This design comes from an exercise in tuning for small area, a short achievable clock period and few clock cycles per item on the open sky130 flow, not from production work.
RTL that was checked went through simulation tests only; none was proved equivalent to the original.
The series may have gaps, and a smaller design here may also do less where the tests do not look.
The RTL of runs 7 and 8 was laid out without a check of its function.

**Run 1: clock network drawn from the DEF**

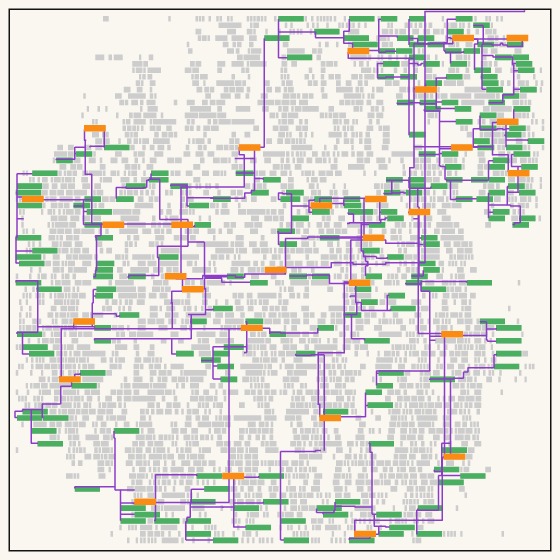
**Run 1: met4 routing**

The bar under the picture is 50 µm long. Supply wires on this layer in grey.
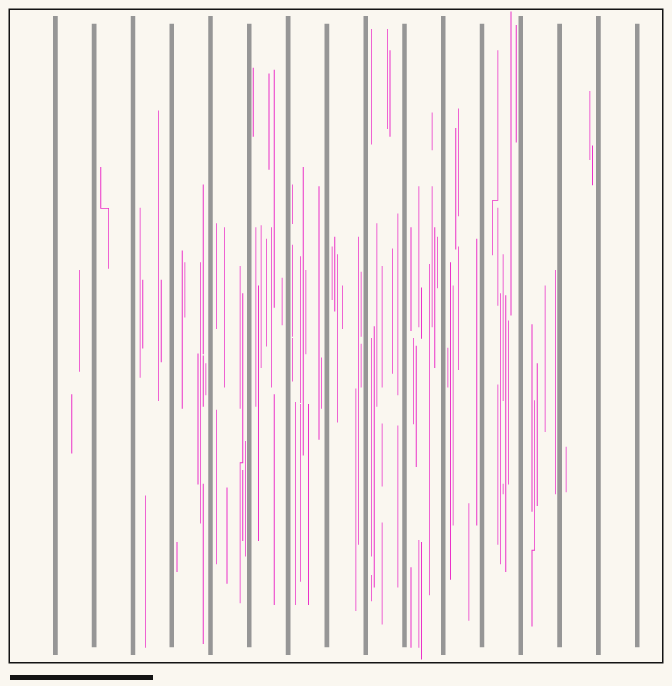
**Run 1: sequential cells grouped by signal name**

The bar under the picture is 50 µm long. Other sequential cells in the stronger grey, the rest of the logic in the fainter grey.
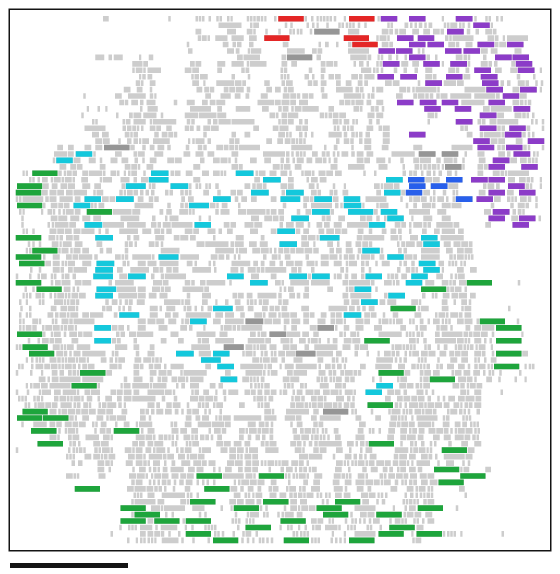
## flow/design.v in outline (module list and top-level ports)
// module pp_nand2: 3 lines
// module pp_nor2: 3 lines
// module pp_inv: 3 lines
// module pp_aoi21: 3 lines
// module pp_oai21: 3 lines
// module pp_xor2: 3 lines
// module pp_xnor2: 3 lines
// module pp_nand3: 3 lines
// module pp_nor3: 3 lines
// module pp_mux2i: 3 lines
// module pp_add69: 1503 lines
// module pp_add8: 107 lines
// module mips_div64: 139 lines
module mips_div64(
  input  logic         clk,
  input  logic         reset,
  input  logic [63:0]  srcA,
  input  logic [63:0]  srcB,
  input  logic [4:0]   rob_ptr_in,
  input  logic [1:0]   hilo_prf_ptr_in,
  input  logic         is_signed_div,
  input  logic         start_div,
  output logic [127:0] y,
  output logic [4:0]   rob_ptr_out,
  output logic [1:0]   hilo_prf_ptr_out,
  output logic         ready,
  output logic         complete
);
  // ...
==> flow/flow/run.sh <==
#!/bin/bash
# Standard ORFS layout (standard.sh) with one change to how it is
# made: the port buffers use the smallest buffer cell instead of the delay
# buffer buffer_ports picks by default.  All of make's output goes to
# standard_flow.log here.
set -euo pipefail
export BUFFER_PORTS_ARGS="-buffer_cell sky130_fd_sc_hd__buf_1"
bash standard.sh > standard_flow.log 2>&1
==> flow/standard.sh <==
#!/bin/bash
# synth_recipe.tcl (not shown) runs the flow's synth.tcl, then flattens the netlist and writes it again
# the make line also repeats each setting of config.mk as NAME=value (left out here)
make -C /OpenROAD-flow-scripts/flow DESIGN_CONFIG=/design/flow/config.mk WORK_HOME=/design/flow/orfs CLKGATE_MAP_FILE= SYNTH_SCRIPT=/design/flow/synth_recipe.tcl "${@:-finish}"
==> flow/config.mk <==
export PLATFORM = sky130hd
export DESIGN_NAME = mips_div64
export DESIGN_NICKNAME = mips_div64
export VERILOG_FILES = /design/flow/design.v
export SDC_FILE = /design/flow/constraint.sdc
export NUM_CORES = 4
export LEC_CHECK = 0
export CAP_MARGIN = 20
export CORE_MARGIN = 2
export CORE_UTILIZATION = 40
export SETUP_SLACK_MARGIN = 1.4
export SLEW_MARGIN = 20
export SYNTH_HIERARCHICAL = 1
==> flow/constraint.sdc <==
create_clock -name core_clock -period 4.0 [get_ports {clk}]
set_input_delay 0.8000 -clock core_clock [delete_from_list [all_inputs] [get_ports {clk}]]
set_output_delay 0.8000 -clock core_clock [all_outputs]
set_load 0.01 [all_outputs]
==> results.toml, run 1 <==
[worst_setup_path]
cpPeakStageDelay_ns = 0.50
endpoint_kind = "flop"
slowest_stage = "dfxtp_1"
crit_cells = 14
cp.required_ns = 4.31
reg2reg_depth = 14
crit_top_cell = "buf_6"
crit_chain = "buf_4, xor2_1, xnor2_1, nor3_2, nand3_2, nor3_4, nand3_2, nand2_2, a21oi_1, mux2i_4, buf_6, buf_6, buf_16, buf_6"
start_kind = "flop"
crit_type = "reg -> reg"
cp.buffers_inverters = 5
path_delay_family = "simple AND/OR/NAND/NOR gates"
rrSetupSlack_ns = 0.84
arrival_ns = 3.47
cp_max_fo = 6

[grt]
grt_use_met2_pct = 49.4
met3_usage_pct = 4.05
grt_max_degree = 99
grt.total_usage_pct = 29.9
antenna_found_initial = 2
grt_pass1_wl_um = 122000
grt_util_met1_pct = 38.0
grt.busiest_layer = "met2"
grt_pass1_vias = 20500
gr-total-overflow = 0

[final_layout]
fill_cells = 4864
n_clock_buffer = 43
n_all_inverters = 88
clockNetworkAreaShare_pct = 3.80
nMultiInputCombCells = 2131
largest_cell_class = "multi-input combinational cells"
final_cell_mix = "nand2_1 (436), buf_1 (264), buf_4 (210), nor2_1 (170), xnor2_1 (167)"
buffers_excl_clock = 542
largest_reg_flops = 69
seq_cell_count = 221
layout_commonest_cell = "nand2_1"
fin_area_mm2 = 0.0259
final_net_count = 3154
syn_to_final_growth_pct = 29.0
multi_input_area_mm2 = 0.0147
area_share_nonclk_buffers_pct = 14.7
multi_input_area_share_pct = 56.6
drive_above_1_share_pct = 26.2
instances_no_fill = 3708
diodes = 2

[drt]
totalWireLength_um = 84200
wirelength_met1_um = 33700
num_vias = 21900
ant_nets = 0
wire_per_inst_um = 22.7
firstDrtPassIters = 6
drt_iter0_drc = 2345
top_layer = "met4"
dr_wl_met2_um = 39200
route.met3.wl_um = 6180
via_per_inst = 5.92
drc_errors = 0

[timing]
finalSetupTns_ns = 0
grt_setup_unrepaired = "yes"
relSlewSlack_pct = 42.8
tightestPinTransition_ns = 0.856
drv_slew = 0
finalCritPeriodShare_pct = 79.1
fin_worst_skew_ns = 0.0378
period_needed_ns = 3.16
setup_violations = 0
max_freq_ghz = 0.316
hold_violations = 0

[clock_tree]
cts_tree = "yes"
ctsHoldBuffers = 0
clk_pin_slew_ns = 0.07
root_buffer = "clkbuf_16"
cts_sinks = 221
cts_inserted_buffers = 29
clock_latency_ns = 0.60
htree_levels = 1
cts_buffer_depth = 3
cts-resized-gates = 240
post_cts_buffers = 88

[floorplanning]
fp.dieH_um = 228
std_cell_rows = 82
die_w_um = 228
die_area_mm2 = 0.0520
taps = 672
coreArea_mm2 = 0.0499
io_pins = 276
initial_core_util_pct = 40.3

[synth]
yosys_warnings = 8
syn_area_mm2 = 0.0201
syn_inst = 2651
syn_avg_cell_area_um2 = 7.58

[min_path]
hold_depth = 1
min_path_type = "in -> reg"

[placed_design]
gp_congestion = 0.979
placed_area_mm2 = 0.0222
io_buffers = 275
dp_hpwl_um = 59400
placed_cells = 3507

[outcome]
status = "timing/DRC/antenna clean"

[flow_run]
drv_cap = 0
Testbench counts for the RTL of run 1, summed over its fixed seeds: cycles 34,475, items 2,400.
Back to the opening pictures, 'clock network drawn from the DEF':
Green shows flip-flops, count 221. Purple shows clock wires, length 3890 µm. Orange shows clock drivers, count 29.
Position of the flops: spread over the die.

Back to the opening pictures, 'met4 routing':
The longest straight run is 116 µm. The layer carries 5130 µm of wire. 86 nets have wire on it. The wires run mostly vertical.

Back to the opening pictures, 'sequential cells grouped by signal name':
Green shows r_R, placed flops 65. Blue shows r_cnt, placed flops 6. Purple shows r_Q, placed flops 64, where north-east. Red shows r_rob, placed flops 5. Cyan shows r_D, placed flops 69.
Seq area share: 20.3%
storage element area: 0.00526 mm²
Core Util, Final: 52.0%

run 1: worst register-to-register path: stages, from the launching register on:
cell and delay (ns):
dfxtp_1 0.50, buf_4 0.24, xor2_1 0.28, xnor2_1 0.13
nor3_2 0.23, nand3_2 0.19, nor3_4 0.25, nand3_2 0.13
nand2_2 0.12, a21oi_1 0.11, mux2i_4 0.23, buf_6 0.14
buf_6 0.11, buf_16 0.14, buf_6 0.11
run 1: per-stage QoR:
| stage | setup WS (ns) | hold slack [ns] | util [%] |
|---|---|---|---|
| after floorplan | -0.114 | 0.372 | - |
| after global placement | 0.260 | 0.381 | 44.4 |
| after detailed placement | 0.0819 | 0.388 | 44.4 |
| after CTS | 0.941 | 0.342 | 49.8 |
| after global routing | 0.778 | 0.349 | 52.0 |
| final | 0.835 | 0.365 | 52.0 |
**Run 1: routed metal per tile**

The bar under the picture is 50 µm long. The die is cut into 23 by 23 equal tiles; black is low, pale yellow is high, scaled to the fullest tile. Values are wire area over tile area, all layers added.
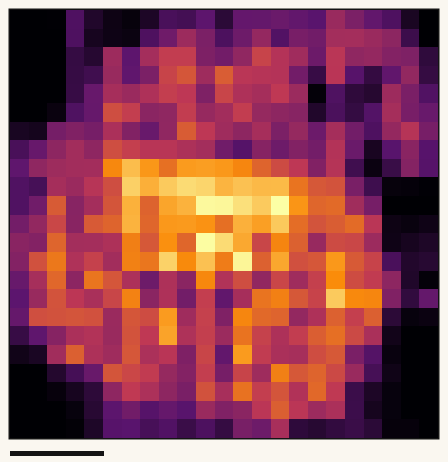

==> inputs of run 2 (changes only) <==
--- a/flow/design.v
+++ b/flow/design.v
@@ -1691,15 +1691,17 @@
       clz64 = v3 ? {1'b0, c3} : 7'd64;
    endfunction
-   logic       sA, sB, qn, bz;
-   logic [6:0] lsA, lsB, lsB63;
-   logic [7:0] k_in;
+   logic        sA, sB, qn, bz, ubigA, ubigB;
+   logic [6:0]  cA, lsB0, lsB;
+   logic [7:0]  k_in;
    assign sA    = is_signed_div & srcA[63];
    assign sB    = is_signed_div & srcB[63];
    assign qn    = sA ^ sB;
    assign bz    = ~|srcB;
-   assign lsA   = clz64(sA ? {~srcA[62:0], 1'b1} : srcA);
-   assign lsB   = clz64(srcB ^ {64{sB}});
-   assign lsB63 = {1'b0, lsB[5:0] | {6{lsB[6]}}};
-   pp_add8 u_k (.a({1'b0, lsB63}), .b(~{1'b0, lsA}), .cin(1'b1), .s(k_in));
+   assign ubigA = ~is_signed_div & srcA[63];
+   assign ubigB = ~is_signed_div & srcB[63];
+   assign cA    = clz64({srcA[63:1] ^ srcA[62:0], 1'b1});
+   assign lsB0  = clz64({1'b0, srcB[63:1] ^ srcB[62:0]});
+   assign lsB   = ubigB ? 7'd0 : {1'b0, lsB0[5:0] | {6{lsB0[6]}}};
+   pp_add8 u_k (.a({1'b0, lsB}), .b(~{1'b0, cA & {7{~ubigA}}}), .cin(srcA[63]), .s(k_in));
    logic [DW-1:0] d_lv [LG_G:6];
    logic          fill;
@@ -1732,9 +1734,12 @@
       end
    end
-   logic upd, en_neg, en_pos, en_R;
+   logic upd, en_neg, en_pos;
+   logic [3:0] en_R;
    assign upd    = (setup_sub | (r_state == ITER)) & ~r_z0;
    assign en_neg = start | (upd & r_negA);
    assign en_pos = start | (upd & (~r_negA | zero));
-   pp_mux2i u_en (.s(sum[DW-1]), .a(~en_neg), .b(~en_pos), .y(en_R));
+   for (genvar i = 0; i < 4; i++) begin : g_en
+      pp_mux2i u_en (.s(sum[DW-1]), .a(~en_neg), .b(~en_pos), .y(en_R[i]));
+   end
    always_ff @(posedge clk) begin
       r_k    <= k_in;
@@ -1748,6 +1753,9 @@
          r_hilo <= hilo_prf_ptr_in;
       end
-      if (en_R)
-        r_R <= start ? {sA, srcA} : sum[64:0];
+      for (int i = 0; i < 4; i++)
+        if (en_R[i])
+          r_R[16*i +: 16] <= start ? srcA[16*i +: 16] : sum[16*i +: 16];
+      if (en_R[3])
+        r_R[64] <= start ? sA : sum[64];
       r_z0 <= setup_sub & ~acc;
       if (r_state == SETUP)
--- a/flow/config.mk
+++ b/flow/config.mk
@@ -9,5 +9,5 @@
 export CORE_MARGIN = 2
 export CORE_UTILIZATION = 40
-export SETUP_SLACK_MARGIN = 1.4
+export SETUP_SLACK_MARGIN = 1.0
 export SLEW_MARGIN = 20
 export SYNTH_HIERARCHICAL = 1
**Run 2: routed metal per tile**

The bar under the picture is 50 µm long. The die is cut into 23 by 23 equal tiles; black is low, pale yellow is high, scaled to the fullest tile. Values are wire area over tile area, all layers added.
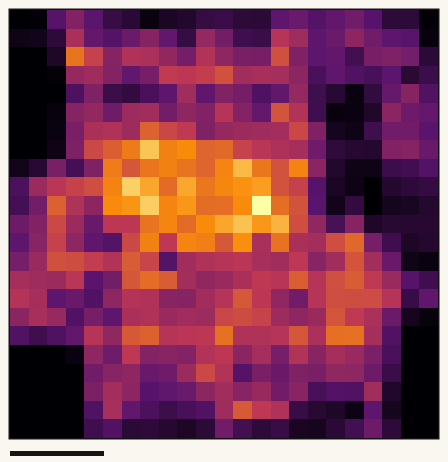
The mean over all tiles is 0.24. The fullest tile reaches 0.71. 21% of the tiles are over half the peak.
DR WL/cell: 20.9 µm
total track usage: 27.4%
DRT Wirelength: 75600 µm

**Run 2: clock network drawn from the DEF**

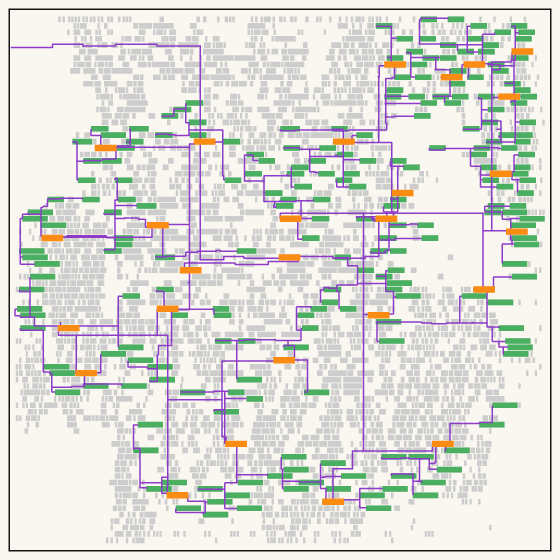
Purple shows clock wires, length 3630 µm. Green shows flip-flops, count 221. Orange shows clock drivers, count 27.
There are 28 routed clock nets.

==> run 2 against run 1 <==
  * Still clean
  * Critical path depth down 1
  * Synthesized cell count shrank 2.6%
  * First-iteration DRC count is 35% lower
  * Synthesized area increased by 0.26%
  * Clock skew decreased by 0.021 ns
  * Non-clock buffer count decreased by 32
  * Largest cell class unchanged
==> results.toml, run 2 <==
[grt]
grt_use_met2_pct = 47.4
grt_pass1_vias = 19700
gr-total-overflow = 0
antenna_found_initial = 0
grt_max_degree = 128
grt.busiest_layer = "met2"
met3_usage_pct = 3.26
grt_pass1_wl_um = 113000
grt_util_met1_pct = 33.6

[final_layout]
fill_cells = 4833
instances_no_fill = 3621
syn_to_final_growth_pct = 25.0
largest_reg_flops = 69
final_core_util_pct = 50.4
fin_area_mm2 = 0.0252
layout_commonest_cell = "nand2_1"
final_net_count = 3101
final_cell_mix = "nand2_1 (402), buf_1 (259), buf_4 (214), xnor2_1 (179), nor2_1 (159)"
diodes = 0
drive_above_1_share_pct = 25.4

[worst_setup_path]
path_delay_family = "compound AO/OA/AOI/OAI gates"
start_kind = "input pin"
cp_max_fo = 4
cp.buffers_inverters = 2
endpoint_kind = "flop"
crit_top_cell = "o21ai_1"
crit_cells = 13
cpPeakStageDelay_ns = 0.60
crit_chain = "buf_1, or4_1, mux2_2, o32ai_1, a21oi_1, o21ai_1, buf_4, nand2_1, o21ai_2, a21oi_2, o21ai_1, xor2_1, nand2b_1"
rrSetupSlack_ns = 1.01
arrival_ns = 3.54
cp.required_ns = 4.47
slowest_stage = "or4_1"
reg2reg_depth = 14
crit_type = "in -> reg"

[drt]
drc_errors = 0
via_per_inst = 5.70
ant_nets = 0
drt_iter0_drc = 1525
num_vias = 20700
route.met3.wl_um = 4490
firstDrtPassIters = 6
wirelength_met1_um = 30100
dr_wl_met2_um = 36900
top_layer = "met4"

[min_path]
hold_depth = 1
min_path_type = "in -> reg"

[timing]
setup_violations = 0
grt_setup_unrepaired = "yes"
fin_ws_ns = 0.937
relSlewSlack_pct = 35.9
period_needed_ns = 3.06
fin_worst_skew_ns = 0.0173
tightestPinTransition_ns = 0.962
drv_slew = 0
finalCritPeriodShare_pct = 76.6
hold_violations = 0
max_freq_ghz = 0.326

[placed_design]
gp_congestion = 0.938
dpl_worst_slack_ns = -0.0237
dp_hpwl_um = 56200
placed_area_mm2 = 0.0224
io_buffers = 275
placed_cells = 3458

[synth]
syn_avg_cell_area_um2 = 7.80
syn_inst = 2582
yosys_warnings = 8
syn_area_mm2 = 0.0201

[floorplanning]
initial_core_util_pct = 40.3
io_pins = 276
die_w_um = 228
std_cell_rows = 82
fp.dieH_um = 228
coreArea_mm2 = 0.0500
die_area_mm2 = 0.0522

[clock_tree]
cts_sinks = 221
ctsHoldBuffers = 0
clock_latency_ns = 0.59
root_buffer = "clkbuf_16"
htree_levels = 1
cts_buffer_depth = 3
cts_inserted_buffers = 27
clk_pin_slew_ns = 0.06
cts_tree = "yes"

[flow_run]
drv_cap = 0

[outcome]
status = "timing/DRC/antenna clean"
Testbench counts for the RTL of run 2, summed over its fixed seeds: cycles 34,475, items 2,400.
==> run 2: layout make-up <==
cell class	instances	area, µm²	area share (%)
timing repair buffer	510	3060	12.2
inverter	162	639	2.54
tap	672	841	3.34
clock inverter	6	45.0	0.179
clock buffer	43	816	3.24
sequential	221	5250	20.9
multi-input combinational	2007	14500	57.7
==> run 2: worst reg2reg max path, cell delays in order, from the launching register on <==
cell,delay [ns]
edfxtp_1,0.42
nor2_1,0.26
nor2_1,0.15
nand2_1,0.13
o21ai_4,0.08
a21oi_4,0.21
o21ai_4,0.13
a21oi_4,0.17
inv_2,0.06
a21oi_4,0.17
xnor2_4,0.15
buf_6,0.16
mux2i_4,0.31
buf_6,0.17
buf_16,0.13
==> run 2: through the flow <==
step / hold WS (ns) / TNS (ns)
6_report: 0.382 / 0
5_1_grt: 0.381 / 0
4_1_cts: 0.356 / 0
3_5_place_dp: 0.386 / -0.0237
3_3_place_gp: 0.384 / 0
2_1_floorplan: 0.371 / 0
==> run 2: timing repair <==
action | in CTS | in global routing
resized for setup | 145 | 143
buffers inserted | 53 | 58
endpoints found under the setup margin | 87 | 95
pin swaps | 30 | 49
cloned | 1 | 0
**Run 2: met4 routing**

The bar under the picture is 50 µm long. Supply wires on this layer in grey.
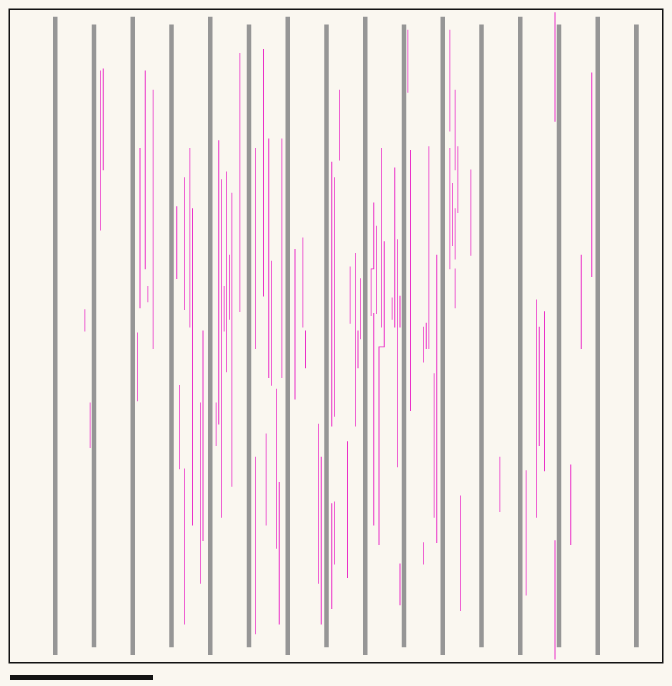

==> inputs of run 3 (changes only) <==
--- a/flow/config.mk
+++ b/flow/config.mk
@@ -9,4 +9,5 @@
 export CORE_MARGIN = 2
 export CORE_UTILIZATION = 40
+export CTS_BUF_LIST = sky130_fd_sc_hd__clkbuf_4 sky130_fd_sc_hd__clkbuf_8
 export SETUP_SLACK_MARGIN = 1.0
 export SLEW_MARGIN = 20
**Run 3: met4 routing**

The bar under the picture is 50 µm long. Supply wires on this layer in grey.
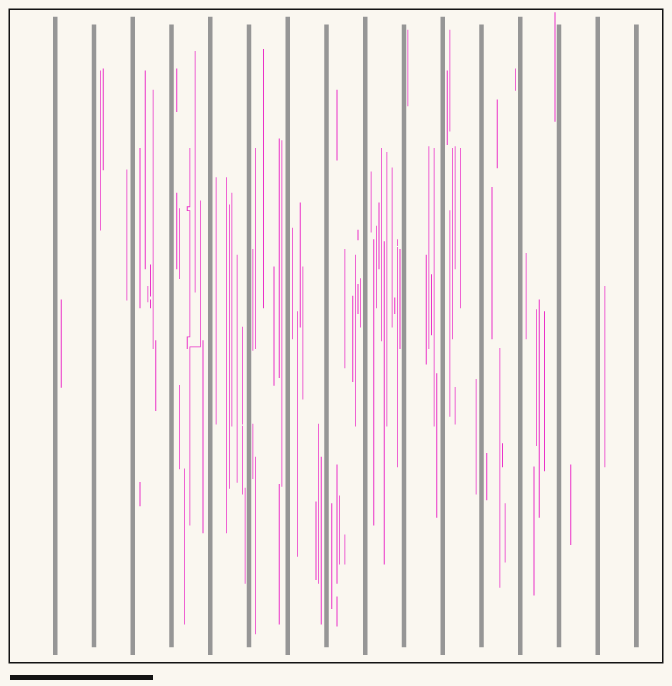
The wires run mostly vertical. The layer carries 4600 µm of wire.

**Run 3: sequential cells grouped by signal name**

The bar under the picture is 50 µm long. Other sequential cells in the stronger grey, the rest of the logic in the fainter grey.
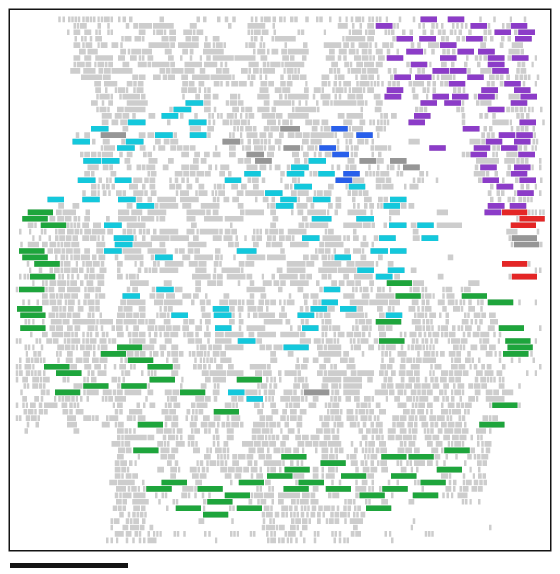
Red shows r_rob, placed flops 5, where east. Purple shows r_Q, placed flops 64, where north-east. Green shows r_R, placed flops 65. Blue shows r_cnt, placed flops 6, where north. Cyan shows r_D, placed flops 69.
storage element area: 0.00524 mm²
Seq area share: 20.7%
Core Util, Final: 50.5%

==> run 3 against run 2 <==
  * Still clean
  * Final area increased by 0.21%
  * Final cell count is 0.83% higher
  * Routed wire length is 0.44% higher
  * Maximum frequency increased by 0.70%
  * Clock skew is 0.030 ns higher
  * Highest routed layer is now met5
==> results.toml, run 3 <==
[outcome]
status = "timing/DRC/antenna clean"

[placed_design]
placed_cells = 3458
placed_area_mm2 = 0.0224

[floorplanning]
initial_core_util_pct = 40.3
die_area_mm2 = 0.0522
std_cell_rows = 82
io_pins = 276
coreArea_mm2 = 0.0500
fp.dieH_um = 228
die_w_um = 228

[worst_setup_path]
start_kind = "input pin"
crit_cells = 15
crit_top_cell = "buf_4"
crit_type = "in -> reg"
cp.required_ns = 4.48
arrival_ns = 3.52
crit_chain = "clkbuf_2, or4_4, o22a_1, nor4_4, buf_4, o311a_1, a32oi_2, a22oi_2, buf_6, nor2_4, o21ai_2, a21oi_2, buf_4, buf_4, xnor2_1"
cp.buffers_inverters = 5
path_delay_family = "compound AO/OA/AOI/OAI gates"
cp_max_fo = 6

[grt]
grt.total_usage_pct = 27.4
grt_max_degree = 128
gr-total-overflow = 0
grt_util_met1_pct = 33.0
grt.busiest_layer = "met2"
grt_use_met2_pct = 47.0
grt_pass1_wl_um = 113000

[drt]
wire_per_inst_um = 20.8
totalWireLength_um = 76000
via_per_inst = 5.68
firstDrtPassIters = 6
num_vias = 20700

[final_layout]
instances_no_fill = 3651
largest_reg_flops = 69
final_net_count = 3116
fin_area_mm2 = 0.0252
layout_commonest_cell = "nand2_1"

[timing]
period_needed_ns = 3.04
relSlewSlack_pct = 35.3
setup_violations = 0
finalCritPeriodShare_pct = 76.1
hold_slack_ns = 0.338
fin_worst_skew_ns = 0.0477

[clock_tree]
htree_levels = 2
cts_buffer_depth = 3
cts_tree = "yes"
ctsHoldBuffers = 0
clk_pin_slew_ns = 0.07
cts_sinks = 221

[synth]
yosys_warnings = 8
syn_inst = 2582
syn_area_mm2 = 0.0201
syn_avg_cell_area_um2 = 7.80

[min_path]
hold_depth = 1

[flow_run]
drv_cap = 0
run 3: changes by cell type in the layout (fill, tap and decap cells not counted), sizes merged:
cell    delta
bufinv     +1
diode      +1
inv        +3
clkinv     +3
clkbuf    +43
buf       -21
run 3: per-layer routing:
layer  routed length [µm]  up-vias
met5                   13        -
met4                 4600        2
met3                 4850      210
met2                36600      867
met1                29900     9950
li1                     -     9700
run 3: timing repair:
item	in CTS	in global routing
pin swaps	17	47
gates resized for setup	106	189
cloned	1	0
setup endpoints to repair	87	95
setup buffers	56	54
run 3: cell type report:
type,instances,area [µm²]
repair buffers,509,3060
clock buffers,66,808
well taps,672,841
flip-flops and latches,221,5240
inverters,162,637
fillers,4862,24700
clock inverters,13,111
multi-input cells,2007,14500
diodes,1,2.50
**Run 3: routed metal per tile**

The bar under the picture is 50 µm long. The die is cut into 23 by 23 equal tiles; black is low, pale yellow is high, scaled to the fullest tile. Values are wire area over tile area, all layers added.
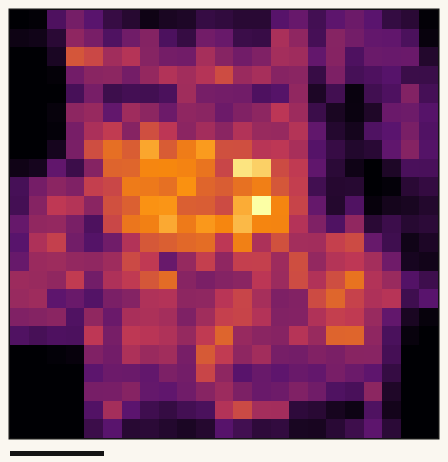

==> inputs of run 4 (changes only) <==
--- a/flow/config.mk
+++ b/flow/config.mk
@@ -10,5 +10,5 @@
 export CORE_UTILIZATION = 40
 export CTS_BUF_LIST = sky130_fd_sc_hd__clkbuf_4 sky130_fd_sc_hd__clkbuf_8
-export SETUP_SLACK_MARGIN = 1.0
+export SETUP_SLACK_MARGIN = 0.7
 export SLEW_MARGIN = 20
 export SYNTH_HIERARCHICAL = 1
**Run 4: routed metal per tile**

The bar under the picture is 50 µm long. The die is cut into 23 by 23 equal tiles; black is low, pale yellow is high, scaled to the fullest tile. Values are wire area over tile area, all layers added.
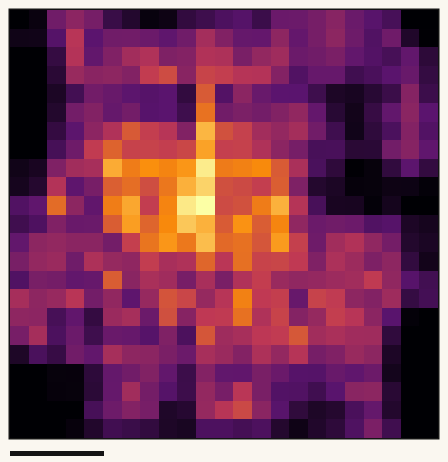
10% of the tiles are nearly empty. The mean over all tiles is 0.23. 18% of the tiles are over half the peak. The densest ninth of the die: centre. The fullest tile reaches 0.73.

==> run 4 against run 3 <==
  * Sequential share of layout area up 1.2 points
  * Flip-flop and latch count did not move
  * Critical path type unchanged
==> results.toml, run 4 <==
[worst_setup_path]
reg2reg_depth = 14
cpPeakStageDelay_ns = 0.60
cp.buffers_inverters = 2
crit_cells = 14
start_kind = "input pin"
arrival_ns = 3.73
crit_top_cell = "o21ai_1"
crit_chain = "buf_1, inv_1, ha_4, or4_1, a2111oi_2, o221ai_1, o211ai_1, a32o_1, nor2_1, o21ai_1, a21oi_2, o21ai_1, xor2_1, nand2b_1"
cp.required_ns = 4.52
path_delay_family = "compound AO/OA/AOI/OAI gates"
crit_type = "in -> reg"
cp_max_fo = 4

[flow_run]
drv_cap = 0

[grt]
grt.total_usage_pct = 27.2
antenna_found_initial = 1
grt_pass1_vias = 19200
grt_use_met2_pct = 46.3
grt_pass1_wl_um = 111000
gr-total-overflow = 0
grt.busiest_layer = "met2"
grt_util_met1_pct = 33.0
grt_max_degree = 152

[floorplanning]
io_pins = 276
die_w_um = 228
initial_core_util_pct = 40.3
std_cell_rows = 82
fp.dieH_um = 228
coreArea_mm2 = 0.0500
die_area_mm2 = 0.0522

[final_layout]
seq_area_mm2 = 0.00519
final_net_count = 3026
diodes = 0
multi_input_area_mm2 = 0.0138
fill_cells = 5025
final_core_util_pct = 47.4
instances_no_fill = 3560
largest_reg_flops = 69
fin_area_mm2 = 0.0237

[placed_design]
io_buffers = 275
placed_cells = 3460
placed_area_mm2 = 0.0223

[drt]
wirelength_met1_um = 29700
top_layer = "met4"
route.met3.wl_um = 4480
dr_wl_met2_um = 35600
wire_per_inst_um = 20.8
via_per_inst = 5.64

[synth]
syn_avg_cell_area_um2 = 7.80
yosys_warnings = 8
syn_inst = 2582
syn_area_mm2 = 0.0201

[timing]
period_needed_ns = 3.21
finalCritPeriodShare_pct = 80.3
relSlewSlack_pct = 31.6
hold_slack_ns = 0.337
setup_violations = 0
fin_worst_skew_ns = 0.0338

[clock_tree]
htree_levels = 2
cts_sinks = 221
cts_tree = "yes"
cts_buffer_depth = 3
clk_pin_slew_ns = 0.06

[outcome]
status = "timing/DRC/antenna clean"
**Run 4: met4 routing**

The bar under the picture is 50 µm long. Supply wires on this layer in grey.
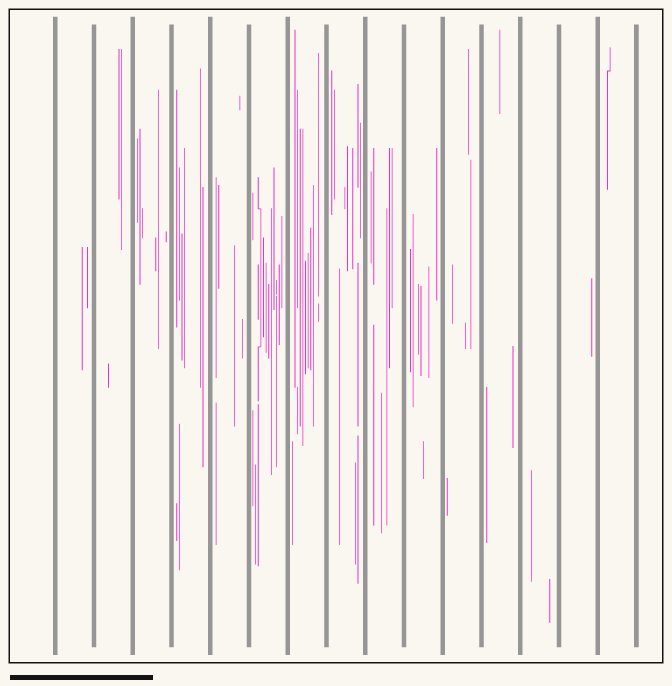
The layer holds 5.6% of the routed length. The longest straight run is 125 µm. The layer carries 4130 µm of wire.
DRT Wirelength: 73900 µm
via count: 20100

-- run 4: cell count changes in the layout (fill, tap and decap cells not counted), sizes merged --
cell,previous run,this run
buf,486,418
clkbuf,89,66
diode,1,0
clkinv,10,7
bufinv,1,4
inv,163,164
-- run 4: final cells by class --
type	count	area share [%]
Timing Repair Buffer	419	9.42
Clock buffer	65	3.41
Multi-Input combinational cell	2007	58.2
Clock inverter	14	0.819
Inverter	162	2.63
Tap cell	672	3.55
Sequential cell	221	21.9
-- run 4: worst register-to-register path: stages (launching register included) --
cell and delay (ns):
edfxtp_1 0.43, inv_4 0.22, inv_2 0.07, o21ai_4 0.20
a21oi_4 0.11, o21ai_4 0.32, a21oi_4 0.13, o21ai_4 0.23
a21oi_2 0.11, inv_1 0.10, a21oi_4 0.07, xnor2_4 0.15
buf_4 0.22, mux2i_4 0.31, buf_12 0.20
-- run 4: what timing repair did --
item / 4_1_cts / 5_1_grt
pin swaps: 0 / 10
setup endpoints to repair: 48 / 85
gates resized for setup: 3 / 58
hold buffers: 0 / 0
setup buffers: 1 / 20
**Run 4: sequential cells grouped by signal name**

The bar under the picture is 50 µm long. Other sequential cells in the stronger grey, the rest of the logic in the fainter grey.
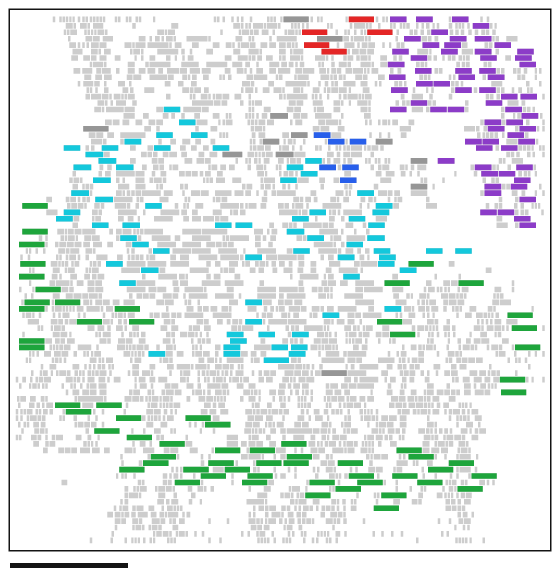

==> inputs of run 5 (changes only) <==
--- a/flow/config.mk
+++ b/flow/config.mk
@@ -9,5 +9,4 @@
 export CORE_MARGIN = 2
 export CORE_UTILIZATION = 40
-export CTS_BUF_LIST = sky130_fd_sc_hd__clkbuf_4 sky130_fd_sc_hd__clkbuf_8
 export SETUP_SLACK_MARGIN = 0.7
 export SLEW_MARGIN = 20
**Run 5: sequential cells grouped by signal name**

The bar under the picture is 50 µm long. Other sequential cells in the stronger grey, the rest of the logic in the fainter grey.
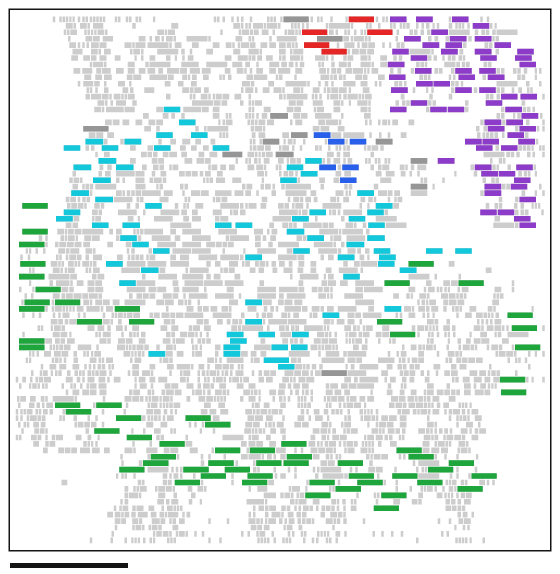
Purple shows r_Q, placed flops 64, where north-east. Cyan shows r_D, placed flops 69. Red shows r_rob, placed flops 5, where north. Blue shows r_cnt, placed flops 6, where north. Green shows r_R, placed flops 65.
Another 12 sequential cells are not coloured.

==> run 5 against run 4 <==
  * Routed wire length down 0.65%
  * Register-to-register slack about the same
  * Maximum frequency up 0.66%
  * Core utilization about the same
  * Critical endpoint unchanged
  * Die area unchanged
  * Synthesized area unchanged
  * Critical path depth unchanged
  * First-iteration DRC count up 1.1%
  * Count of clock-buffer cells in the layout down 27
  * Critical path type unchanged
  * Largest cell class unchanged
  * Worst setup slack better by 0.021 ns
==> results.toml, run 5 <==
[timing]
hold_violations = 0
max_freq_ghz = 0.313
hold_slack_ns = 0.372
period_needed_ns = 3.19
drv_slew = 0
setup_violations = 0
finalCritPeriodShare_pct = 79.8
relSlewSlack_pct = 29.8
finalSetupTns_ns = 0
fin_ws_ns = 0.809
fin_worst_skew_ns = 0.0182
tightestPinTransition_ns = 1.05
grt_setup_unrepaired = "yes"

[placed_design]
io_buffers = 275
dp_hpwl_um = 56400
placed_area_mm2 = 0.0223
dpl_worst_slack_ns = 0.125
gp_congestion = 0.939
placed_cells = 3460

[clock_tree]
htree_levels = 1
ctsHoldBuffers = 0
cts_inserted_buffers = 29
cts_buffer_depth = 3
cts_tree = "yes"
clk_pin_slew_ns = 0.06
clock_latency_ns = 0.59
root_buffer = "clkbuf_16"
cts_sinks = 221

[floorplanning]
fp.dieH_um = 228
initial_core_util_pct = 40.3
io_pins = 276
die_area_mm2 = 0.0522
std_cell_rows = 82
coreArea_mm2 = 0.0500
die_w_um = 228

[synth]
syn_inst = 2582
syn_avg_cell_area_um2 = 7.80
yosys_warnings = 8
syn_area_mm2 = 0.0201

[final_layout]
layout_commonest_cell = "nand2_1"
final_net_count = 3011
syn_to_final_growth_pct = 17.5
drive_above_1_share_pct = 17.9
final_core_util_pct = 47.4
largest_reg_flops = 69
fin_area_mm2 = 0.0237
final_cell_mix = "nand2_1 (408), buf_1 (274), nor2_1 (206), xnor2_1 (180), inv_1 (151)"
instances_no_fill = 3535

[worst_setup_path]
rrSetupSlack_ns = 0.84
arrival_ns = 3.67
slowest_stage = "or4_4"
crit_type = "in -> reg"
cpPeakStageDelay_ns = 0.58
path_delay_family = "simple AND/OR/NAND/NOR gates"
crit_chain = "buf_1, inv_1, ha_1, nor4_4, nand3_2, or4_4, mux2_4, a21oi_4, nor2_1, nor2_1, a21oi_2, o21ai_1, xor2_1, nand2b_1"
start_kind = "input pin"
reg2reg_depth = 13
crit_cells = 14
cp.required_ns = 4.48
crit_top_cell = "nor2_1"
endpoint_kind = "flop"
cp.buffers_inverters = 2
cp_max_fo = 4

[drt]
wire_per_inst_um = 20.8
totalWireLength_um = 73400
num_vias = 20000
ant_nets = 0
firstDrtPassIters = 5
drc_errors = 0
drt_iter0_drc = 1601
via_per_inst = 5.66

[grt]
gr-total-overflow = 0
antenna_found_initial = 1
grt_max_degree = 152
grt_pass1_wl_um = 111000
grt.total_usage_pct = 26.9
grt_pass1_vias = 19100

[min_path]
min_path_type = "in -> reg"
hold_depth = 1

[flow_run]
drv_cap = 0

[outcome]
status = "timing/DRC/antenna clean"
**Run 5: routed metal per tile**

The bar under the picture is 50 µm long. The die is cut into 23 by 23 equal tiles; black is low, pale yellow is high, scaled to the fullest tile. Values are wire area over tile area, all layers added.
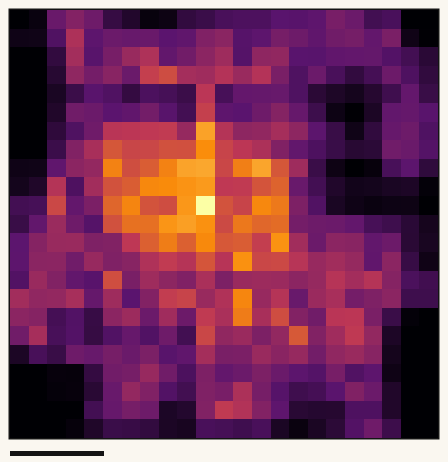
15% of the tiles are over half the peak. The mean over all tiles is 0.23. The fullest tile reaches 0.78. 9.6% of the tiles are nearly empty. The densest ninth of the die: centre.

-- run 5: repair_timing --
| item | in CTS | in global routing |
|---|---|---|
| hold endpoints to repair | 0 | 0 |
| setup buffers | 1 | 19 |
| pin swaps | 0 | 10 |
| endpoints found under the setup margin | 48 | 87 |
| gates resized for setup | 3 | 65 |
-- run 5: area by class of cell --
type	count	area, µm²
Tap cell	672	841
Fill cell	5009	26300
Timing Repair Buffer	418	2220
Multi-Input combinational cell	2007	13800
Clock buffer	38	832
Antenna cell	1	2.50
Inverter	162	622
Clock inverter	16	140
Sequential cell	221	5200
-- run 5: per-layer routing --
layer  part of all wire (%)  track usage, %
met2                     49            46.2
met1                     40            33.0
met4                    5.5            13.6
met5                  0.019               0
met3                    6.1            3.68
**Run 5: clock network drawn from the DEF**

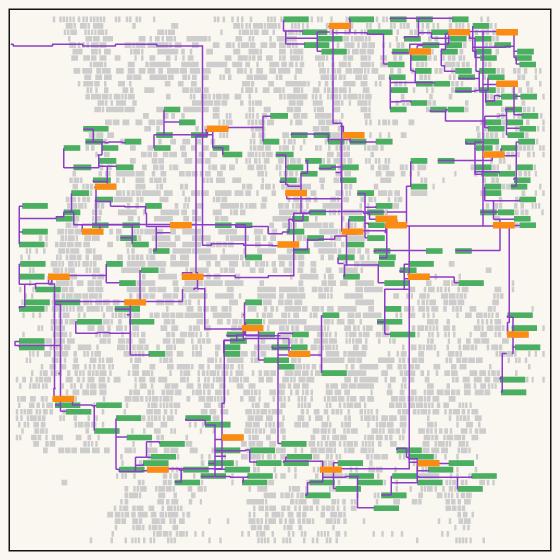

==> inputs of run 6 (changes only) <==
--- a/flow/config.mk
+++ b/flow/config.mk
@@ -9,5 +9,5 @@
 export CORE_MARGIN = 2
 export CORE_UTILIZATION = 40
-export SETUP_SLACK_MARGIN = 0.7
+export SETUP_SLACK_MARGIN = 0.45
 export SLEW_MARGIN = 20
 export SYNTH_HIERARCHICAL = 1
**Run 6: clock network drawn from the DEF**

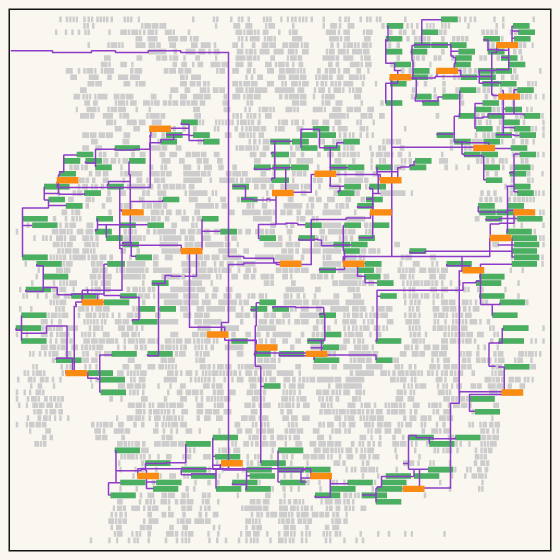
Green shows flip-flops, count 221. Orange shows clock drivers, count 28. Purple shows clock wires, length 3430 µm.
There are 29 routed clock nets.

**Run 6: clock wiring as the flow saved it**

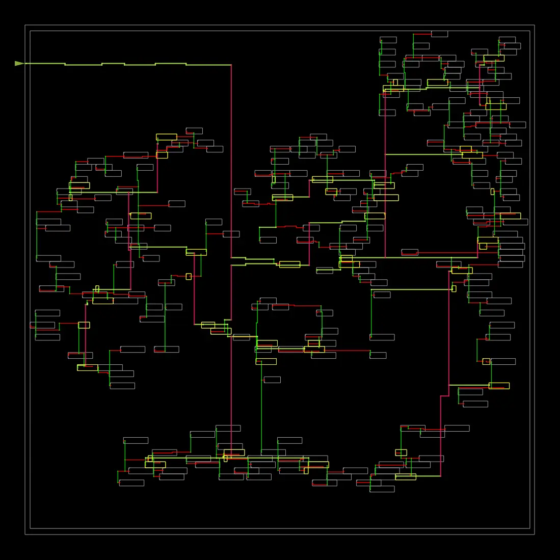
clkbuf count: 42
clock latency at the later pin of the worst-skew pair: 0.57 ns
Inserted Clock Buffers: 28
Final Skew: 0.0128 ns

==> run 6 against run 5 <==
  * Synthesized cell count unchanged
  * Critical path depth unchanged
  * Sequential share of layout area up 0.33 points
  * Highest routed layer is now met4
  * Non-clock buffer count up 4
  * Final cell count unchanged
  * Still clean on timing, DRC and antenna
==> results.toml, run 6 <==
[worst_setup_path]
crit_type = "in -> reg"
endpoint_kind = "flop"
cpPeakStageDelay_ns = 0.48
slowest_stage = "or4_1"
crit_cells = 14
arrival_ns = 3.86
path_delay_family = "compound AO/OA/AOI/OAI gates"
reg2reg_depth = 13
cp.buffers_inverters = 2
crit_chain = "buf_1, or4_1, o22ai_1, o21ai_0, o311ai_0, buf_4, a32oi_1, a22oi_2, nor2_1, o21ai_1, a21oi_2, o21ai_1, xor2_1, nand2b_1"
cp_max_fo = 7
cp.required_ns = 4.45
start_kind = "input pin"
rrSetupSlack_ns = 0.62
crit_top_cell = "o21ai_1"

[final_layout]
syn_to_final_growth_pct = 15.5
final_cell_mix = "nand2_1 (408), buf_1 (275), nor2_1 (240), xnor2_1 (180), inv_1 (159)"
final_core_util_pct = 46.6
final_net_count = 3014
fin_area_mm2 = 0.0233
largest_reg_flops = 69
instances_no_fill = 3535
diodes = 0
layout_commonest_cell = "nand2_1"
fill_cells = 4999
drive_above_1_share_pct = 15.3

[synth]
syn_avg_cell_area_um2 = 7.80
yosys_warnings = 8
syn_inst = 2582
syn_area_mm2 = 0.0201

[floorplanning]
die_w_um = 228
io_pins = 276
fp.dieH_um = 228
die_area_mm2 = 0.0522
initial_core_util_pct = 40.3
std_cell_rows = 82
coreArea_mm2 = 0.0500

[timing]
setup_violations = 0
hold_violations = 0
fin_ws_ns = 0.597
finalSetupTns_ns = 0
grt_setup_unrepaired = "no"
drv_slew = 0
hold_slack_ns = 0.395
relSlewSlack_pct = 27.2
period_needed_ns = 3.40
tightestPinTransition_ns = 1.09
finalCritPeriodShare_pct = 85.1
max_freq_ghz = 0.294

[grt]
antenna_found_initial = 0
grt.total_usage_pct = 26.8
grt_pass1_vias = 19400
grt_pass1_wl_um = 111000
grt_max_degree = 84
gr-total-overflow = 0

[min_path]
hold_depth = 1
min_path_type = "in -> reg"

[clock_tree]
root_buffer = "clkbuf_16"
cts_buffer_depth = 3
clk_pin_slew_ns = 0.06
cts_tree = "yes"
cts_sinks = 221
htree_levels = 1
ctsHoldBuffers = 0

[placed_design]
placed_area_mm2 = 0.0223
dpl_worst_slack_ns = 0.0822
placed_cells = 3482
gp_congestion = 0.992
io_buffers = 275
dp_hpwl_um = 56700

[flow_run]
drv_cap = 0

[drt]
totalWireLength_um = 72900
ant_nets = 0
num_vias = 20100
drc_errors = 0
via_per_inst = 5.67
wire_per_inst_um = 20.6
drt_iter0_drc = 1799
firstDrtPassIters = 6

[outcome]
status = "timing/DRC/antenna clean"
==> run 6: final cells by class <==
type	instances	area [µm²]	area share, %
multi-input combinational	2007	13500	57.9
sequential	221	5180	22.3
timing repair buffer	422	2220	9.56
clock buffer	42	845	3.63
tap	672	841	3.61
inverter	162	611	2.62
clock inverter	9	90.1	0.387
==> run 6: layer usage <==
metal	vias up	GRT usage [%]	share of wire (%)
met4	0	14.8	6.1
met2	852	45.8	48
met1	9517	32.7	40
met5	-	0	0
li1	9504	-	-
met3	181	3.53	6.4
==> run 6: what timing repair did <==
item                                    CTS  global route
resized for setup                         0             6
endpoints found under the setup margin    0            13
setup buffers                             0             2
**Run 6: sequential cells grouped by signal name**

The bar under the picture is 50 µm long. Other sequential cells in the stronger grey, the rest of the logic in the fainter grey.
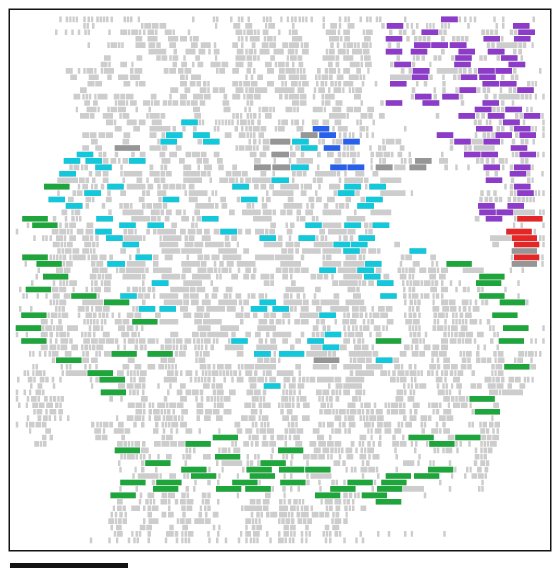

==> inputs of run 7 (changes only) <==
--- a/flow/design.v
+++ b/flow/design.v
@@ -1668,27 +1668,4 @@
    logic [4:0]    r_rob;
    logic [1:0]    r_hilo;
-   function automatic logic [6:0] clz64(input logic [63:0] x);
-      logic [15:0] v1; logic [31:0] c1;    
-      logic [3:0]  v2; logic [15:0] c2;    
-      logic        v3; logic [5:0]  c3;
-      for (int i = 0; i < 16; i++) begin
-         v1[i] = |x[4*i +: 4];
-         c1[2*i+1] = ~x[4*i+3] & ~x[4*i+2];
-         c1[2*i]   = ~x[4*i+3] & (x[4*i+2] | ~x[4*i+1]);
-      end
-      for (int i = 0; i < 4; i++) begin
-         v2[i] = |v1[4*i +: 4];
-         c2[4*i+3] = ~v1[4*i+3] & ~v1[4*i+2];
-         c2[4*i+2] = ~v1[4*i+3] & (v1[4*i+2] | ~v1[4*i+1]);
-         c2[4*i +: 2] = v1[4*i+3] ? c1[2*(4*i+3) +: 2] :
-                        v1[4*i+2] ? c1[2*(4*i+2) +: 2] :
-                        v1[4*i+1] ? c1[2*(4*i+1) +: 2] : c1[2*(4*i) +: 2];
-      end
-      v3 = |v2;
-      c3[5] = ~v2[3] & ~v2[2];
-      c3[4] = ~v2[3] & (v2[2] | ~v2[1]);
-      c3[3:0] = v2[3] ? c2[12 +: 4] : v2[2] ? c2[8 +: 4] : v2[1] ? c2[4 +: 4] : c2[0 +: 4];
-      clz64 = v3 ? {1'b0, c3} : 7'd64;
-   endfunction
    logic        sA, sB, qn, bz, ubigA, ubigB;
    logic [6:0]  cA, lsB0, lsB;
@@ -1700,6 +1677,6 @@
    assign ubigA = ~is_signed_div & srcA[63];
    assign ubigB = ~is_signed_div & srcB[63];
-   assign cA    = clz64({srcA[63:1] ^ srcA[62:0], 1'b1});
-   assign lsB0  = clz64({1'b0, srcB[63:1] ^ srcB[62:0]});
+   clz64 u_clzA (.x({srcA[63:1] ^ srcA[62:0], 1'b1}), .n(cA));
+   clz64 u_clzB (.x({1'b0, srcB[63:1] ^ srcB[62:0]}), .n(lsB0));
    assign lsB   = ubigB ? 7'd0 : {1'b0, lsB0[5:0] | {6{lsB0[6]}}};
    pp_add8 u_k (.a({1'b0, lsB}), .b(~{1'b0, cA & {7{~ubigA}}}), .cin(srcA[63]), .s(k_in));
@@ -1786,2 +1763,27 @@
    assign hilo_prf_ptr_out = r_hilo;
 endmodule
+module clz64(input logic [63:0] x, output logic [6:0] n);
+always_comb begin : b
+   logic [15:0] v1; logic [31:0] c1;    
+   logic [3:0]  v2; logic [15:0] c2;    
+   logic        v3; logic [5:0]  c3;
+   for (int i = 0; i < 16; i++) begin
+      v1[i] = |x[4*i +: 4];
+      c1[2*i+1] = ~x[4*i+3] & ~x[4*i+2];
+      c1[2*i]   = ~x[4*i+3] & (x[4*i+2] | ~x[4*i+1]);
+   end
+   for (int i = 0; i < 4; i++) begin
+      v2[i] = |v1[4*i +: 4];
+      c2[4*i+3] = ~v1[4*i+3] & ~v1[4*i+2];
+      c2[4*i+2] = ~v1[4*i+3] & (v1[4*i+2] | ~v1[4*i+1]);
+      c2[4*i +: 2] = v1[4*i+3] ? c1[2*(4*i+3) +: 2] :
+                     v1[4*i+2] ? c1[2*(4*i+2) +: 2] :
+                     v1[4*i+1] ? c1[2*(4*i+1) +: 2] : c1[2*(4*i) +: 2];
+   end
+   v3 = |v2;
+   c3[5] = ~v2[3] & ~v2[2];
+   c3[4] = ~v2[3] & (v2[2] | ~v2[1]);
+   c3[3:0] = v2[3] ? c2[12 +: 4] : v2[2] ? c2[8 +: 4] : v2[1] ? c2[4 +: 4] : c2[0 +: 4];
+   n = v3 ? {1'b0, c3} : 7'd64;
+end
+endmodule
--- a/flow/config.mk
+++ b/flow/config.mk
@@ -9,5 +9,5 @@
 export CORE_MARGIN = 2
 export CORE_UTILIZATION = 40
-export SETUP_SLACK_MARGIN = 0.45
+export SETUP_SLACK_MARGIN = 0.7
 export SLEW_MARGIN = 20
 export SYNTH_HIERARCHICAL = 1
**Run 7: sequential cells grouped by signal name**

The bar under the picture is 50 µm long. Other sequential cells in the stronger grey, the rest of the logic in the fainter grey.
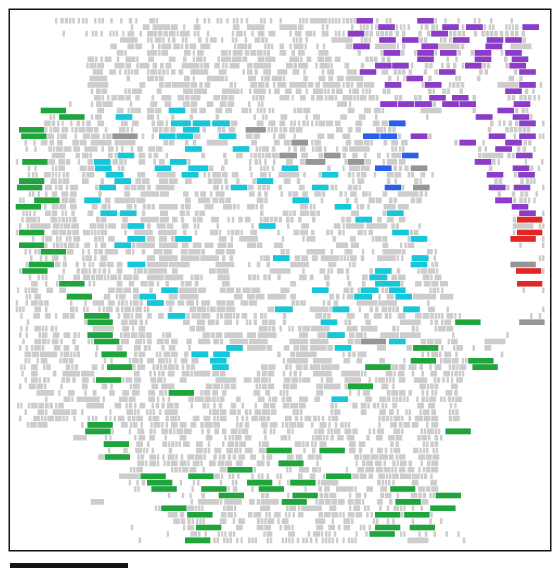
Green shows r_R, placed flops 65. Red shows r_rob, placed flops 5, where east. Cyan shows r_D, placed flops 69. Purple shows r_Q, placed flops 64, where north-east. Blue shows r_cnt, placed flops 6.
Another 12 sequential cells are not coloured.

**Run 7: met4 routing**

The bar under the picture is 50 µm long. Supply wires on this layer in grey.
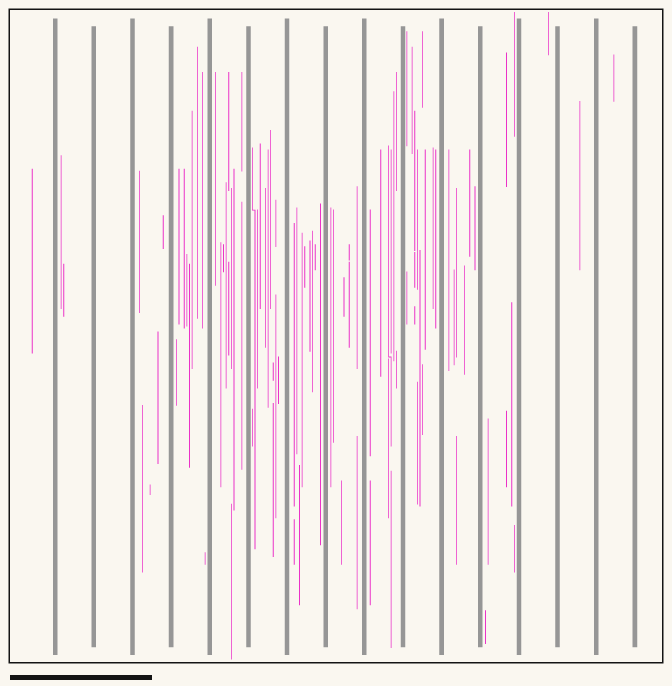
The layer carries 5030 µm of wire. The longest straight run is 120 µm. The layer holds 6.7% of the routed length. 87 nets have wire on it. The wires run mostly vertical.
via count: 20100
DRT Wirelength: 75300 µm

==> run 7 against run 6 <==
  * Worst hold slack worse by 0.022 ns
  * Register-to-register slack better by 0.19 ns
==> results.toml, run 7 <==
[clock_tree]
cts_tree = "yes"
post_cts_buffers = 2
root_buffer = "clkbuf_16"
htree_levels = 1
cts_inserted_buffers = 29
cts-resized-gates = 9
cts_buffer_depth = 3
clk_pin_slew_ns = 0.06
clock_latency_ns = 0.60
cts_sinks = 221
ctsHoldBuffers = 0

[worst_setup_path]
crit_type = "reg -> reg"
cpPeakStageDelay_ns = 0.53
endpoint_kind = "flop"
crit_top_cell = "a21oi_4"
start_kind = "flop"
cp_max_fo = 16
crit_chain = "nor2_2, nor2_1, nand2_1, o21ai_4, a21oi_4, o21ai_4, a21oi_4, inv_1, a21oi_4, xnor2_4, buf_6, mux2i_4, buf_12"
arrival_ns = 3.47
reg2reg_depth = 13
rrSetupSlack_ns = 0.81
cp.required_ns = 4.29
slowest_stage = "dfxtp_1"

[final_layout]
syn_to_final_growth_pct = 17.1
final_cell_mix = "nand2_1 (408), buf_1 (271), o21ai_1 (217), nor2_1 (207), xor2_1 (206)"
instances_no_fill = 3535
seq_area_mm2 = 0.00521
layout_commonest_cell = "nand2_1"
final_net_count = 3015
multi_input_area_mm2 = 0.0140
fill_cells = 5078
final_core_util_pct = 47.3
diodes = 0
drive_above_1_share_pct = 17.4
largest_reg_flops = 69

[flow_run]
drv_cap = 0

[grt]
grt_pass1_wl_um = 113000
grt.total_usage_pct = 27.4
antenna_found_initial = 0
grt_pass1_vias = 19400
gr-total-overflow = 0
grt_max_degree = 143

[drt]
firstDrtPassIters = 6
drt_iter0_drc = 1643
drc_errors = 0
wirelength_met1_um = 30000
dr_wl_met2_um = 35500
wire_per_inst_um = 21.3
top_layer = "met4"
ant_nets = 0
via_per_inst = 5.68
route.met3.wl_um = 4750

[timing]
setup_violations = 0
drv_slew = 0
fin_worst_skew_ns = 0.0287
tightestPinTransition_ns = 1.10
hold_slack_ns = 0.373
finalCritPeriodShare_pct = 79.7
relSlewSlack_pct = 26.5
period_needed_ns = 3.19
hold_violations = 0
max_freq_ghz = 0.314
fin_ws_ns = 0.814
grt_setup_unrepaired = "no"

[synth]
syn_inst = 2569
syn_avg_cell_area_um2 = 7.88
yosys_warnings = 9
syn_area_mm2 = 0.0202

[floorplanning]
coreArea_mm2 = 0.0501
std_cell_rows = 82
io_pins = 276
initial_core_util_pct = 40.4
die_w_um = 229
die_area_mm2 = 0.0524
fp.dieH_um = 229

[placed_design]
dp_hpwl_um = 58200
placed_cells = 3452
gp_congestion = 0.971
io_buffers = 275
dpl_worst_slack_ns = -0.197

[min_path]
hold_depth = 1
min_path_type = "in -> reg"

[outcome]
status = "timing/DRC/antenna clean"
-- run 7: cell type report --
cell class	count	share of cell area [%]
Tap cell	672	3.55
Sequential cell	221	22.0
Clock buffer	39	3.57
Inverter	161	2.57
Clock inverter	13	0.422
Multi-Input combinational cell	2016	58.9
Timing Repair Buffer	413	9.04
-- run 7: routing by layer --
layer	GRT usage, %	up-vias
li1	-	9394
met1	33.8	9614
met2	46.4	872
met3	3.23	209
met4	15.5	0
met5	0	-
-- run 7: worst max-delay path, delay by kind of cell (launching register included) --
kind                   cells  cell delay [ns]
XOR/XNOR                   1             0.19
AND/OR/NAND/NOR            3             0.46
flip-flops                 1             0.53
AO/OA/AOI/OAI              5             0.90
multiplexers               1             0.29
buffers and inverters      3             0.49
-- run 7: through the flow --
step	setup TNS [ns]	instance area, µm²
6_report	0	23700
5_1_grt	0	23700
4_1_cts	0	23100
3_5_place_dp	-0.626	22200
3_3_place_gp	-0.737	22200
2_1_floorplan	0	20400
**Run 7: clock wiring as the flow saved it**

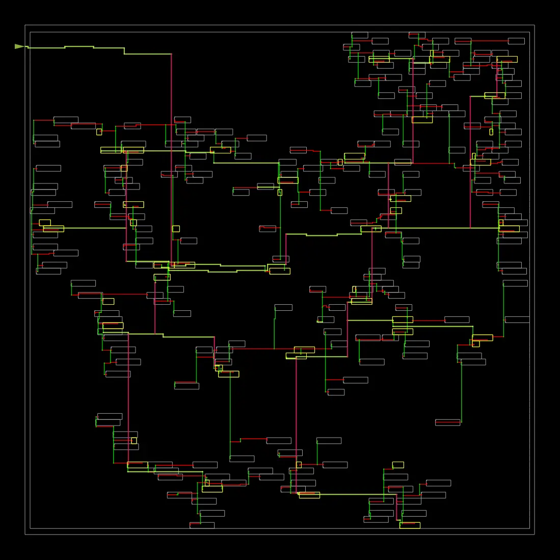

==> run 8: too many edits to list; what changed since run 7 <==
flow/design.v: 1789 -> 1751 lines; modules unchanged: 12
  pp_add67: new, 1465 lines
  mips_div64: edited, 124 -> 124 lines
  removed: pp_add69
==> module mips_div64 as of run 8 <==
module mips_div64(
  input  logic         clk,
  input  logic         reset,
  input  logic [63:0]  srcA,
  input  logic [63:0]  srcB,
  input  logic [4:0]   rob_ptr_in,
  input  logic [1:0]   hilo_prf_ptr_in,
  input  logic         is_signed_div,
  input  logic         start_div,
  output logic [127:0] y,
  output logic [4:0]   rob_ptr_out,
  output logic [1:0]   hilo_prf_ptr_out,
  output logic         ready,
  output logic         complete
);
   localparam integer LG_G = 1;
   localparam integer G = 1 << LG_G;
   localparam integer DW = 66 + G - 1;
   localparam logic [1:0] IDLE = 2'd0, SETUP = 2'd1, ITER = 2'd2, DONE = 2'd3;
   logic [1:0]    r_state;
   logic [64:0]   r_R;        
   logic [DW-1:0] r_D;        
   logic [63:0]   r_Q;        
   logic [7:0]    r_k;        
   logic [5:0]    r_cnt;
   logic          r_negA, r_qneg, r_exit;
   logic          r_z0;       
   logic [4:0]    r_rob;
   logic [1:0]    r_hilo;
   logic        sA, sB, qn, bz, ubigA, ubigB;
   logic [6:0]  cA, lsB0, lsB;
   logic [7:0]  k_in;
   assign sA    = is_signed_div & srcA[63];
   assign sB    = is_signed_div & srcB[63];
   assign qn    = sA ^ sB;
   assign bz    = ~|srcB;
   assign ubigA = ~is_signed_div & srcA[63];
   assign ubigB = ~is_signed_div & srcB[63];
   clz64 u_clzA (.x({srcA[63:1] ^ srcA[62:0], 1'b1}), .n(cA));
   clz64 u_clzB (.x({1'b0, srcB[63:1] ^ srcB[62:0]}), .n(lsB0));
   assign lsB   = ubigB ? 7'd0 : {1'b0, lsB0[5:0] | {6{lsB0[6]}}};
   pp_add8 u_k (.a({1'b0, lsB}), .b(~{1'b0, cA & {7{~ubigA}}}), .cin(srcA[63]), .s(k_in));
   logic [DW-1:0] d_lv [LG_G:6];
   logic          fill;
   assign fill       = ~r_qneg;
   assign d_lv[LG_G] = {r_D[DW-G:0], {(G-1){fill}}};
   for (genvar l = LG_G; l < 6; l++) begin : g_sh
      assign d_lv[l+1] = r_k[l] ? {d_lv[l][DW-1-(1<<l):0], {(1<<l){fill}}} : d_lv[l];
   end
   logic [DW-1:0] xs, sum;
   logic          cin, zero, acc;
   assign xs  = {{(DW-65){r_R[64]}}, r_R};
   assign cin = ~r_qneg;
   logic zero_n;
   pp_add67 u_add (.a(xs), .b(r_D), .cin(cin), .s(sum), .zn(zero_n));
   assign zero = ~zero_n;
   assign acc = (r_negA ? (sum[DW-1] | zero) : ~sum[DW-1]) & ~r_z0;
   logic start, setup_sub;
   assign start     = (r_state == IDLE) & start_div;
   assign setup_sub = (r_state == SETUP) & r_qneg & ~r_exit;
   always_ff @(posedge clk) begin
      if (reset) begin
         r_state <= IDLE;
      end else begin
         case (r_state)
           IDLE:  if (start_div) r_state <= SETUP;
           SETUP: r_state <= r_exit ? IDLE : ITER;
           ITER:  if (r_z0 | (r_cnt == 6'd0)) r_state <= DONE;
           DONE:  r_state <= IDLE;
         endcase
      end
   end
   logic upd, en_neg, en_pos;
   logic [3:0] en_R;
   assign upd    = (setup_sub | (r_state == ITER)) & ~r_z0;
   assign en_neg = start | (upd & r_negA);
   assign en_pos = start | (upd & (~r_negA | zero));
   for (genvar i = 0; i < 4; i++) begin : g_en
      pp_mux2i u_en (.s(sum[DW-1]), .a(~en_neg), .b(~en_pos), .y(en_R[i]));
   end
   always_ff @(posedge clk) begin
      r_k    <= k_in;
      r_exit <= bz | k_in[7];
   end
   always_ff @(posedge clk) begin
      if (start) begin
         r_negA <= sA;
         r_qneg <= qn;
         r_rob  <= rob_ptr_in;
         r_hilo <= hilo_prf_ptr_in;
      end
      for (int i = 0; i < 4; i++)
        if (en_R[i])
          r_R[16*i +: 16] <= start ? srcA[16*i +: 16] : sum[16*i +: 16];
      if (en_R[3])
        r_R[64] <= start ? sA : sum[64];
      r_z0 <= setup_sub & ~acc;
      if (r_state == SETUP)
        r_cnt <= r_k[5:0] | (G - 1);
      else
        r_cnt <= r_cnt - 6'd1;
   end
   always_ff @(posedge clk) begin
      if (start)
        r_D <= {{(DW-64){sB}}, srcB} ^ {DW{~qn}};
      else if (r_state == SETUP)
        r_D <= d_lv[6];
      else
        r_D <= {r_D[DW-1], r_D[DW-1:1]};
      if (start)
        r_Q <= bz ? (qn ? 64'd1 : '1) : '0;
      else if (r_state == SETUP)
        r_Q <= {64{r_qneg}};
      else if (r_z0)
        r_Q <= '0;
      else
        r_Q <= {r_Q[62:0], acc ^ r_qneg};
   end
   assign complete         = (r_state == DONE) | ((r_state == SETUP) & r_exit);
   assign ready            = (r_state == IDLE) & ~start_div;
   assign y                = {r_R[63:0], r_Q};
   assign rob_ptr_out      = r_rob;
   assign hilo_prf_ptr_out = r_hilo;
endmodule
**Run 8: clock wiring as the flow saved it**

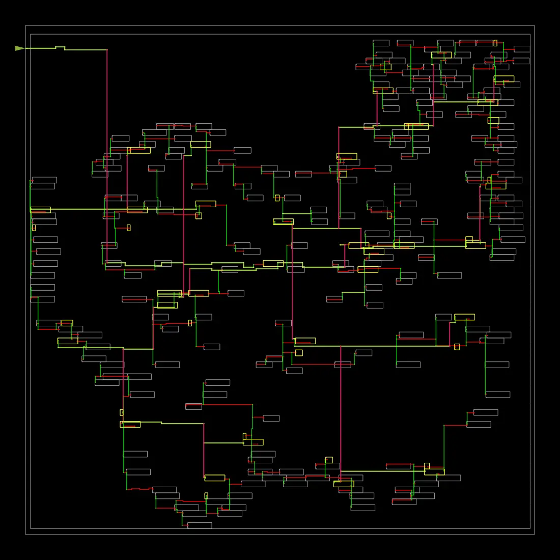
Clock Sinks: 220

**Run 8: sequential cells grouped by signal name**

The bar under the picture is 50 µm long. Other sequential cells in the stronger grey, the rest of the logic in the fainter grey.
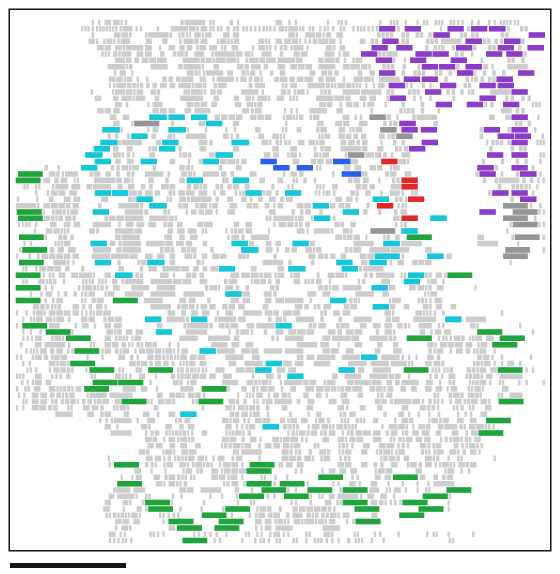
Green shows r_R, placed flops 65. Cyan shows r_D, placed flops 67. Blue shows r_k, placed flops 5. Red shows r_cnt, placed flops 6. Purple shows r_Q, placed flops 64, where north-east.
Another 13 sequential cells are not coloured.
storage element area: 0.00518 mm²
Seq area share: 21.2%

==> run 8 against run 7 <==
  * First-iteration DRC count up 32%
  * Via count is 1.3% higher
  * Global-route usage rose by 0.49 points
  * Core utilization grew 0.050 points
  * Clock skew up 0.017 ns
  * Worst setup slack got worse by 0.046 ns
  * Maximum frequency shrank 1.4%
  * Critical path type unchanged
  * Highest routed layer unchanged
==> results.toml, run 8 <==
[clock_tree]
clock_latency_ns = 0.61
post_cts_buffers = 1
cts_tree = "yes"
ctsHoldBuffers = 0
htree_levels = 1
clk_pin_slew_ns = 0.06
cts_buffer_depth = 3
root_buffer = "clkbuf_16"
cts-resized-gates = 15
cts_inserted_buffers = 28

[final_layout]
final_net_count = 3049
instances_no_fill = 3578
drive_above_1_share_pct = 17.6
layout_commonest_cell = "nand2_1"
diodes = 0
final_cell_mix = "nand2_1 (390), buf_1 (270), nor2_1 (210), xor2_1 (205), xnor2_1 (165)"
largest_reg_flops = 67
syn_to_final_growth_pct = 16.9

[timing]
hold_violations = 0
fin_ws_ns = 0.767
grt_setup_unrepaired = "no"
setup_violations = 0
max_freq_ghz = 0.309
fin_worst_skew_ns = 0.0460
drv_slew = 0
tightestPinTransition_ns = 1.05
period_needed_ns = 3.23
finalCritPeriodShare_pct = 80.8
relSlewSlack_pct = 30.0

[drt]
drc_errors = 0
firstDrtPassIters = 6
totalWireLength_um = 78100
num_vias = 20300
drt_iter0_drc = 2172
wire_per_inst_um = 21.8
via_per_inst = 5.69
ant_nets = 0

[worst_setup_path]
endpoint_kind = "flop"
crit_chain = "buf_12, mux2_2, mux2i_1, mux2i_1, a211oi_1, a22oi_1"
start_kind = "flop"
cp.required_ns = 4.42
arrival_ns = 3.66
crit_type = "reg -> reg"
crit_top_cell = "mux2i_1"
cpPeakStageDelay_ns = 0.91
rrSetupSlack_ns = 0.77
slowest_stage = "dfxtp_4"
reg2reg_depth = 6
cp_max_fo = 50

[synth]
syn_area_mm2 = 0.0209
yosys_warnings = 9
syn_avg_cell_area_um2 = 8.04
syn_inst = 2598

[grt]
grt_util_met1_pct = 33.7
grt.total_usage_pct = 27.9
grt.busiest_layer = "met2"
gr-total-overflow = 0
antenna_found_initial = 1
grt_use_met2_pct = 47.5
grt_max_degree = 70
met3_usage_pct = 4.18
grt_pass1_vias = 20000
grt_pass1_wl_um = 117000

[flow_run]
drv_cap = 0

[min_path]
hold_depth = 1
min_path_type = "in -> reg"

[placed_design]
gp_congestion = 1.03
dp_hpwl_um = 61200
io_buffers = 275
placed_cells = 3512
dpl_worst_slack_ns = -0.147

[floorplanning]
initial_core_util_pct = 40.5
die_area_mm2 = 0.0540
io_pins = 276
fp.dieH_um = 232
coreArea_mm2 = 0.0515
std_cell_rows = 83
die_w_um = 232

[outcome]
status = "timing/DRC/antenna clean"
[run 8: final cells by class]
cell class,count,area (µm²)
tap,680,851
timing repair buffer,424,2270
fill,5073,27100
clock buffer,41,801
multi-input combinational,2039,14600
inverter,163,619
sequential,220,5180
clock inverter,11,100
[run 8: stage by stage]
step	hold slack (ns)	utilization [%]	area, µm²	setup TNS, ns
after floorplan	0.371	-	21100	0
after global placement	0.385	44.8	23100	-0.422
after detailed placement	0.388	44.8	23100	-0.357
after CTS	0.341	46.6	24000	0
after global routing	0.348	47.4	24400	0
final	0.365	47.4	24400	0
[run 8: layer usage]
layer	part of all wire, %	vias up
met5	0	-
met1	39	9651
met2	48	893
li1	-	9579
met4	6.4	0
met3	6.9	221
[run 8: critical path: cells and delay by family (launching register included)]
family,cells,cell delay [ns]
multiplexers,3,1.00
flip-flops,1,0.91
buffers and inverters,1,0.30
AO/OA/AOI/OAI,2,0.78
**Run 8: routed metal per tile**

The bar under the picture is 50 µm long. The die is cut into 23 by 23 equal tiles; black is low, pale yellow is high, scaled to the fullest tile. Values are wire area over tile area, all layers added.
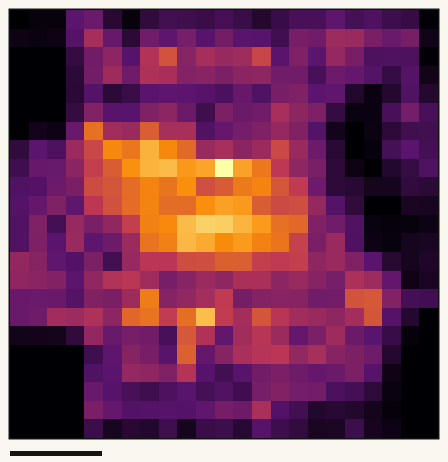

==> inputs of run 9 (changes only) <==
--- a/flow/design.v
+++ b/flow/design.v
@@ -1630,4 +1630,27 @@
    logic [4:0]    r_rob;
    logic [1:0]    r_hilo;
+   function automatic logic [6:0] clz64(input logic [63:0] x);
+      logic [15:0] v1; logic [31:0] c1;    
+      logic [3:0]  v2; logic [15:0] c2;    
+      logic        v3; logic [5:0]  c3;
+      for (int i = 0; i < 16; i++) begin
+         v1[i] = |x[4*i +: 4];
+         c1[2*i+1] = ~x[4*i+3] & ~x[4*i+2];
+         c1[2*i]   = ~x[4*i+3] & (x[4*i+2] | ~x[4*i+1]);
+      end
+      for (int i = 0; i < 4; i++) begin
+         v2[i] = |v1[4*i +: 4];
+         c2[4*i+3] = ~v1[4*i+3] & ~v1[4*i+2];
+         c2[4*i+2] = ~v1[4*i+3] & (v1[4*i+2] | ~v1[4*i+1]);
+         c2[4*i +: 2] = v1[4*i+3] ? c1[2*(4*i+3) +: 2] :
+                        v1[4*i+2] ? c1[2*(4*i+2) +: 2] :
+                        v1[4*i+1] ? c1[2*(4*i+1) +: 2] : c1[2*(4*i) +: 2];
+      end
+      v3 = |v2;
+      c3[5] = ~v2[3] & ~v2[2];
+      c3[4] = ~v2[3] & (v2[2] | ~v2[1]);
+      c3[3:0] = v2[3] ? c2[12 +: 4] : v2[2] ? c2[8 +: 4] : v2[1] ? c2[4 +: 4] : c2[0 +: 4];
+      clz64 = v3 ? {1'b0, c3} : 7'd64;
+   endfunction
    logic        sA, sB, qn, bz, ubigA, ubigB;
    logic [6:0]  cA, lsB0, lsB;
@@ -1639,6 +1662,6 @@
    assign ubigA = ~is_signed_div & srcA[63];
    assign ubigB = ~is_signed_div & srcB[63];
-   clz64 u_clzA (.x({srcA[63:1] ^ srcA[62:0], 1'b1}), .n(cA));
-   clz64 u_clzB (.x({1'b0, srcB[63:1] ^ srcB[62:0]}), .n(lsB0));
+   assign cA    = clz64({srcA[63:1] ^ srcA[62:0], 1'b1});
+   assign lsB0  = clz64({1'b0, srcB[63:1] ^ srcB[62:0]});
    assign lsB   = ubigB ? 7'd0 : {1'b0, lsB0[5:0] | {6{lsB0[6]}}};
    pp_add8 u_k (.a({1'b0, lsB}), .b(~{1'b0, cA & {7{~ubigA}}}), .cin(srcA[63]), .s(k_in));
@@ -1725,27 +1748,2 @@
    assign hilo_prf_ptr_out = r_hilo;
 endmodule
-module clz64(input logic [63:0] x, output logic [6:0] n);
-always_comb begin : b
-   logic [15:0] v1; logic [31:0] c1;    
-   logic [3:0]  v2; logic [15:0] c2;    
-   logic        v3; logic [5:0]  c3;
-   for (int i = 0; i < 16; i++) begin
-      v1[i] = |x[4*i +: 4];
-      c1[2*i+1] = ~x[4*i+3] & ~x[4*i+2];
-      c1[2*i]   = ~x[4*i+3] & (x[4*i+2] | ~x[4*i+1]);
-   end
-   for (int i = 0; i < 4; i++) begin
-      v2[i] = |v1[4*i +: 4];
-      c2[4*i+3] = ~v1[4*i+3] & ~v1[4*i+2];
-      c2[4*i+2] = ~v1[4*i+3] & (v1[4*i+2] | ~v1[4*i+1]);
-      c2[4*i +: 2] = v1[4*i+3] ? c1[2*(4*i+3) +: 2] :
-                     v1[4*i+2] ? c1[2*(4*i+2) +: 2] :
-                     v1[4*i+1] ? c1[2*(4*i+1) +: 2] : c1[2*(4*i) +: 2];
-   end
-   v3 = |v2;
-   c3[5] = ~v2[3] & ~v2[2];
-   c3[4] = ~v2[3] & (v2[2] | ~v2[1]);
-   c3[3:0] = v2[3] ? c2[12 +: 4] : v2[2] ? c2[8 +: 4] : v2[1] ? c2[4 +: 4] : c2[0 +: 4];
-   n = v3 ? {1'b0, c3} : 7'd64;
-end
-endmodule
--- a/flow/config.mk
+++ b/flow/config.mk
@@ -8,5 +8,5 @@
 export CAP_MARGIN = 20
 export CORE_MARGIN = 2
-export CORE_UTILIZATION = 40
+export CORE_UTILIZATION = 60
 export SETUP_SLACK_MARGIN = 0.7
 export SLEW_MARGIN = 20
**Run 9: routed metal per tile**

The bar under the picture is 50 µm long. The die is cut into 38 by 38 equal tiles; black is low, pale yellow is high, scaled to the fullest tile. Values are wire area over tile area, all layers added.
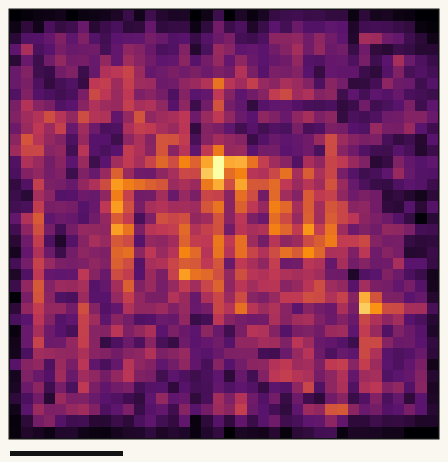
The mean over all tiles is 0.33. 1.2% of the tiles are nearly empty. The densest ninth of the die: centre. The fullest tile reaches 1.0. The emptiest ninth of the die: north-east.

**Run 9: sequential cells grouped by signal name**

The bar under the picture is 50 µm long. Other sequential cells in the stronger grey, the rest of the logic in the fainter grey.
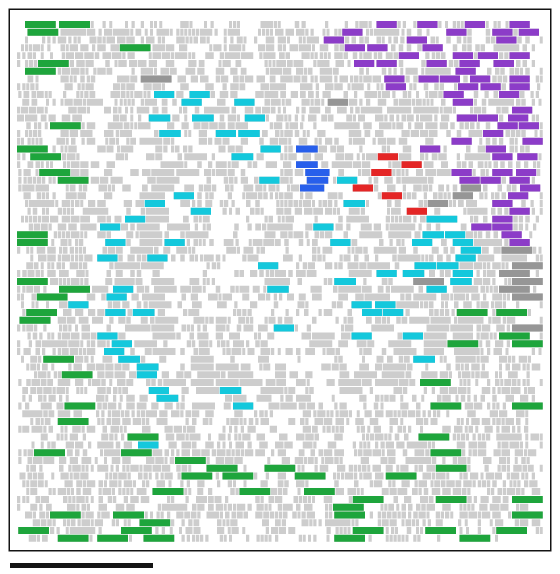
Purple shows r_Q, placed flops 64, where north-east. Blue shows r_k, placed flops 5. Red shows r_cnt, placed flops 6. Cyan shows r_D, placed flops 67. Green shows r_R, placed flops 65, where spread over the die.
Seq area share: 22.1%
storage element area: 0.00519 mm²

==> run 9 against run 8 <==
  * Still clean
  * Clock skew fell by 0.032 ns
  * Register-to-register slack barely moved
  * Routed wire length fell by 11%
  * Final cell count fell by 5.0%
  * Worst setup slack got worse by 0.092 ns
  * Highest routed layer unchanged
==> results.toml, run 9 <==
[drt]
drc_errors = 0
totalWireLength_um = 69200
via_per_inst = 6.10
drt_iter0_drc = 2088
ant_nets = 0
num_vias = 20700
wire_per_inst_um = 20.3
firstDrtPassIters = 6

[placed_design]
dp_hpwl_um = 51900
io_buffers = 275
gp_congestion = 1.03

[worst_setup_path]
path_delay_family = "compound AO/OA/AOI/OAI gates"
cpPeakStageDelay_ns = 0.50
endpoint_kind = "flop"
crit_type = "in -> reg"
cp_max_fo = 4
crit_chain = "buf_1, or4_1, o22ai_1, a21boi_1, o221ai_1, a221oi_2, o221ai_2, nor2_1, nor2_1, a21oi_2, o21ai_1, xor2_1, a21o_1"
start_kind = "input pin"
reg2reg_depth = 14
cp.buffers_inverters = 1
cp.required_ns = 4.52
crit_cells = 13
rrSetupSlack_ns = 0.76
arrival_ns = 3.85
slowest_stage = "or4_1"
crit_top_cell = "nor2_1"

[synth]
syn_inst = 2700
syn_avg_cell_area_um2 = 7.58
syn_area_mm2 = 0.0205
yosys_warnings = 8

[timing]
drv_slew = 0
hold_slack_ns = 0.381
finalCritPeriodShare_pct = 83.1
period_needed_ns = 3.32
tightestPinTransition_ns = 0.955
setup_violations = 0
relSlewSlack_pct = 36.3
finalSetupTns_ns = 0
fin_worst_skew_ns = 0.0139
hold_violations = 0
grt_setup_unrepaired = "no"
max_freq_ghz = 0.301

[final_layout]
syn_to_final_growth_pct = 14.7
fill_cells = 2922
drive_above_1_share_pct = 15.9
final_net_count = 3104
layout_commonest_cell = "nand2_1"
final_cell_mix = "nand2_1 (407), buf_1 (272), nor2_1 (250), o21ai_1 (210), xnor2_1 (174)"
diodes = 0
largest_reg_flops = 67

[clock_tree]
cts_tree = "yes"
cts_buffer_depth = 3
htree_levels = 1
clk_pin_slew_ns = 0.07
cts_inserted_buffers = 27
root_buffer = "clkbuf_16"
ctsHoldBuffers = 0
cts_sinks = 220
clock_latency_ns = 0.58

[floorplanning]
die_area_mm2 = 0.0356
initial_core_util_pct = 61.0
fp.dieH_um = 189
die_w_um = 189
coreArea_mm2 = 0.0335
std_cell_rows = 67
io_pins = 276

[grt]
grt_max_degree = 194
grt_pass1_vias = 19400
gr-total-overflow = 0
antenna_found_initial = 0
grt_pass1_wl_um = 105000
grt.total_usage_pct = 37.1

[outcome]
status = "timing/DRC/antenna clean"

[flow_run]
drv_cap = 0

[min_path]
hold_depth = 1
min_path_type = "in -> reg"
Testbench counts for the RTL of run 9, summed over its fixed seeds: cycles 33,279, items 2,400.
==> run 9: what timing repair did <==
item / CTS / global route
buffers inserted: 3 / 15
endpoints found under the setup margin: 79 / 86
gates cloned: 0 / 1
gates resized for setup: 12 / 76
pin swaps: 1 / 12
==> run 9: per-layer routing <==
metal	global-route usage (%)	share of wire, %	up-vias
li1	-	-	9813
met1	47.1	39	9736
met2	61.7	47	996
met3	5.05	8.2	204
met4	19.7	6.0	0
met5	0	0	-
==> run 9: stage by stage <==
stage / instance area (µm²) / util (%) / worst slack, ns / cells
final: 23500 / 70.0 / 0.676 / 3400
after global routing: 23500 / 70.0 / 0.668 / 3400
after CTS: 23100 / 68.8 / 0.703 / 3384
after detailed placement: 22100 / 65.9 / 0.0418 / 3332
after global placement: 22100 / 65.9 / 0.0736 / 3332
after floorplan: 20600 / - / 0.697 / 2704
==> run 9: cell type report <==
type                    count  area, µm²  share of cell area [%]
inverters                 164        622                    2.65
multi-input cells        2115      14100                    60.0
clock inverters            12        101                   0.432
clock buffers              37        774                    3.30
well taps                 448        561                    2.39
repair buffers            404       2130                    9.07
flip-flops and latches    220       5190                    22.1
**Run 9: met4 routing**

The bar under the picture is 50 µm long. Supply wires on this layer in grey.
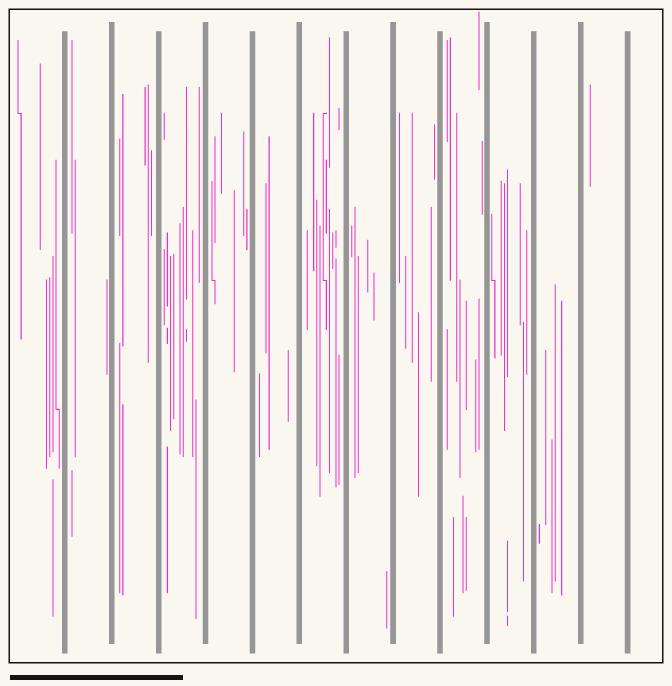

==> inputs of run 10 (changes only) <==
--- a/flow/config.mk
+++ b/flow/config.mk
@@ -8,5 +8,5 @@
 export CAP_MARGIN = 20
 export CORE_MARGIN = 2
-export CORE_UTILIZATION = 60
+export CORE_UTILIZATION = 40
 export SETUP_SLACK_MARGIN = 0.7
 export SLEW_MARGIN = 20
**Run 10: met4 routing**

The bar under the picture is 50 µm long. Supply wires on this layer in grey.
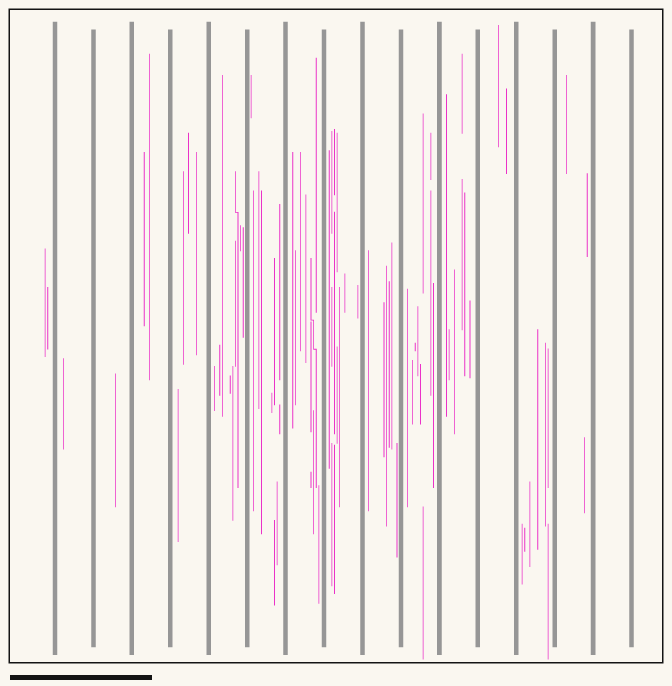
75 nets have wire on it. The longest straight run is 121 µm.
DRT Wirelength: 76100 µm
via count: 20900

**Run 10: routed metal per tile**

The bar under the picture is 50 µm long. The die is cut into 23 by 23 equal tiles; black is low, pale yellow is high, scaled to the fullest tile. Values are wire area over tile area, all layers added.
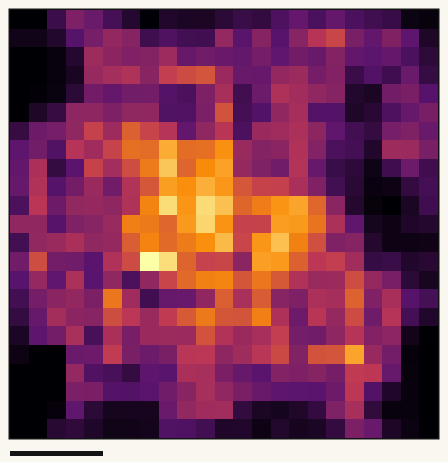
The fullest tile reaches 0.71. 7.2% of the tiles are nearly empty. The emptiest ninth of the die: south-west. The densest ninth of the die: centre.
total track usage: 27.4%
DR WL/cell: 20.6 µm

==> run 10 against run 9 <==
  * Still clean on timing, DRC and antenna
  * Die area rose by 49%
  * Clock skew shrank 0.0039 ns
  * Routed wire length is 10% higher
  * Via count is 0.69% higher
  * Non-clock buffer count grew 61
  * Critical path depth increased by 1
  * Global-route usage fell by 9.7 points
  * Flip-flop and latch count is the same
==> results.toml, run 10 <==
[outcome]
status = "timing/DRC/antenna clean"

[timing]
hold_violations = 0
tightestPinTransition_ns = 1.07
finalCritPeriodShare_pct = 79.3
finalSetupTns_ns = 0
setup_violations = 0
drv_slew = 0
fin_ws_ns = 0.828
max_freq_ghz = 0.315
period_needed_ns = 3.17
relSlewSlack_pct = 28.2
fin_worst_skew_ns = 0.0100
grt_setup_unrepaired = "yes"

[drt]
drt_iter0_drc = 1801
ant_nets = 0
route.met3.wl_um = 4720
dr_wl_met2_um = 36300
top_layer = "met4"
wirelength_met1_um = 30800
firstDrtPassIters = 6
drc_errors = 0
via_per_inst = 5.67

[grt]
gr-total-overflow = 0
grt_pass1_wl_um = 114000
grt.busiest_layer = "met2"
antenna_found_initial = 1
met3_usage_pct = 2.93
grt_max_degree = 194
grt_pass1_vias = 19600
grt_util_met1_pct = 34.7
grt_use_met2_pct = 46.5

[worst_setup_path]
arrival_ns = 3.68
rrSetupSlack_ns = 0.84
start_kind = "input pin"
slowest_stage = "or3_1"
cp_max_fo = 5
path_delay_family = "simple AND/OR/NAND/NOR gates"
cp.required_ns = 4.51
endpoint_kind = "flop"
cpPeakStageDelay_ns = 0.45
crit_type = "in -> reg"
cp.buffers_inverters = 3
crit_top_cell = "o21ai_1"
crit_chain = "buf_1, inv_1, ha_1, or3_1, or3_4, nor4_2, o21ai_1, o22ai_2, nand2_1, o21ai_1, a21oi_2, buf_4, o21ai_1, xor2_1"
reg2reg_depth = 14
crit_cells = 14

[synth]
syn_area_mm2 = 0.0205
yosys_warnings = 8
syn_inst = 2700
syn_avg_cell_area_um2 = 7.58

[final_layout]
clockNetworkAreaShare_pct = 3.78
buffers_excl_clock = 465
drive_above_1_share_pct = 17.1
nMultiInputCombCells = 2115
diodes = 1
syn_to_final_growth_pct = 18.0
final_net_count = 3165
final_cell_mix = "nand2_1 (407), buf_1 (273), nor2_1 (247), o21ai_1 (214), buf_4 (182)"
multi_input_area_mm2 = 0.0140
multi_input_area_share_pct = 58.1
largest_cell_class = "multi-input combinational cells"
n_all_inverters = 164
area_share_nonclk_buffers_pct = 10.6
fill_cells = 5061
seq_cell_count = 220
seq_share_pct = 21.5
n_clock_buffer = 40
fin_area_mm2 = 0.0242
largest_reg_flops = 67
layout_commonest_cell = "nand2_1"
seq_area_mm2 = 0.00518

[placed_design]
gp_congestion = 0.981
io_buffers = 275
dp_hpwl_um = 58600
dpl_worst_slack_ns = 0.0421
placed_area_mm2 = 0.0228

[floorplanning]
coreArea_mm2 = 0.0504
taps = 672
io_pins = 276
std_cell_rows = 82
die_area_mm2 = 0.0530
initial_core_util_pct = 40.6
die_w_um = 230
fp.dieH_um = 230

[clock_tree]
clock_latency_ns = 0.58
cts_buffer_depth = 3
cts_tree = "yes"
clk_pin_slew_ns = 0.06
cts_inserted_buffers = 27
cts_sinks = 220
root_buffer = "clkbuf_16"
htree_levels = 1

[min_path]
min_path_type = "in -> reg"
hold_depth = 1

[flow_run]
drv_cap = 0
[run 10: cell types whose count changed in the layout (fill, tap and decap cells not counted), sizes merged]
cell,change
clkbuf,+1
inv,-1
diode,+1
clkinvlp,-1
buf,+63
clkinv,-1
[run 10: through the flow]
step / cells / utilization (%) / hold slack [ns]
after floorplan: 2704 / - / 0.371
after global placement: 3605 / 45.2 / 0.388
after detailed placement: 3605 / 45.2 / 0.395
after CTS: 3654 / 47.1 / 0.361
after global routing: 3686 / 47.9 / 0.377
final: 3686 / 47.9 / 0.386
[run 10: timing repair]
item | CTS | global route
pin swaps | 0 | 13
hold buffers | 0 | 0
setup endpoints to repair | 69 | 70
resized for setup | 12 | 59
buffers inserted | 0 | 31
**Run 10: sequential cells grouped by signal name**

The bar under the picture is 50 µm long. Other sequential cells in the stronger grey, the rest of the logic in the fainter grey.
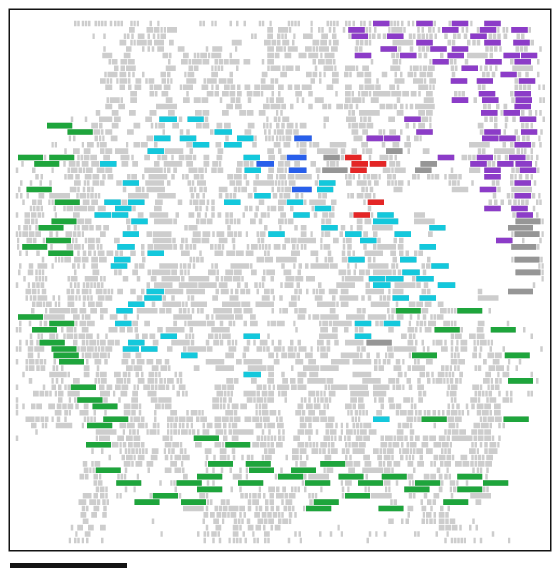

==> inputs of run 11 (changes only) <==
--- a/flow/config.mk
+++ b/flow/config.mk
@@ -8,6 +8,6 @@
 export CAP_MARGIN = 20
 export CORE_MARGIN = 2
-export CORE_UTILIZATION = 40
-export SETUP_SLACK_MARGIN = 0.7
+export CORE_UTILIZATION = 50
+export SETUP_SLACK_MARGIN = 0.85
 export SLEW_MARGIN = 20
 export SYNTH_HIERARCHICAL = 1
**Run 11: sequential cells grouped by signal name**

The bar under the picture is 50 µm long. Other sequential cells in the stronger grey, the rest of the logic in the fainter grey.
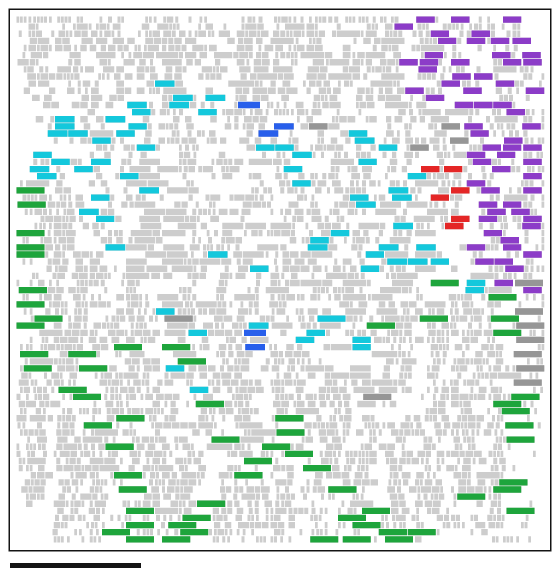
Cyan shows r_D, placed flops 67. Green shows r_R, placed flops 65. Purple shows r_Q, placed flops 64. Blue shows r_k, placed flops 5. Red shows r_cnt, placed flops 6.
Another 13 sequential cells are not coloured.

==> run 11 against run 10 <==
  * Still clean on timing, DRC and antenna
  * Synthesized area did not move
  * Count of clock-buffer cells in the layout fell by 6
  * Routed wire length fell by 2.8%
  * Worst setup slack improved by 0.059 ns
  * Via count fell by 0.42%
  * Non-clock buffer count fell by 11
  * Critical path depth rose by 2
  * Largest cell class unchanged
==> results.toml, run 11 <==
[outcome]
status = "timing/DRC/antenna clean"

[drt]
ant_nets = 0
via_per_inst = 5.89
firstDrtPassIters = 6
drt_iter0_drc = 2046
drc_errors = 0
wire_per_inst_um = 20.9

[worst_setup_path]
arrival_ns = 3.64
endpoint_kind = "flop"
slowest_stage = "or4_1"
start_kind = "input pin"
cp.buffers_inverters = 3
cpPeakStageDelay_ns = 0.54
cp.required_ns = 4.52
reg2reg_depth = 13
crit_type = "in -> reg"
cp_max_fo = 6
crit_cells = 16
rrSetupSlack_ns = 0.93
crit_chain = "buf_1, or4_1, o22ai_2, o21ai_0, a31oi_2, nor4_4, o31ai_1, buf_4, a41oi_4, nor2_2, o21ai_2, a21oi_2, buf_6, o21ai_4, xor2_1, a21o_1"
path_delay_family = "compound AO/OA/AOI/OAI gates"

[final_layout]
final_net_count = 3154
syn_to_final_growth_pct = 19.3
instances_no_fill = 3534
seq_area_mm2 = 0.00520
largest_reg_flops = 67
fill_cells = 3810
fin_area_mm2 = 0.0244
drive_above_1_share_pct = 20.3
multi_input_area_mm2 = 0.0145
final_core_util_pct = 60.1
final_cell_mix = "nand2_1 (405), buf_1 (252), nor2_1 (225), o21ai_1 (208), xnor2_1 (174)"
layout_commonest_cell = "nand2_1"
diodes = 0

[clock_tree]
cts_tree = "yes"
clock_latency_ns = 0.58
cts_buffer_depth = 3
cts_sinks = 220
htree_levels = 1
clk_pin_slew_ns = 0.06
cts_inserted_buffers = 27
root_buffer = "clkbuf_16"

[timing]
hold_violations = 0
tightestPinTransition_ns = 0.922
finalCritPeriodShare_pct = 77.8
drv_slew = 0
fin_worst_skew_ns = 0.0123
relSlewSlack_pct = 38.1
fin_ws_ns = 0.887
finalSetupTns_ns = 0
hold_slack_ns = 0.387
period_needed_ns = 3.11
grt_setup_unrepaired = "yes"
setup_violations = 0
max_freq_ghz = 0.321

[floorplanning]
fp.dieH_um = 206
initial_core_util_pct = 50.3
coreArea_mm2 = 0.0406
die_w_um = 206
io_pins = 276
std_cell_rows = 74
die_area_mm2 = 0.0426

[placed_design]
placed_area_mm2 = 0.0226
dp_hpwl_um = 56300
gp_congestion = 0.977
io_buffers = 275
placed_cells = 3445
dpl_worst_slack_ns = -0.116

[synth]
yosys_warnings = 8
syn_area_mm2 = 0.0205
syn_avg_cell_area_um2 = 7.58
syn_inst = 2700

[grt]
grt_pass1_vias = 19200
antenna_found_initial = 0
grt_pass1_wl_um = 109000
grt.total_usage_pct = 33.2
gr-total-overflow = 0
grt_max_degree = 194

[flow_run]
drv_cap = 0

[min_path]
hold_depth = 1
min_path_type = "in -> reg"
**Run 11: met4 routing**

The bar under the picture is 50 µm long. Supply wires on this layer in grey.
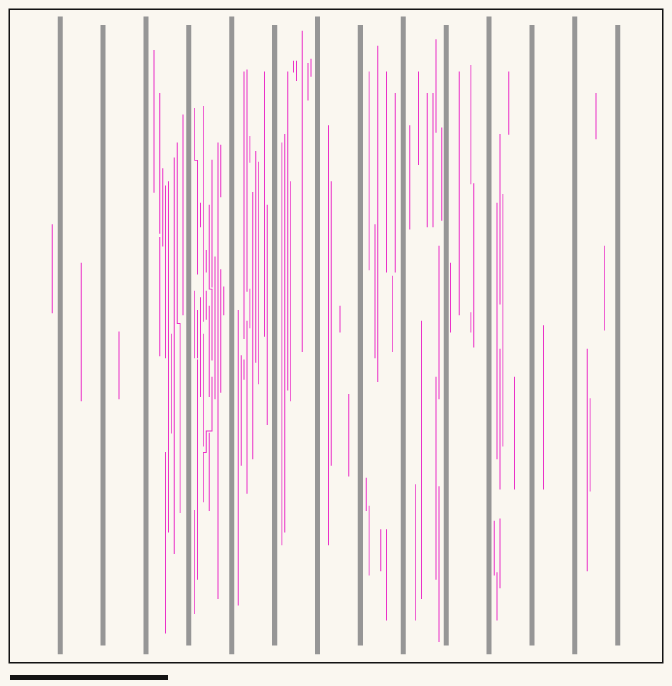
The layer holds 6.5% of the routed length. The layer carries 4810 µm of wire.
DRT Wirelength: 73900 µm
via count: 20800

==> run 11: layout make-up <==
type,count,area share (%)
clock buffers,34,3.18
clock inverters,15,0.466
inverters,164,2.53
multi-input cells,2115,59.4
flip-flops and latches,220,21.3
well taps,532,2.73
repair buffers,454,10.4
==> run 11: timing repair <==
action,4_1_cts,5_1_grt
hold buffers,0,0
pin swaps,8,45
buffers inserted,12,28
gates cloned,0,0
setup endpoints to repair,70,72
resized for setup,52,140
==> run 11: per-layer routing <==
layer	routed length, µm	share of wire (%)	vias up	GRT usage [%]
li1	-	-	9919	-
met1	29600	40	9770	41.9
met2	34100	46	901	53.6
met3	5440	7.4	216	4.84
met4	4810	6.5	0	20.2
met5	0	0	-	0
**Run 11: clock network drawn from the DEF**

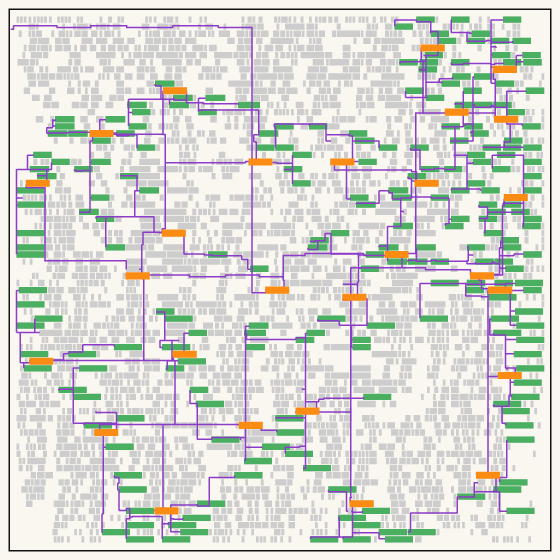

==> inputs of run 12 (changes only) <==
--- a/flow/config.mk
+++ b/flow/config.mk
@@ -9,5 +9,6 @@
 export CORE_MARGIN = 2
 export CORE_UTILIZATION = 50
-export SETUP_SLACK_MARGIN = 0.85
+export PLACE_DENSITY = 0.7
+export SETUP_SLACK_MARGIN = 0.7
 export SLEW_MARGIN = 20
 export SYNTH_HIERARCHICAL = 1
**Run 12: clock network drawn from the DEF**

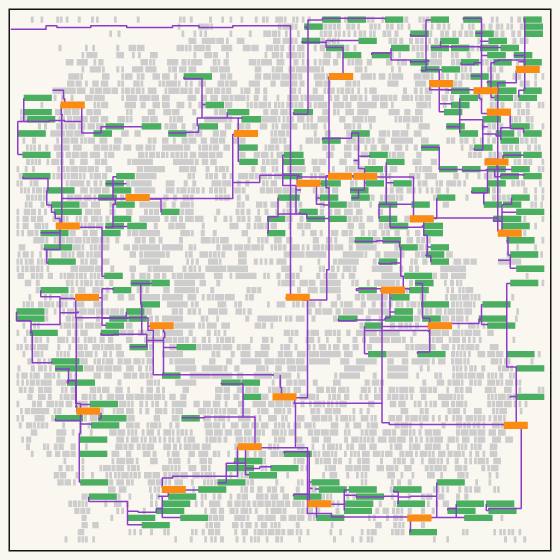
Purple shows clock wires, length 3350 µm. Green shows flip-flops, count 220. Orange shows clock drivers, count 27.
There are 28 routed clock nets.
Final Skew: 0.0256 ns
clock latency at the later pin of the worst-skew pair: 0.58 ns

==> run 12 against run 11 <==
  * Flip-flop and latch count unchanged
  * Critical path depth is 2 lower
  * Maximum frequency decreased by 4.1%
  * Highest routed layer unchanged
  * Via count rose by 0.58%
  * First-iteration DRC count fell by 3.0%
  * Register-to-register slack got worse by 0.13 ns
  * Worst setup slack lost 0.13 ns
  * Critical path type unchanged
  * Synthesized area unchanged
==> results.toml, run 12 <==
[placed_design]
gp_congestion = 1.04
placed_area_mm2 = 0.0224
dp_hpwl_um = 55900
dpl_worst_slack_ns = 0.0948
io_buffers = 275
placed_cells = 3444

[final_layout]
fin_area_mm2 = 0.0238
fill_cells = 3855
final_cell_mix = "nand2_1 (405), buf_1 (269), nor2_1 (240), o21ai_1 (208), xnor2_1 (174)"
final_net_count = 3138
instances_no_fill = 3519
final_core_util_pct = 58.6
syn_to_final_growth_pct = 16.5
drive_above_1_share_pct = 17.2
layout_commonest_cell = "nand2_1"
largest_reg_flops = 67

[timing]
max_freq_ghz = 0.308
relSlewSlack_pct = 29.1
finalCritPeriodShare_pct = 81.2
hold_violations = 0
grt_setup_unrepaired = "yes"
setup_violations = 0
hold_slack_ns = 0.405
tightestPinTransition_ns = 1.06
fin_ws_ns = 0.753
finalSetupTns_ns = 0
drv_slew = 0
period_needed_ns = 3.25

[floorplanning]
fp.dieH_um = 206
std_cell_rows = 74
die_area_mm2 = 0.0426
initial_core_util_pct = 50.3
coreArea_mm2 = 0.0406
io_pins = 276
die_w_um = 206

[worst_setup_path]
endpoint_kind = "flop"
reg2reg_depth = 13
rrSetupSlack_ns = 0.80
crit_chain = "buf_1, or4_1, o22ai_2, a21boi_1, o221ai_1, a221oi_2, o221ai_2, nor2_1, nor2_1, a21oi_2, buf_4, inv_1, a21oi_2, xnor2_1"
arrival_ns = 3.74
cp_max_fo = 6
cpPeakStageDelay_ns = 0.53
path_delay_family = "compound AO/OA/AOI/OAI gates"
crit_type = "in -> reg"
start_kind = "input pin"
cp.buffers_inverters = 3
crit_cells = 14
slowest_stage = "or4_1"
cp.required_ns = 4.49

[drt]
drt_iter0_drc = 1985
wirelength_met1_um = 29000
via_per_inst = 5.95
drc_errors = 0
dr_wl_met2_um = 33200
wire_per_inst_um = 20.6
firstDrtPassIters = 6
ant_nets = 0
top_layer = "met4"
route.met3.wl_um = 5120

[grt]
grt_use_met2_pct = 52.8
grt.total_usage_pct = 33.1
grt_util_met1_pct = 41.9
grt_max_degree = 104
grt_pass1_wl_um = 109000
grt_pass1_vias = 19500
antenna_found_initial = 1
gr-total-overflow = 0
grt.busiest_layer = "met2"
met3_usage_pct = 4.29

[clock_tree]
root_buffer = "clkbuf_16"
ctsHoldBuffers = 0
cts-resized-gates = 15
post_cts_buffers = 2
cts_inserted_buffers = 27
cts_buffer_depth = 3
htree_levels = 1
cts_sinks = 220
clk_pin_slew_ns = 0.06
cts_tree = "yes"

[synth]
syn_avg_cell_area_um2 = 7.58
syn_area_mm2 = 0.0205
yosys_warnings = 8
syn_inst = 2700

[flow_run]
drv_cap = 0

[min_path]
hold_depth = 1
min_path_type = "in -> reg"

[outcome]
status = "timing/DRC/antenna clean"
**Run 12: met4 routing**

The bar under the picture is 50 µm long. Supply wires on this layer in grey.
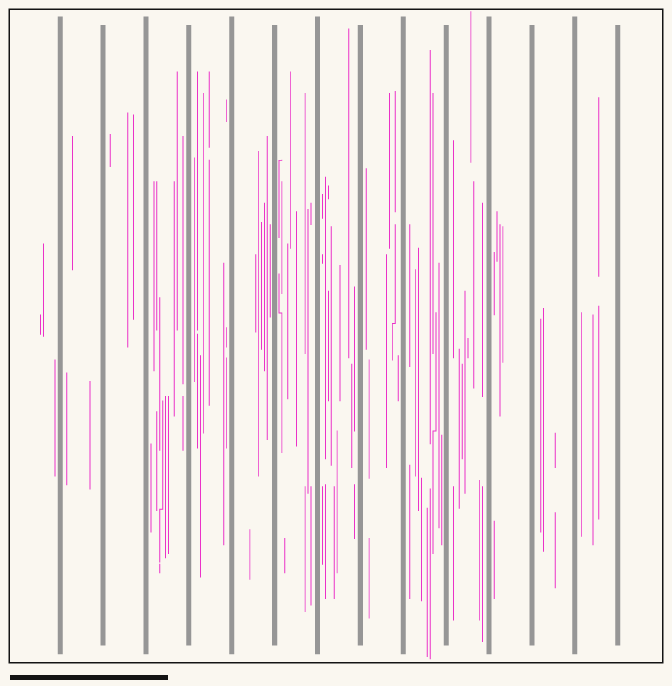
99 nets have wire on it. The longest straight run is 124 µm. The wires run mostly vertical. The layer carries 5320 µm of wire.
DRT Wirelength: 72600 µm
via count: 20900

## run 12: cell count changes in the layout (fill, tap and decap cells not counted), sizes merged
cell    previous run  this run
diode              0         1
inv              169       165
clkinv             8         6
clkbuf            48        45
bufinv             0         1
buf              440       432
## run 12: final cells by class
cell class	count	area (µm²)	share of cell area, %
Multi-Input combinational cell	2115	14100	59.3
Sequential cell	220	5190	21.8
Timing Repair Buffer	438	2300	9.67
Clock buffer	39	825	3.46
Tap cell	532	666	2.79
Inverter	164	627	2.63
Clock inverter	10	95.1	0.399
Antenna cell	1	2.50	0.0105
## run 12: worst reg2reg max path, delay by kind of cell (launching register included)
| kind | cells | cell delay [ns] |
|---|---|---|
| xor gates and xnor gates | 1 | 0.18 |
| DFF | 1 | 0.48 |
| and+or+nand+nor | 2 | 0.33 |
| AOI/OAI and AO/OA | 6 | 1.10 |
| muxes | 1 | 0.22 |
| buffers and inverters | 3 | 0.54 |
**Run 12: sequential cells grouped by signal name**

The bar under the picture is 50 µm long. Other sequential cells in the stronger grey, the rest of the logic in the fainter grey.
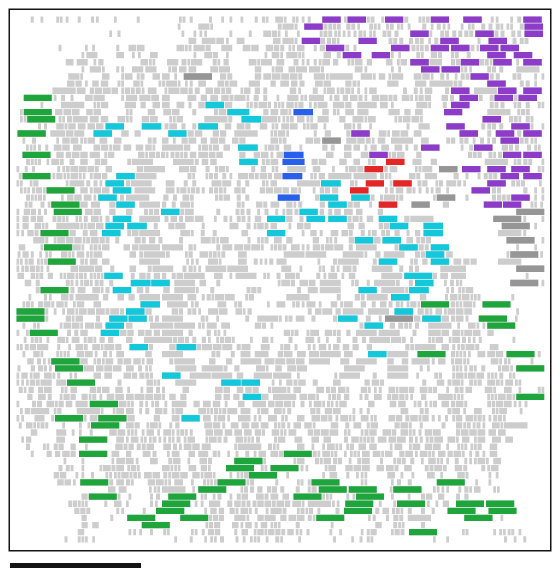

==> inputs of run 13 (changes only) <==
--- a/flow/config.mk
+++ b/flow/config.mk
@@ -9,5 +9,4 @@
 export CORE_MARGIN = 2
 export CORE_UTILIZATION = 50
-export PLACE_DENSITY = 0.7
 export SETUP_SLACK_MARGIN = 0.7
 export SLEW_MARGIN = 20
**Run 13: sequential cells grouped by signal name**

The bar under the picture is 50 µm long. Other sequential cells in the stronger grey, the rest of the logic in the fainter grey.
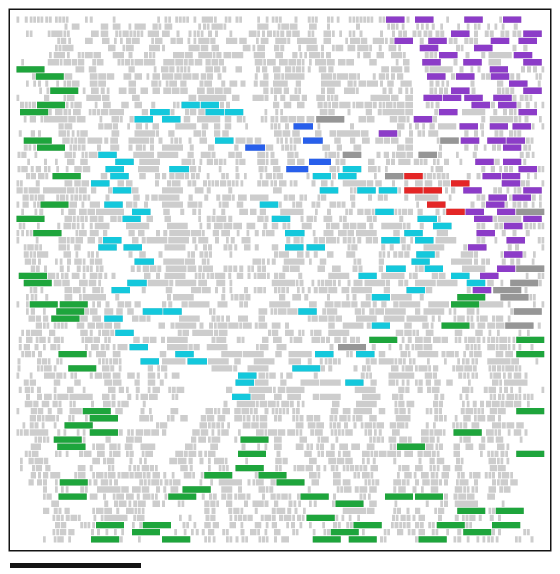
Blue shows r_k, placed flops 5, where north. Cyan shows r_D, placed flops 67. Green shows r_R, placed flops 65, where spread over the die. Red shows r_cnt, placed flops 6. Purple shows r_Q, placed flops 64, where north-east.
storage element area: 0.00518 mm²
Seq area share: 21.9%
Core Util, Final: 58.0%

==> run 13 against run 12 <==
  * Global-route usage shrank 0.50 points
  * Critical path type unchanged
  * Worst setup slack better by 0.049 ns
  * Largest cell class unchanged
  * Highest routed layer unchanged
  * Non-clock buffer count down 26
==> results.toml, run 13 <==
[final_layout]
syn_to_final_growth_pct = 15.3
final_net_count = 3112
largest_reg_flops = 67
layout_commonest_cell = "nand2_1"
fill_cells = 3946
drive_above_1_share_pct = 15.4
final_cell_mix = "nand2_1 (407), buf_1 (271), nor2_1 (256), o21ai_1 (212), xnor2_1 (174)"
diodes = 0

[worst_setup_path]
start_kind = "input pin"
cpPeakStageDelay_ns = 0.56
cp.required_ns = 4.47
cp_max_fo = 4
cp.buffers_inverters = 1
rrSetupSlack_ns = 0.82
crit_chain = "buf_1, or4_1, o22a_1, nor2_4, nand2_2, o221ai_1, a221oi_2, o221ai_2, nor2_1, o21ai_1, a21oi_2, o21ai_1, xor2_1, a21o_1"
slowest_stage = "or4_1"
crit_type = "in -> reg"
crit_top_cell = "o21ai_1"
reg2reg_depth = 13
arrival_ns = 3.67
path_delay_family = "compound AO/OA/AOI/OAI gates"
endpoint_kind = "flop"
crit_cells = 14

[grt]
gr-total-overflow = 0
met3_usage_pct = 4.05
antenna_found_initial = 0
grt_use_met2_pct = 54.1
grt_util_met1_pct = 42.2
grt_pass1_wl_um = 108000
grt_pass1_vias = 18800
grt.busiest_layer = "met2"
grt_max_degree = 194
grt.total_usage_pct = 32.6

[timing]
finalSetupTns_ns = 0
max_freq_ghz = 0.313
finalCritPeriodShare_pct = 79.9
setup_violations = 0
grt_setup_unrepaired = "yes"
tightestPinTransition_ns = 0.967
fin_worst_skew_ns = 0.0115
hold_violations = 0
relSlewSlack_pct = 35.5
drv_slew = 0
period_needed_ns = 3.20
fin_ws_ns = 0.803

[clock_tree]
htree_levels = 1
cts_tree = "yes"
cts_buffer_depth = 3
clock_latency_ns = 0.58
ctsHoldBuffers = 0
cts_inserted_buffers = 27
clk_pin_slew_ns = 0.06
cts_sinks = 220
root_buffer = "clkbuf_16"

[synth]
syn_area_mm2 = 0.0205
syn_avg_cell_area_um2 = 7.58
syn_inst = 2700
yosys_warnings = 8

[outcome]
status = "timing/DRC/antenna clean"

[placed_design]
gp_congestion = 0.986
dp_hpwl_um = 55200
io_buffers = 275
dpl_worst_slack_ns = 0.116

[min_path]
hold_depth = 1
min_path_type = "in -> reg"

[drt]
drt_iter0_drc = 1929
drc_errors = 0
via_per_inst = 5.90
route.met3.wl_um = 4860
totalWireLength_um = 71800
firstDrtPassIters = 5
dr_wl_met2_um = 33800
top_layer = "met4"
num_vias = 20600
wire_per_inst_um = 20.5
ant_nets = 0
wirelength_met1_um = 29500

[floorplanning]
fp.dieH_um = 206
std_cell_rows = 74
die_area_mm2 = 0.0426
coreArea_mm2 = 0.0406
die_w_um = 206
initial_core_util_pct = 50.3
io_pins = 276

[flow_run]
drv_cap = 0

[power]
**Run 13: routed metal per tile**

The bar under the picture is 50 µm long. The die is cut into 21 by 21 equal tiles; black is low, pale yellow is high, scaled to the fullest tile. Values are wire area over tile area, all layers added.
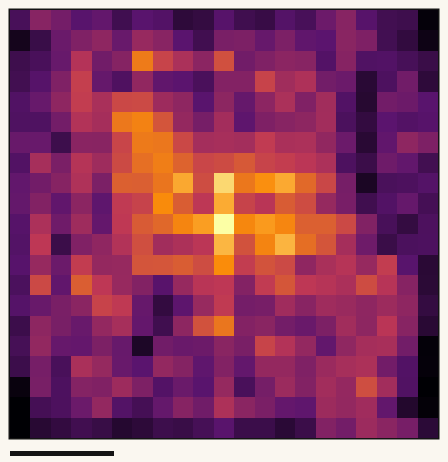
The fullest tile reaches 0.77. 1.6% of the tiles are nearly empty. The densest ninth of the die: centre. The mean over all tiles is 0.28.

[run 13: final cells by class]
cell class | instances | area, µm² | share of cell area (%)
inverters | 164 | 618 | 2.62
multi-input cells | 2115 | 14100 | 59.6
flip-flops and latches | 220 | 5180 | 21.9
clock buffers | 39 | 803 | 3.40
repair buffers | 412 | 2140 | 9.07
clock inverters | 11 | 128 | 0.541
well taps | 532 | 666 | 2.82
[run 13: repair_timing]
action	in CTS	in global routing
gates resized for setup	3	60
endpoints found under the setup margin	66	74
pin swaps	0	15
setup buffers	0	11
[run 13: stage by stage]
step / std cells / instance area, µm² / hold slack, ns
4_1_cts: 3482 / 23300 / 0.364
3_3_place_gp: 3432 / 22300 / 0.386
2_1_floorplan: 2704 / 20600 / 0.371
3_5_place_dp: 3432 / 22300 / 0.395
6_report: 3493 / 23600 / 0.390
5_1_grt: 3493 / 23600 / 0.375

==> layout pictures side by side <==
Clock network drawn from the DEF.
image #1
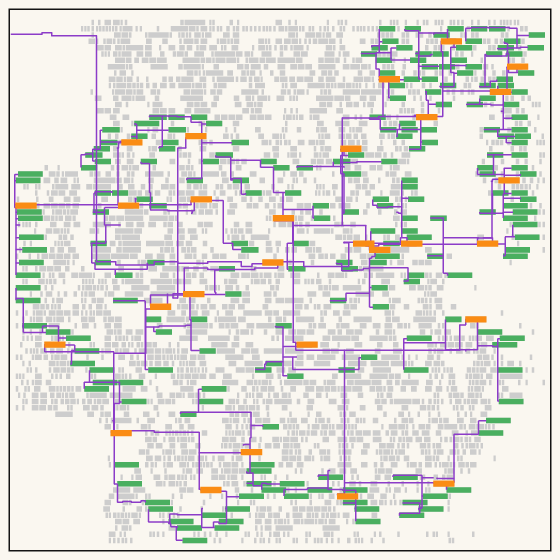
image #2
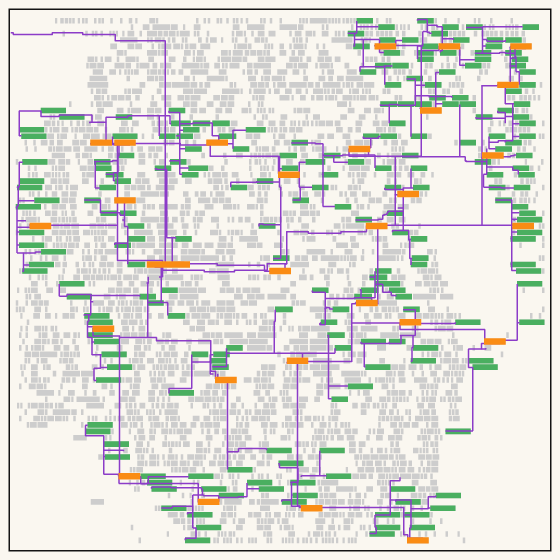
image #3
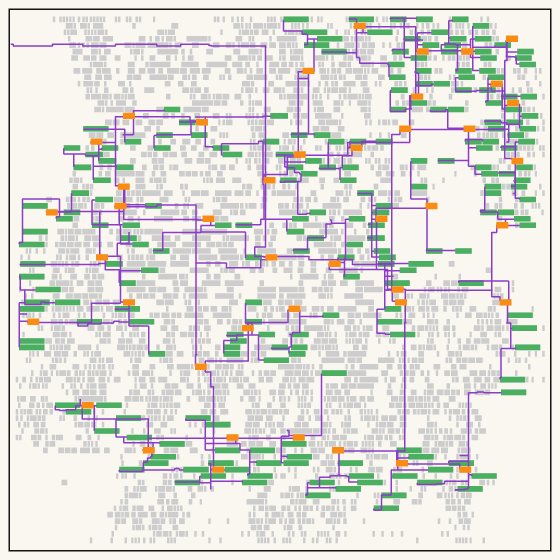
image #4
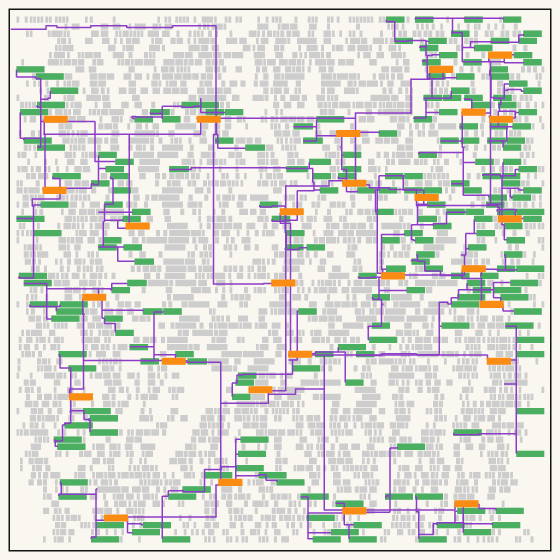
image #5
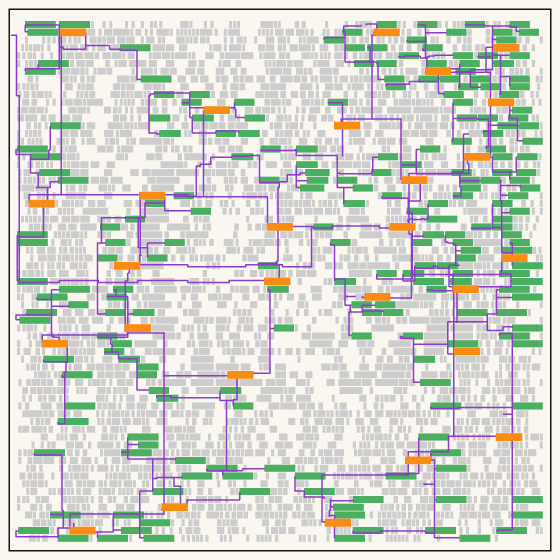
run 7 -> image #2
run 9 -> image #5
run 13 -> image #4
run 4 -> image #3
run 8 -> image #1


==> notes/layouts.md <==
Pictures saved along the way, in no particular order.

Met4 routing.
The bar under the picture is 50 µm long. Supply wires on this layer in grey.
panel A
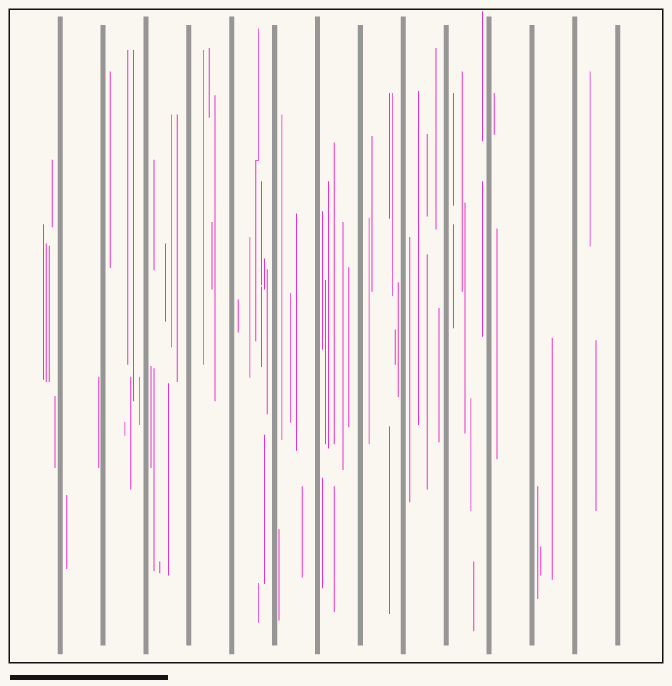
panel B
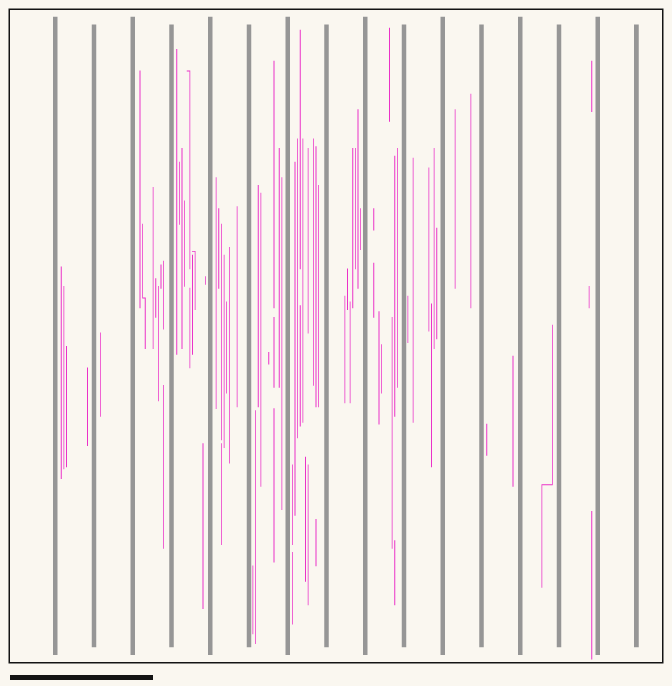
run 6: panel B
run 13: panel A
- largest die: panel B

[re-timing with driven ports]
The results above use ideal ports. As a check the final layouts listed here were re-extracted and re-timed, cells and wires unchanged.
Step 1 (the two cells are an assumption about what drives the block):
set clk [get_ports {clk}]
set_driving_cell -lib_cell sky130_fd_sc_hd__clkbuf_16 $clk
set_driving_cell -lib_cell sky130_fd_sc_hd__buf_2 [delete_from_list [all_inputs] $clk]
Step 2 times the ports against the registers' clock, not the clock port: input delays grow and output delays shrink by t, the midpoint of the rising clock arrivals with the driver on.
a / b / c = ideal ports / drivers / drivers and shift; a / b = the first two.
run | t, ns | setup WS [ns] | worst setup path at the end | clock arrival spread, ns | worst data-port slew with drivers (ns)
run 1 | 0.646 | 0.835 / 0.835 / 0.221 | input to register | 0.037 / 0.038 | 0.08
run 2 | 0.636 | 0.937 / 0.938 / 0.302 | input to register | 0.017 / 0.018 | 0.07
run 3 | 0.665 | 0.958 / 0.973 / 0.325 | input to register | 0.047 / 0.048 | 0.07
run 4 | 0.671 | 0.788 / 0.818 / 0.147 | input to register | 0.034 / 0.034 | 0.06
run 5 | 0.639 | 0.809 / 0.838 / 0.200 | input to register | 0.019 / 0.019 | 0.06
run 6 | 0.623 | 0.597 / 0.622 / 0.009 | input to register | 0.013 / 0.013 | 0.08
run 7 | 0.647 | 0.814 / 0.814 / 0.227 | input to register | 0.028 / 0.028 | 0.06
run 8 | 0.651 | 0.767 / 0.767 / 0.229 | input to register | 0.046 / 0.046 | 0.05
run 9 | 0.632 | 0.676 / 0.712 / 0.080 | input to register | 0.014 / 0.014 | 0.06
run 10 | 0.632 | 0.828 / 0.838 / 0.222 | input to register | 0.010 / 0.010 | 0.07
run 11 | 0.636 | 0.887 / 0.927 / 0.291 | input to register | 0.013 / 0.012 | 0.05
run 12 | 0.629 | 0.753 / 0.792 / 0.163 | input to register | 0.025 / 0.025 | 0.07
run 13 | 0.635 | 0.803 / 0.820 / 0.206 | input to register | 0.012 / 0.012 | 0.07
After both steps every run listed still meets setup and hold. The setup slack of run 4, which loses most, moves by +0.030 ns with the drivers and by -0.641 ns with both steps.
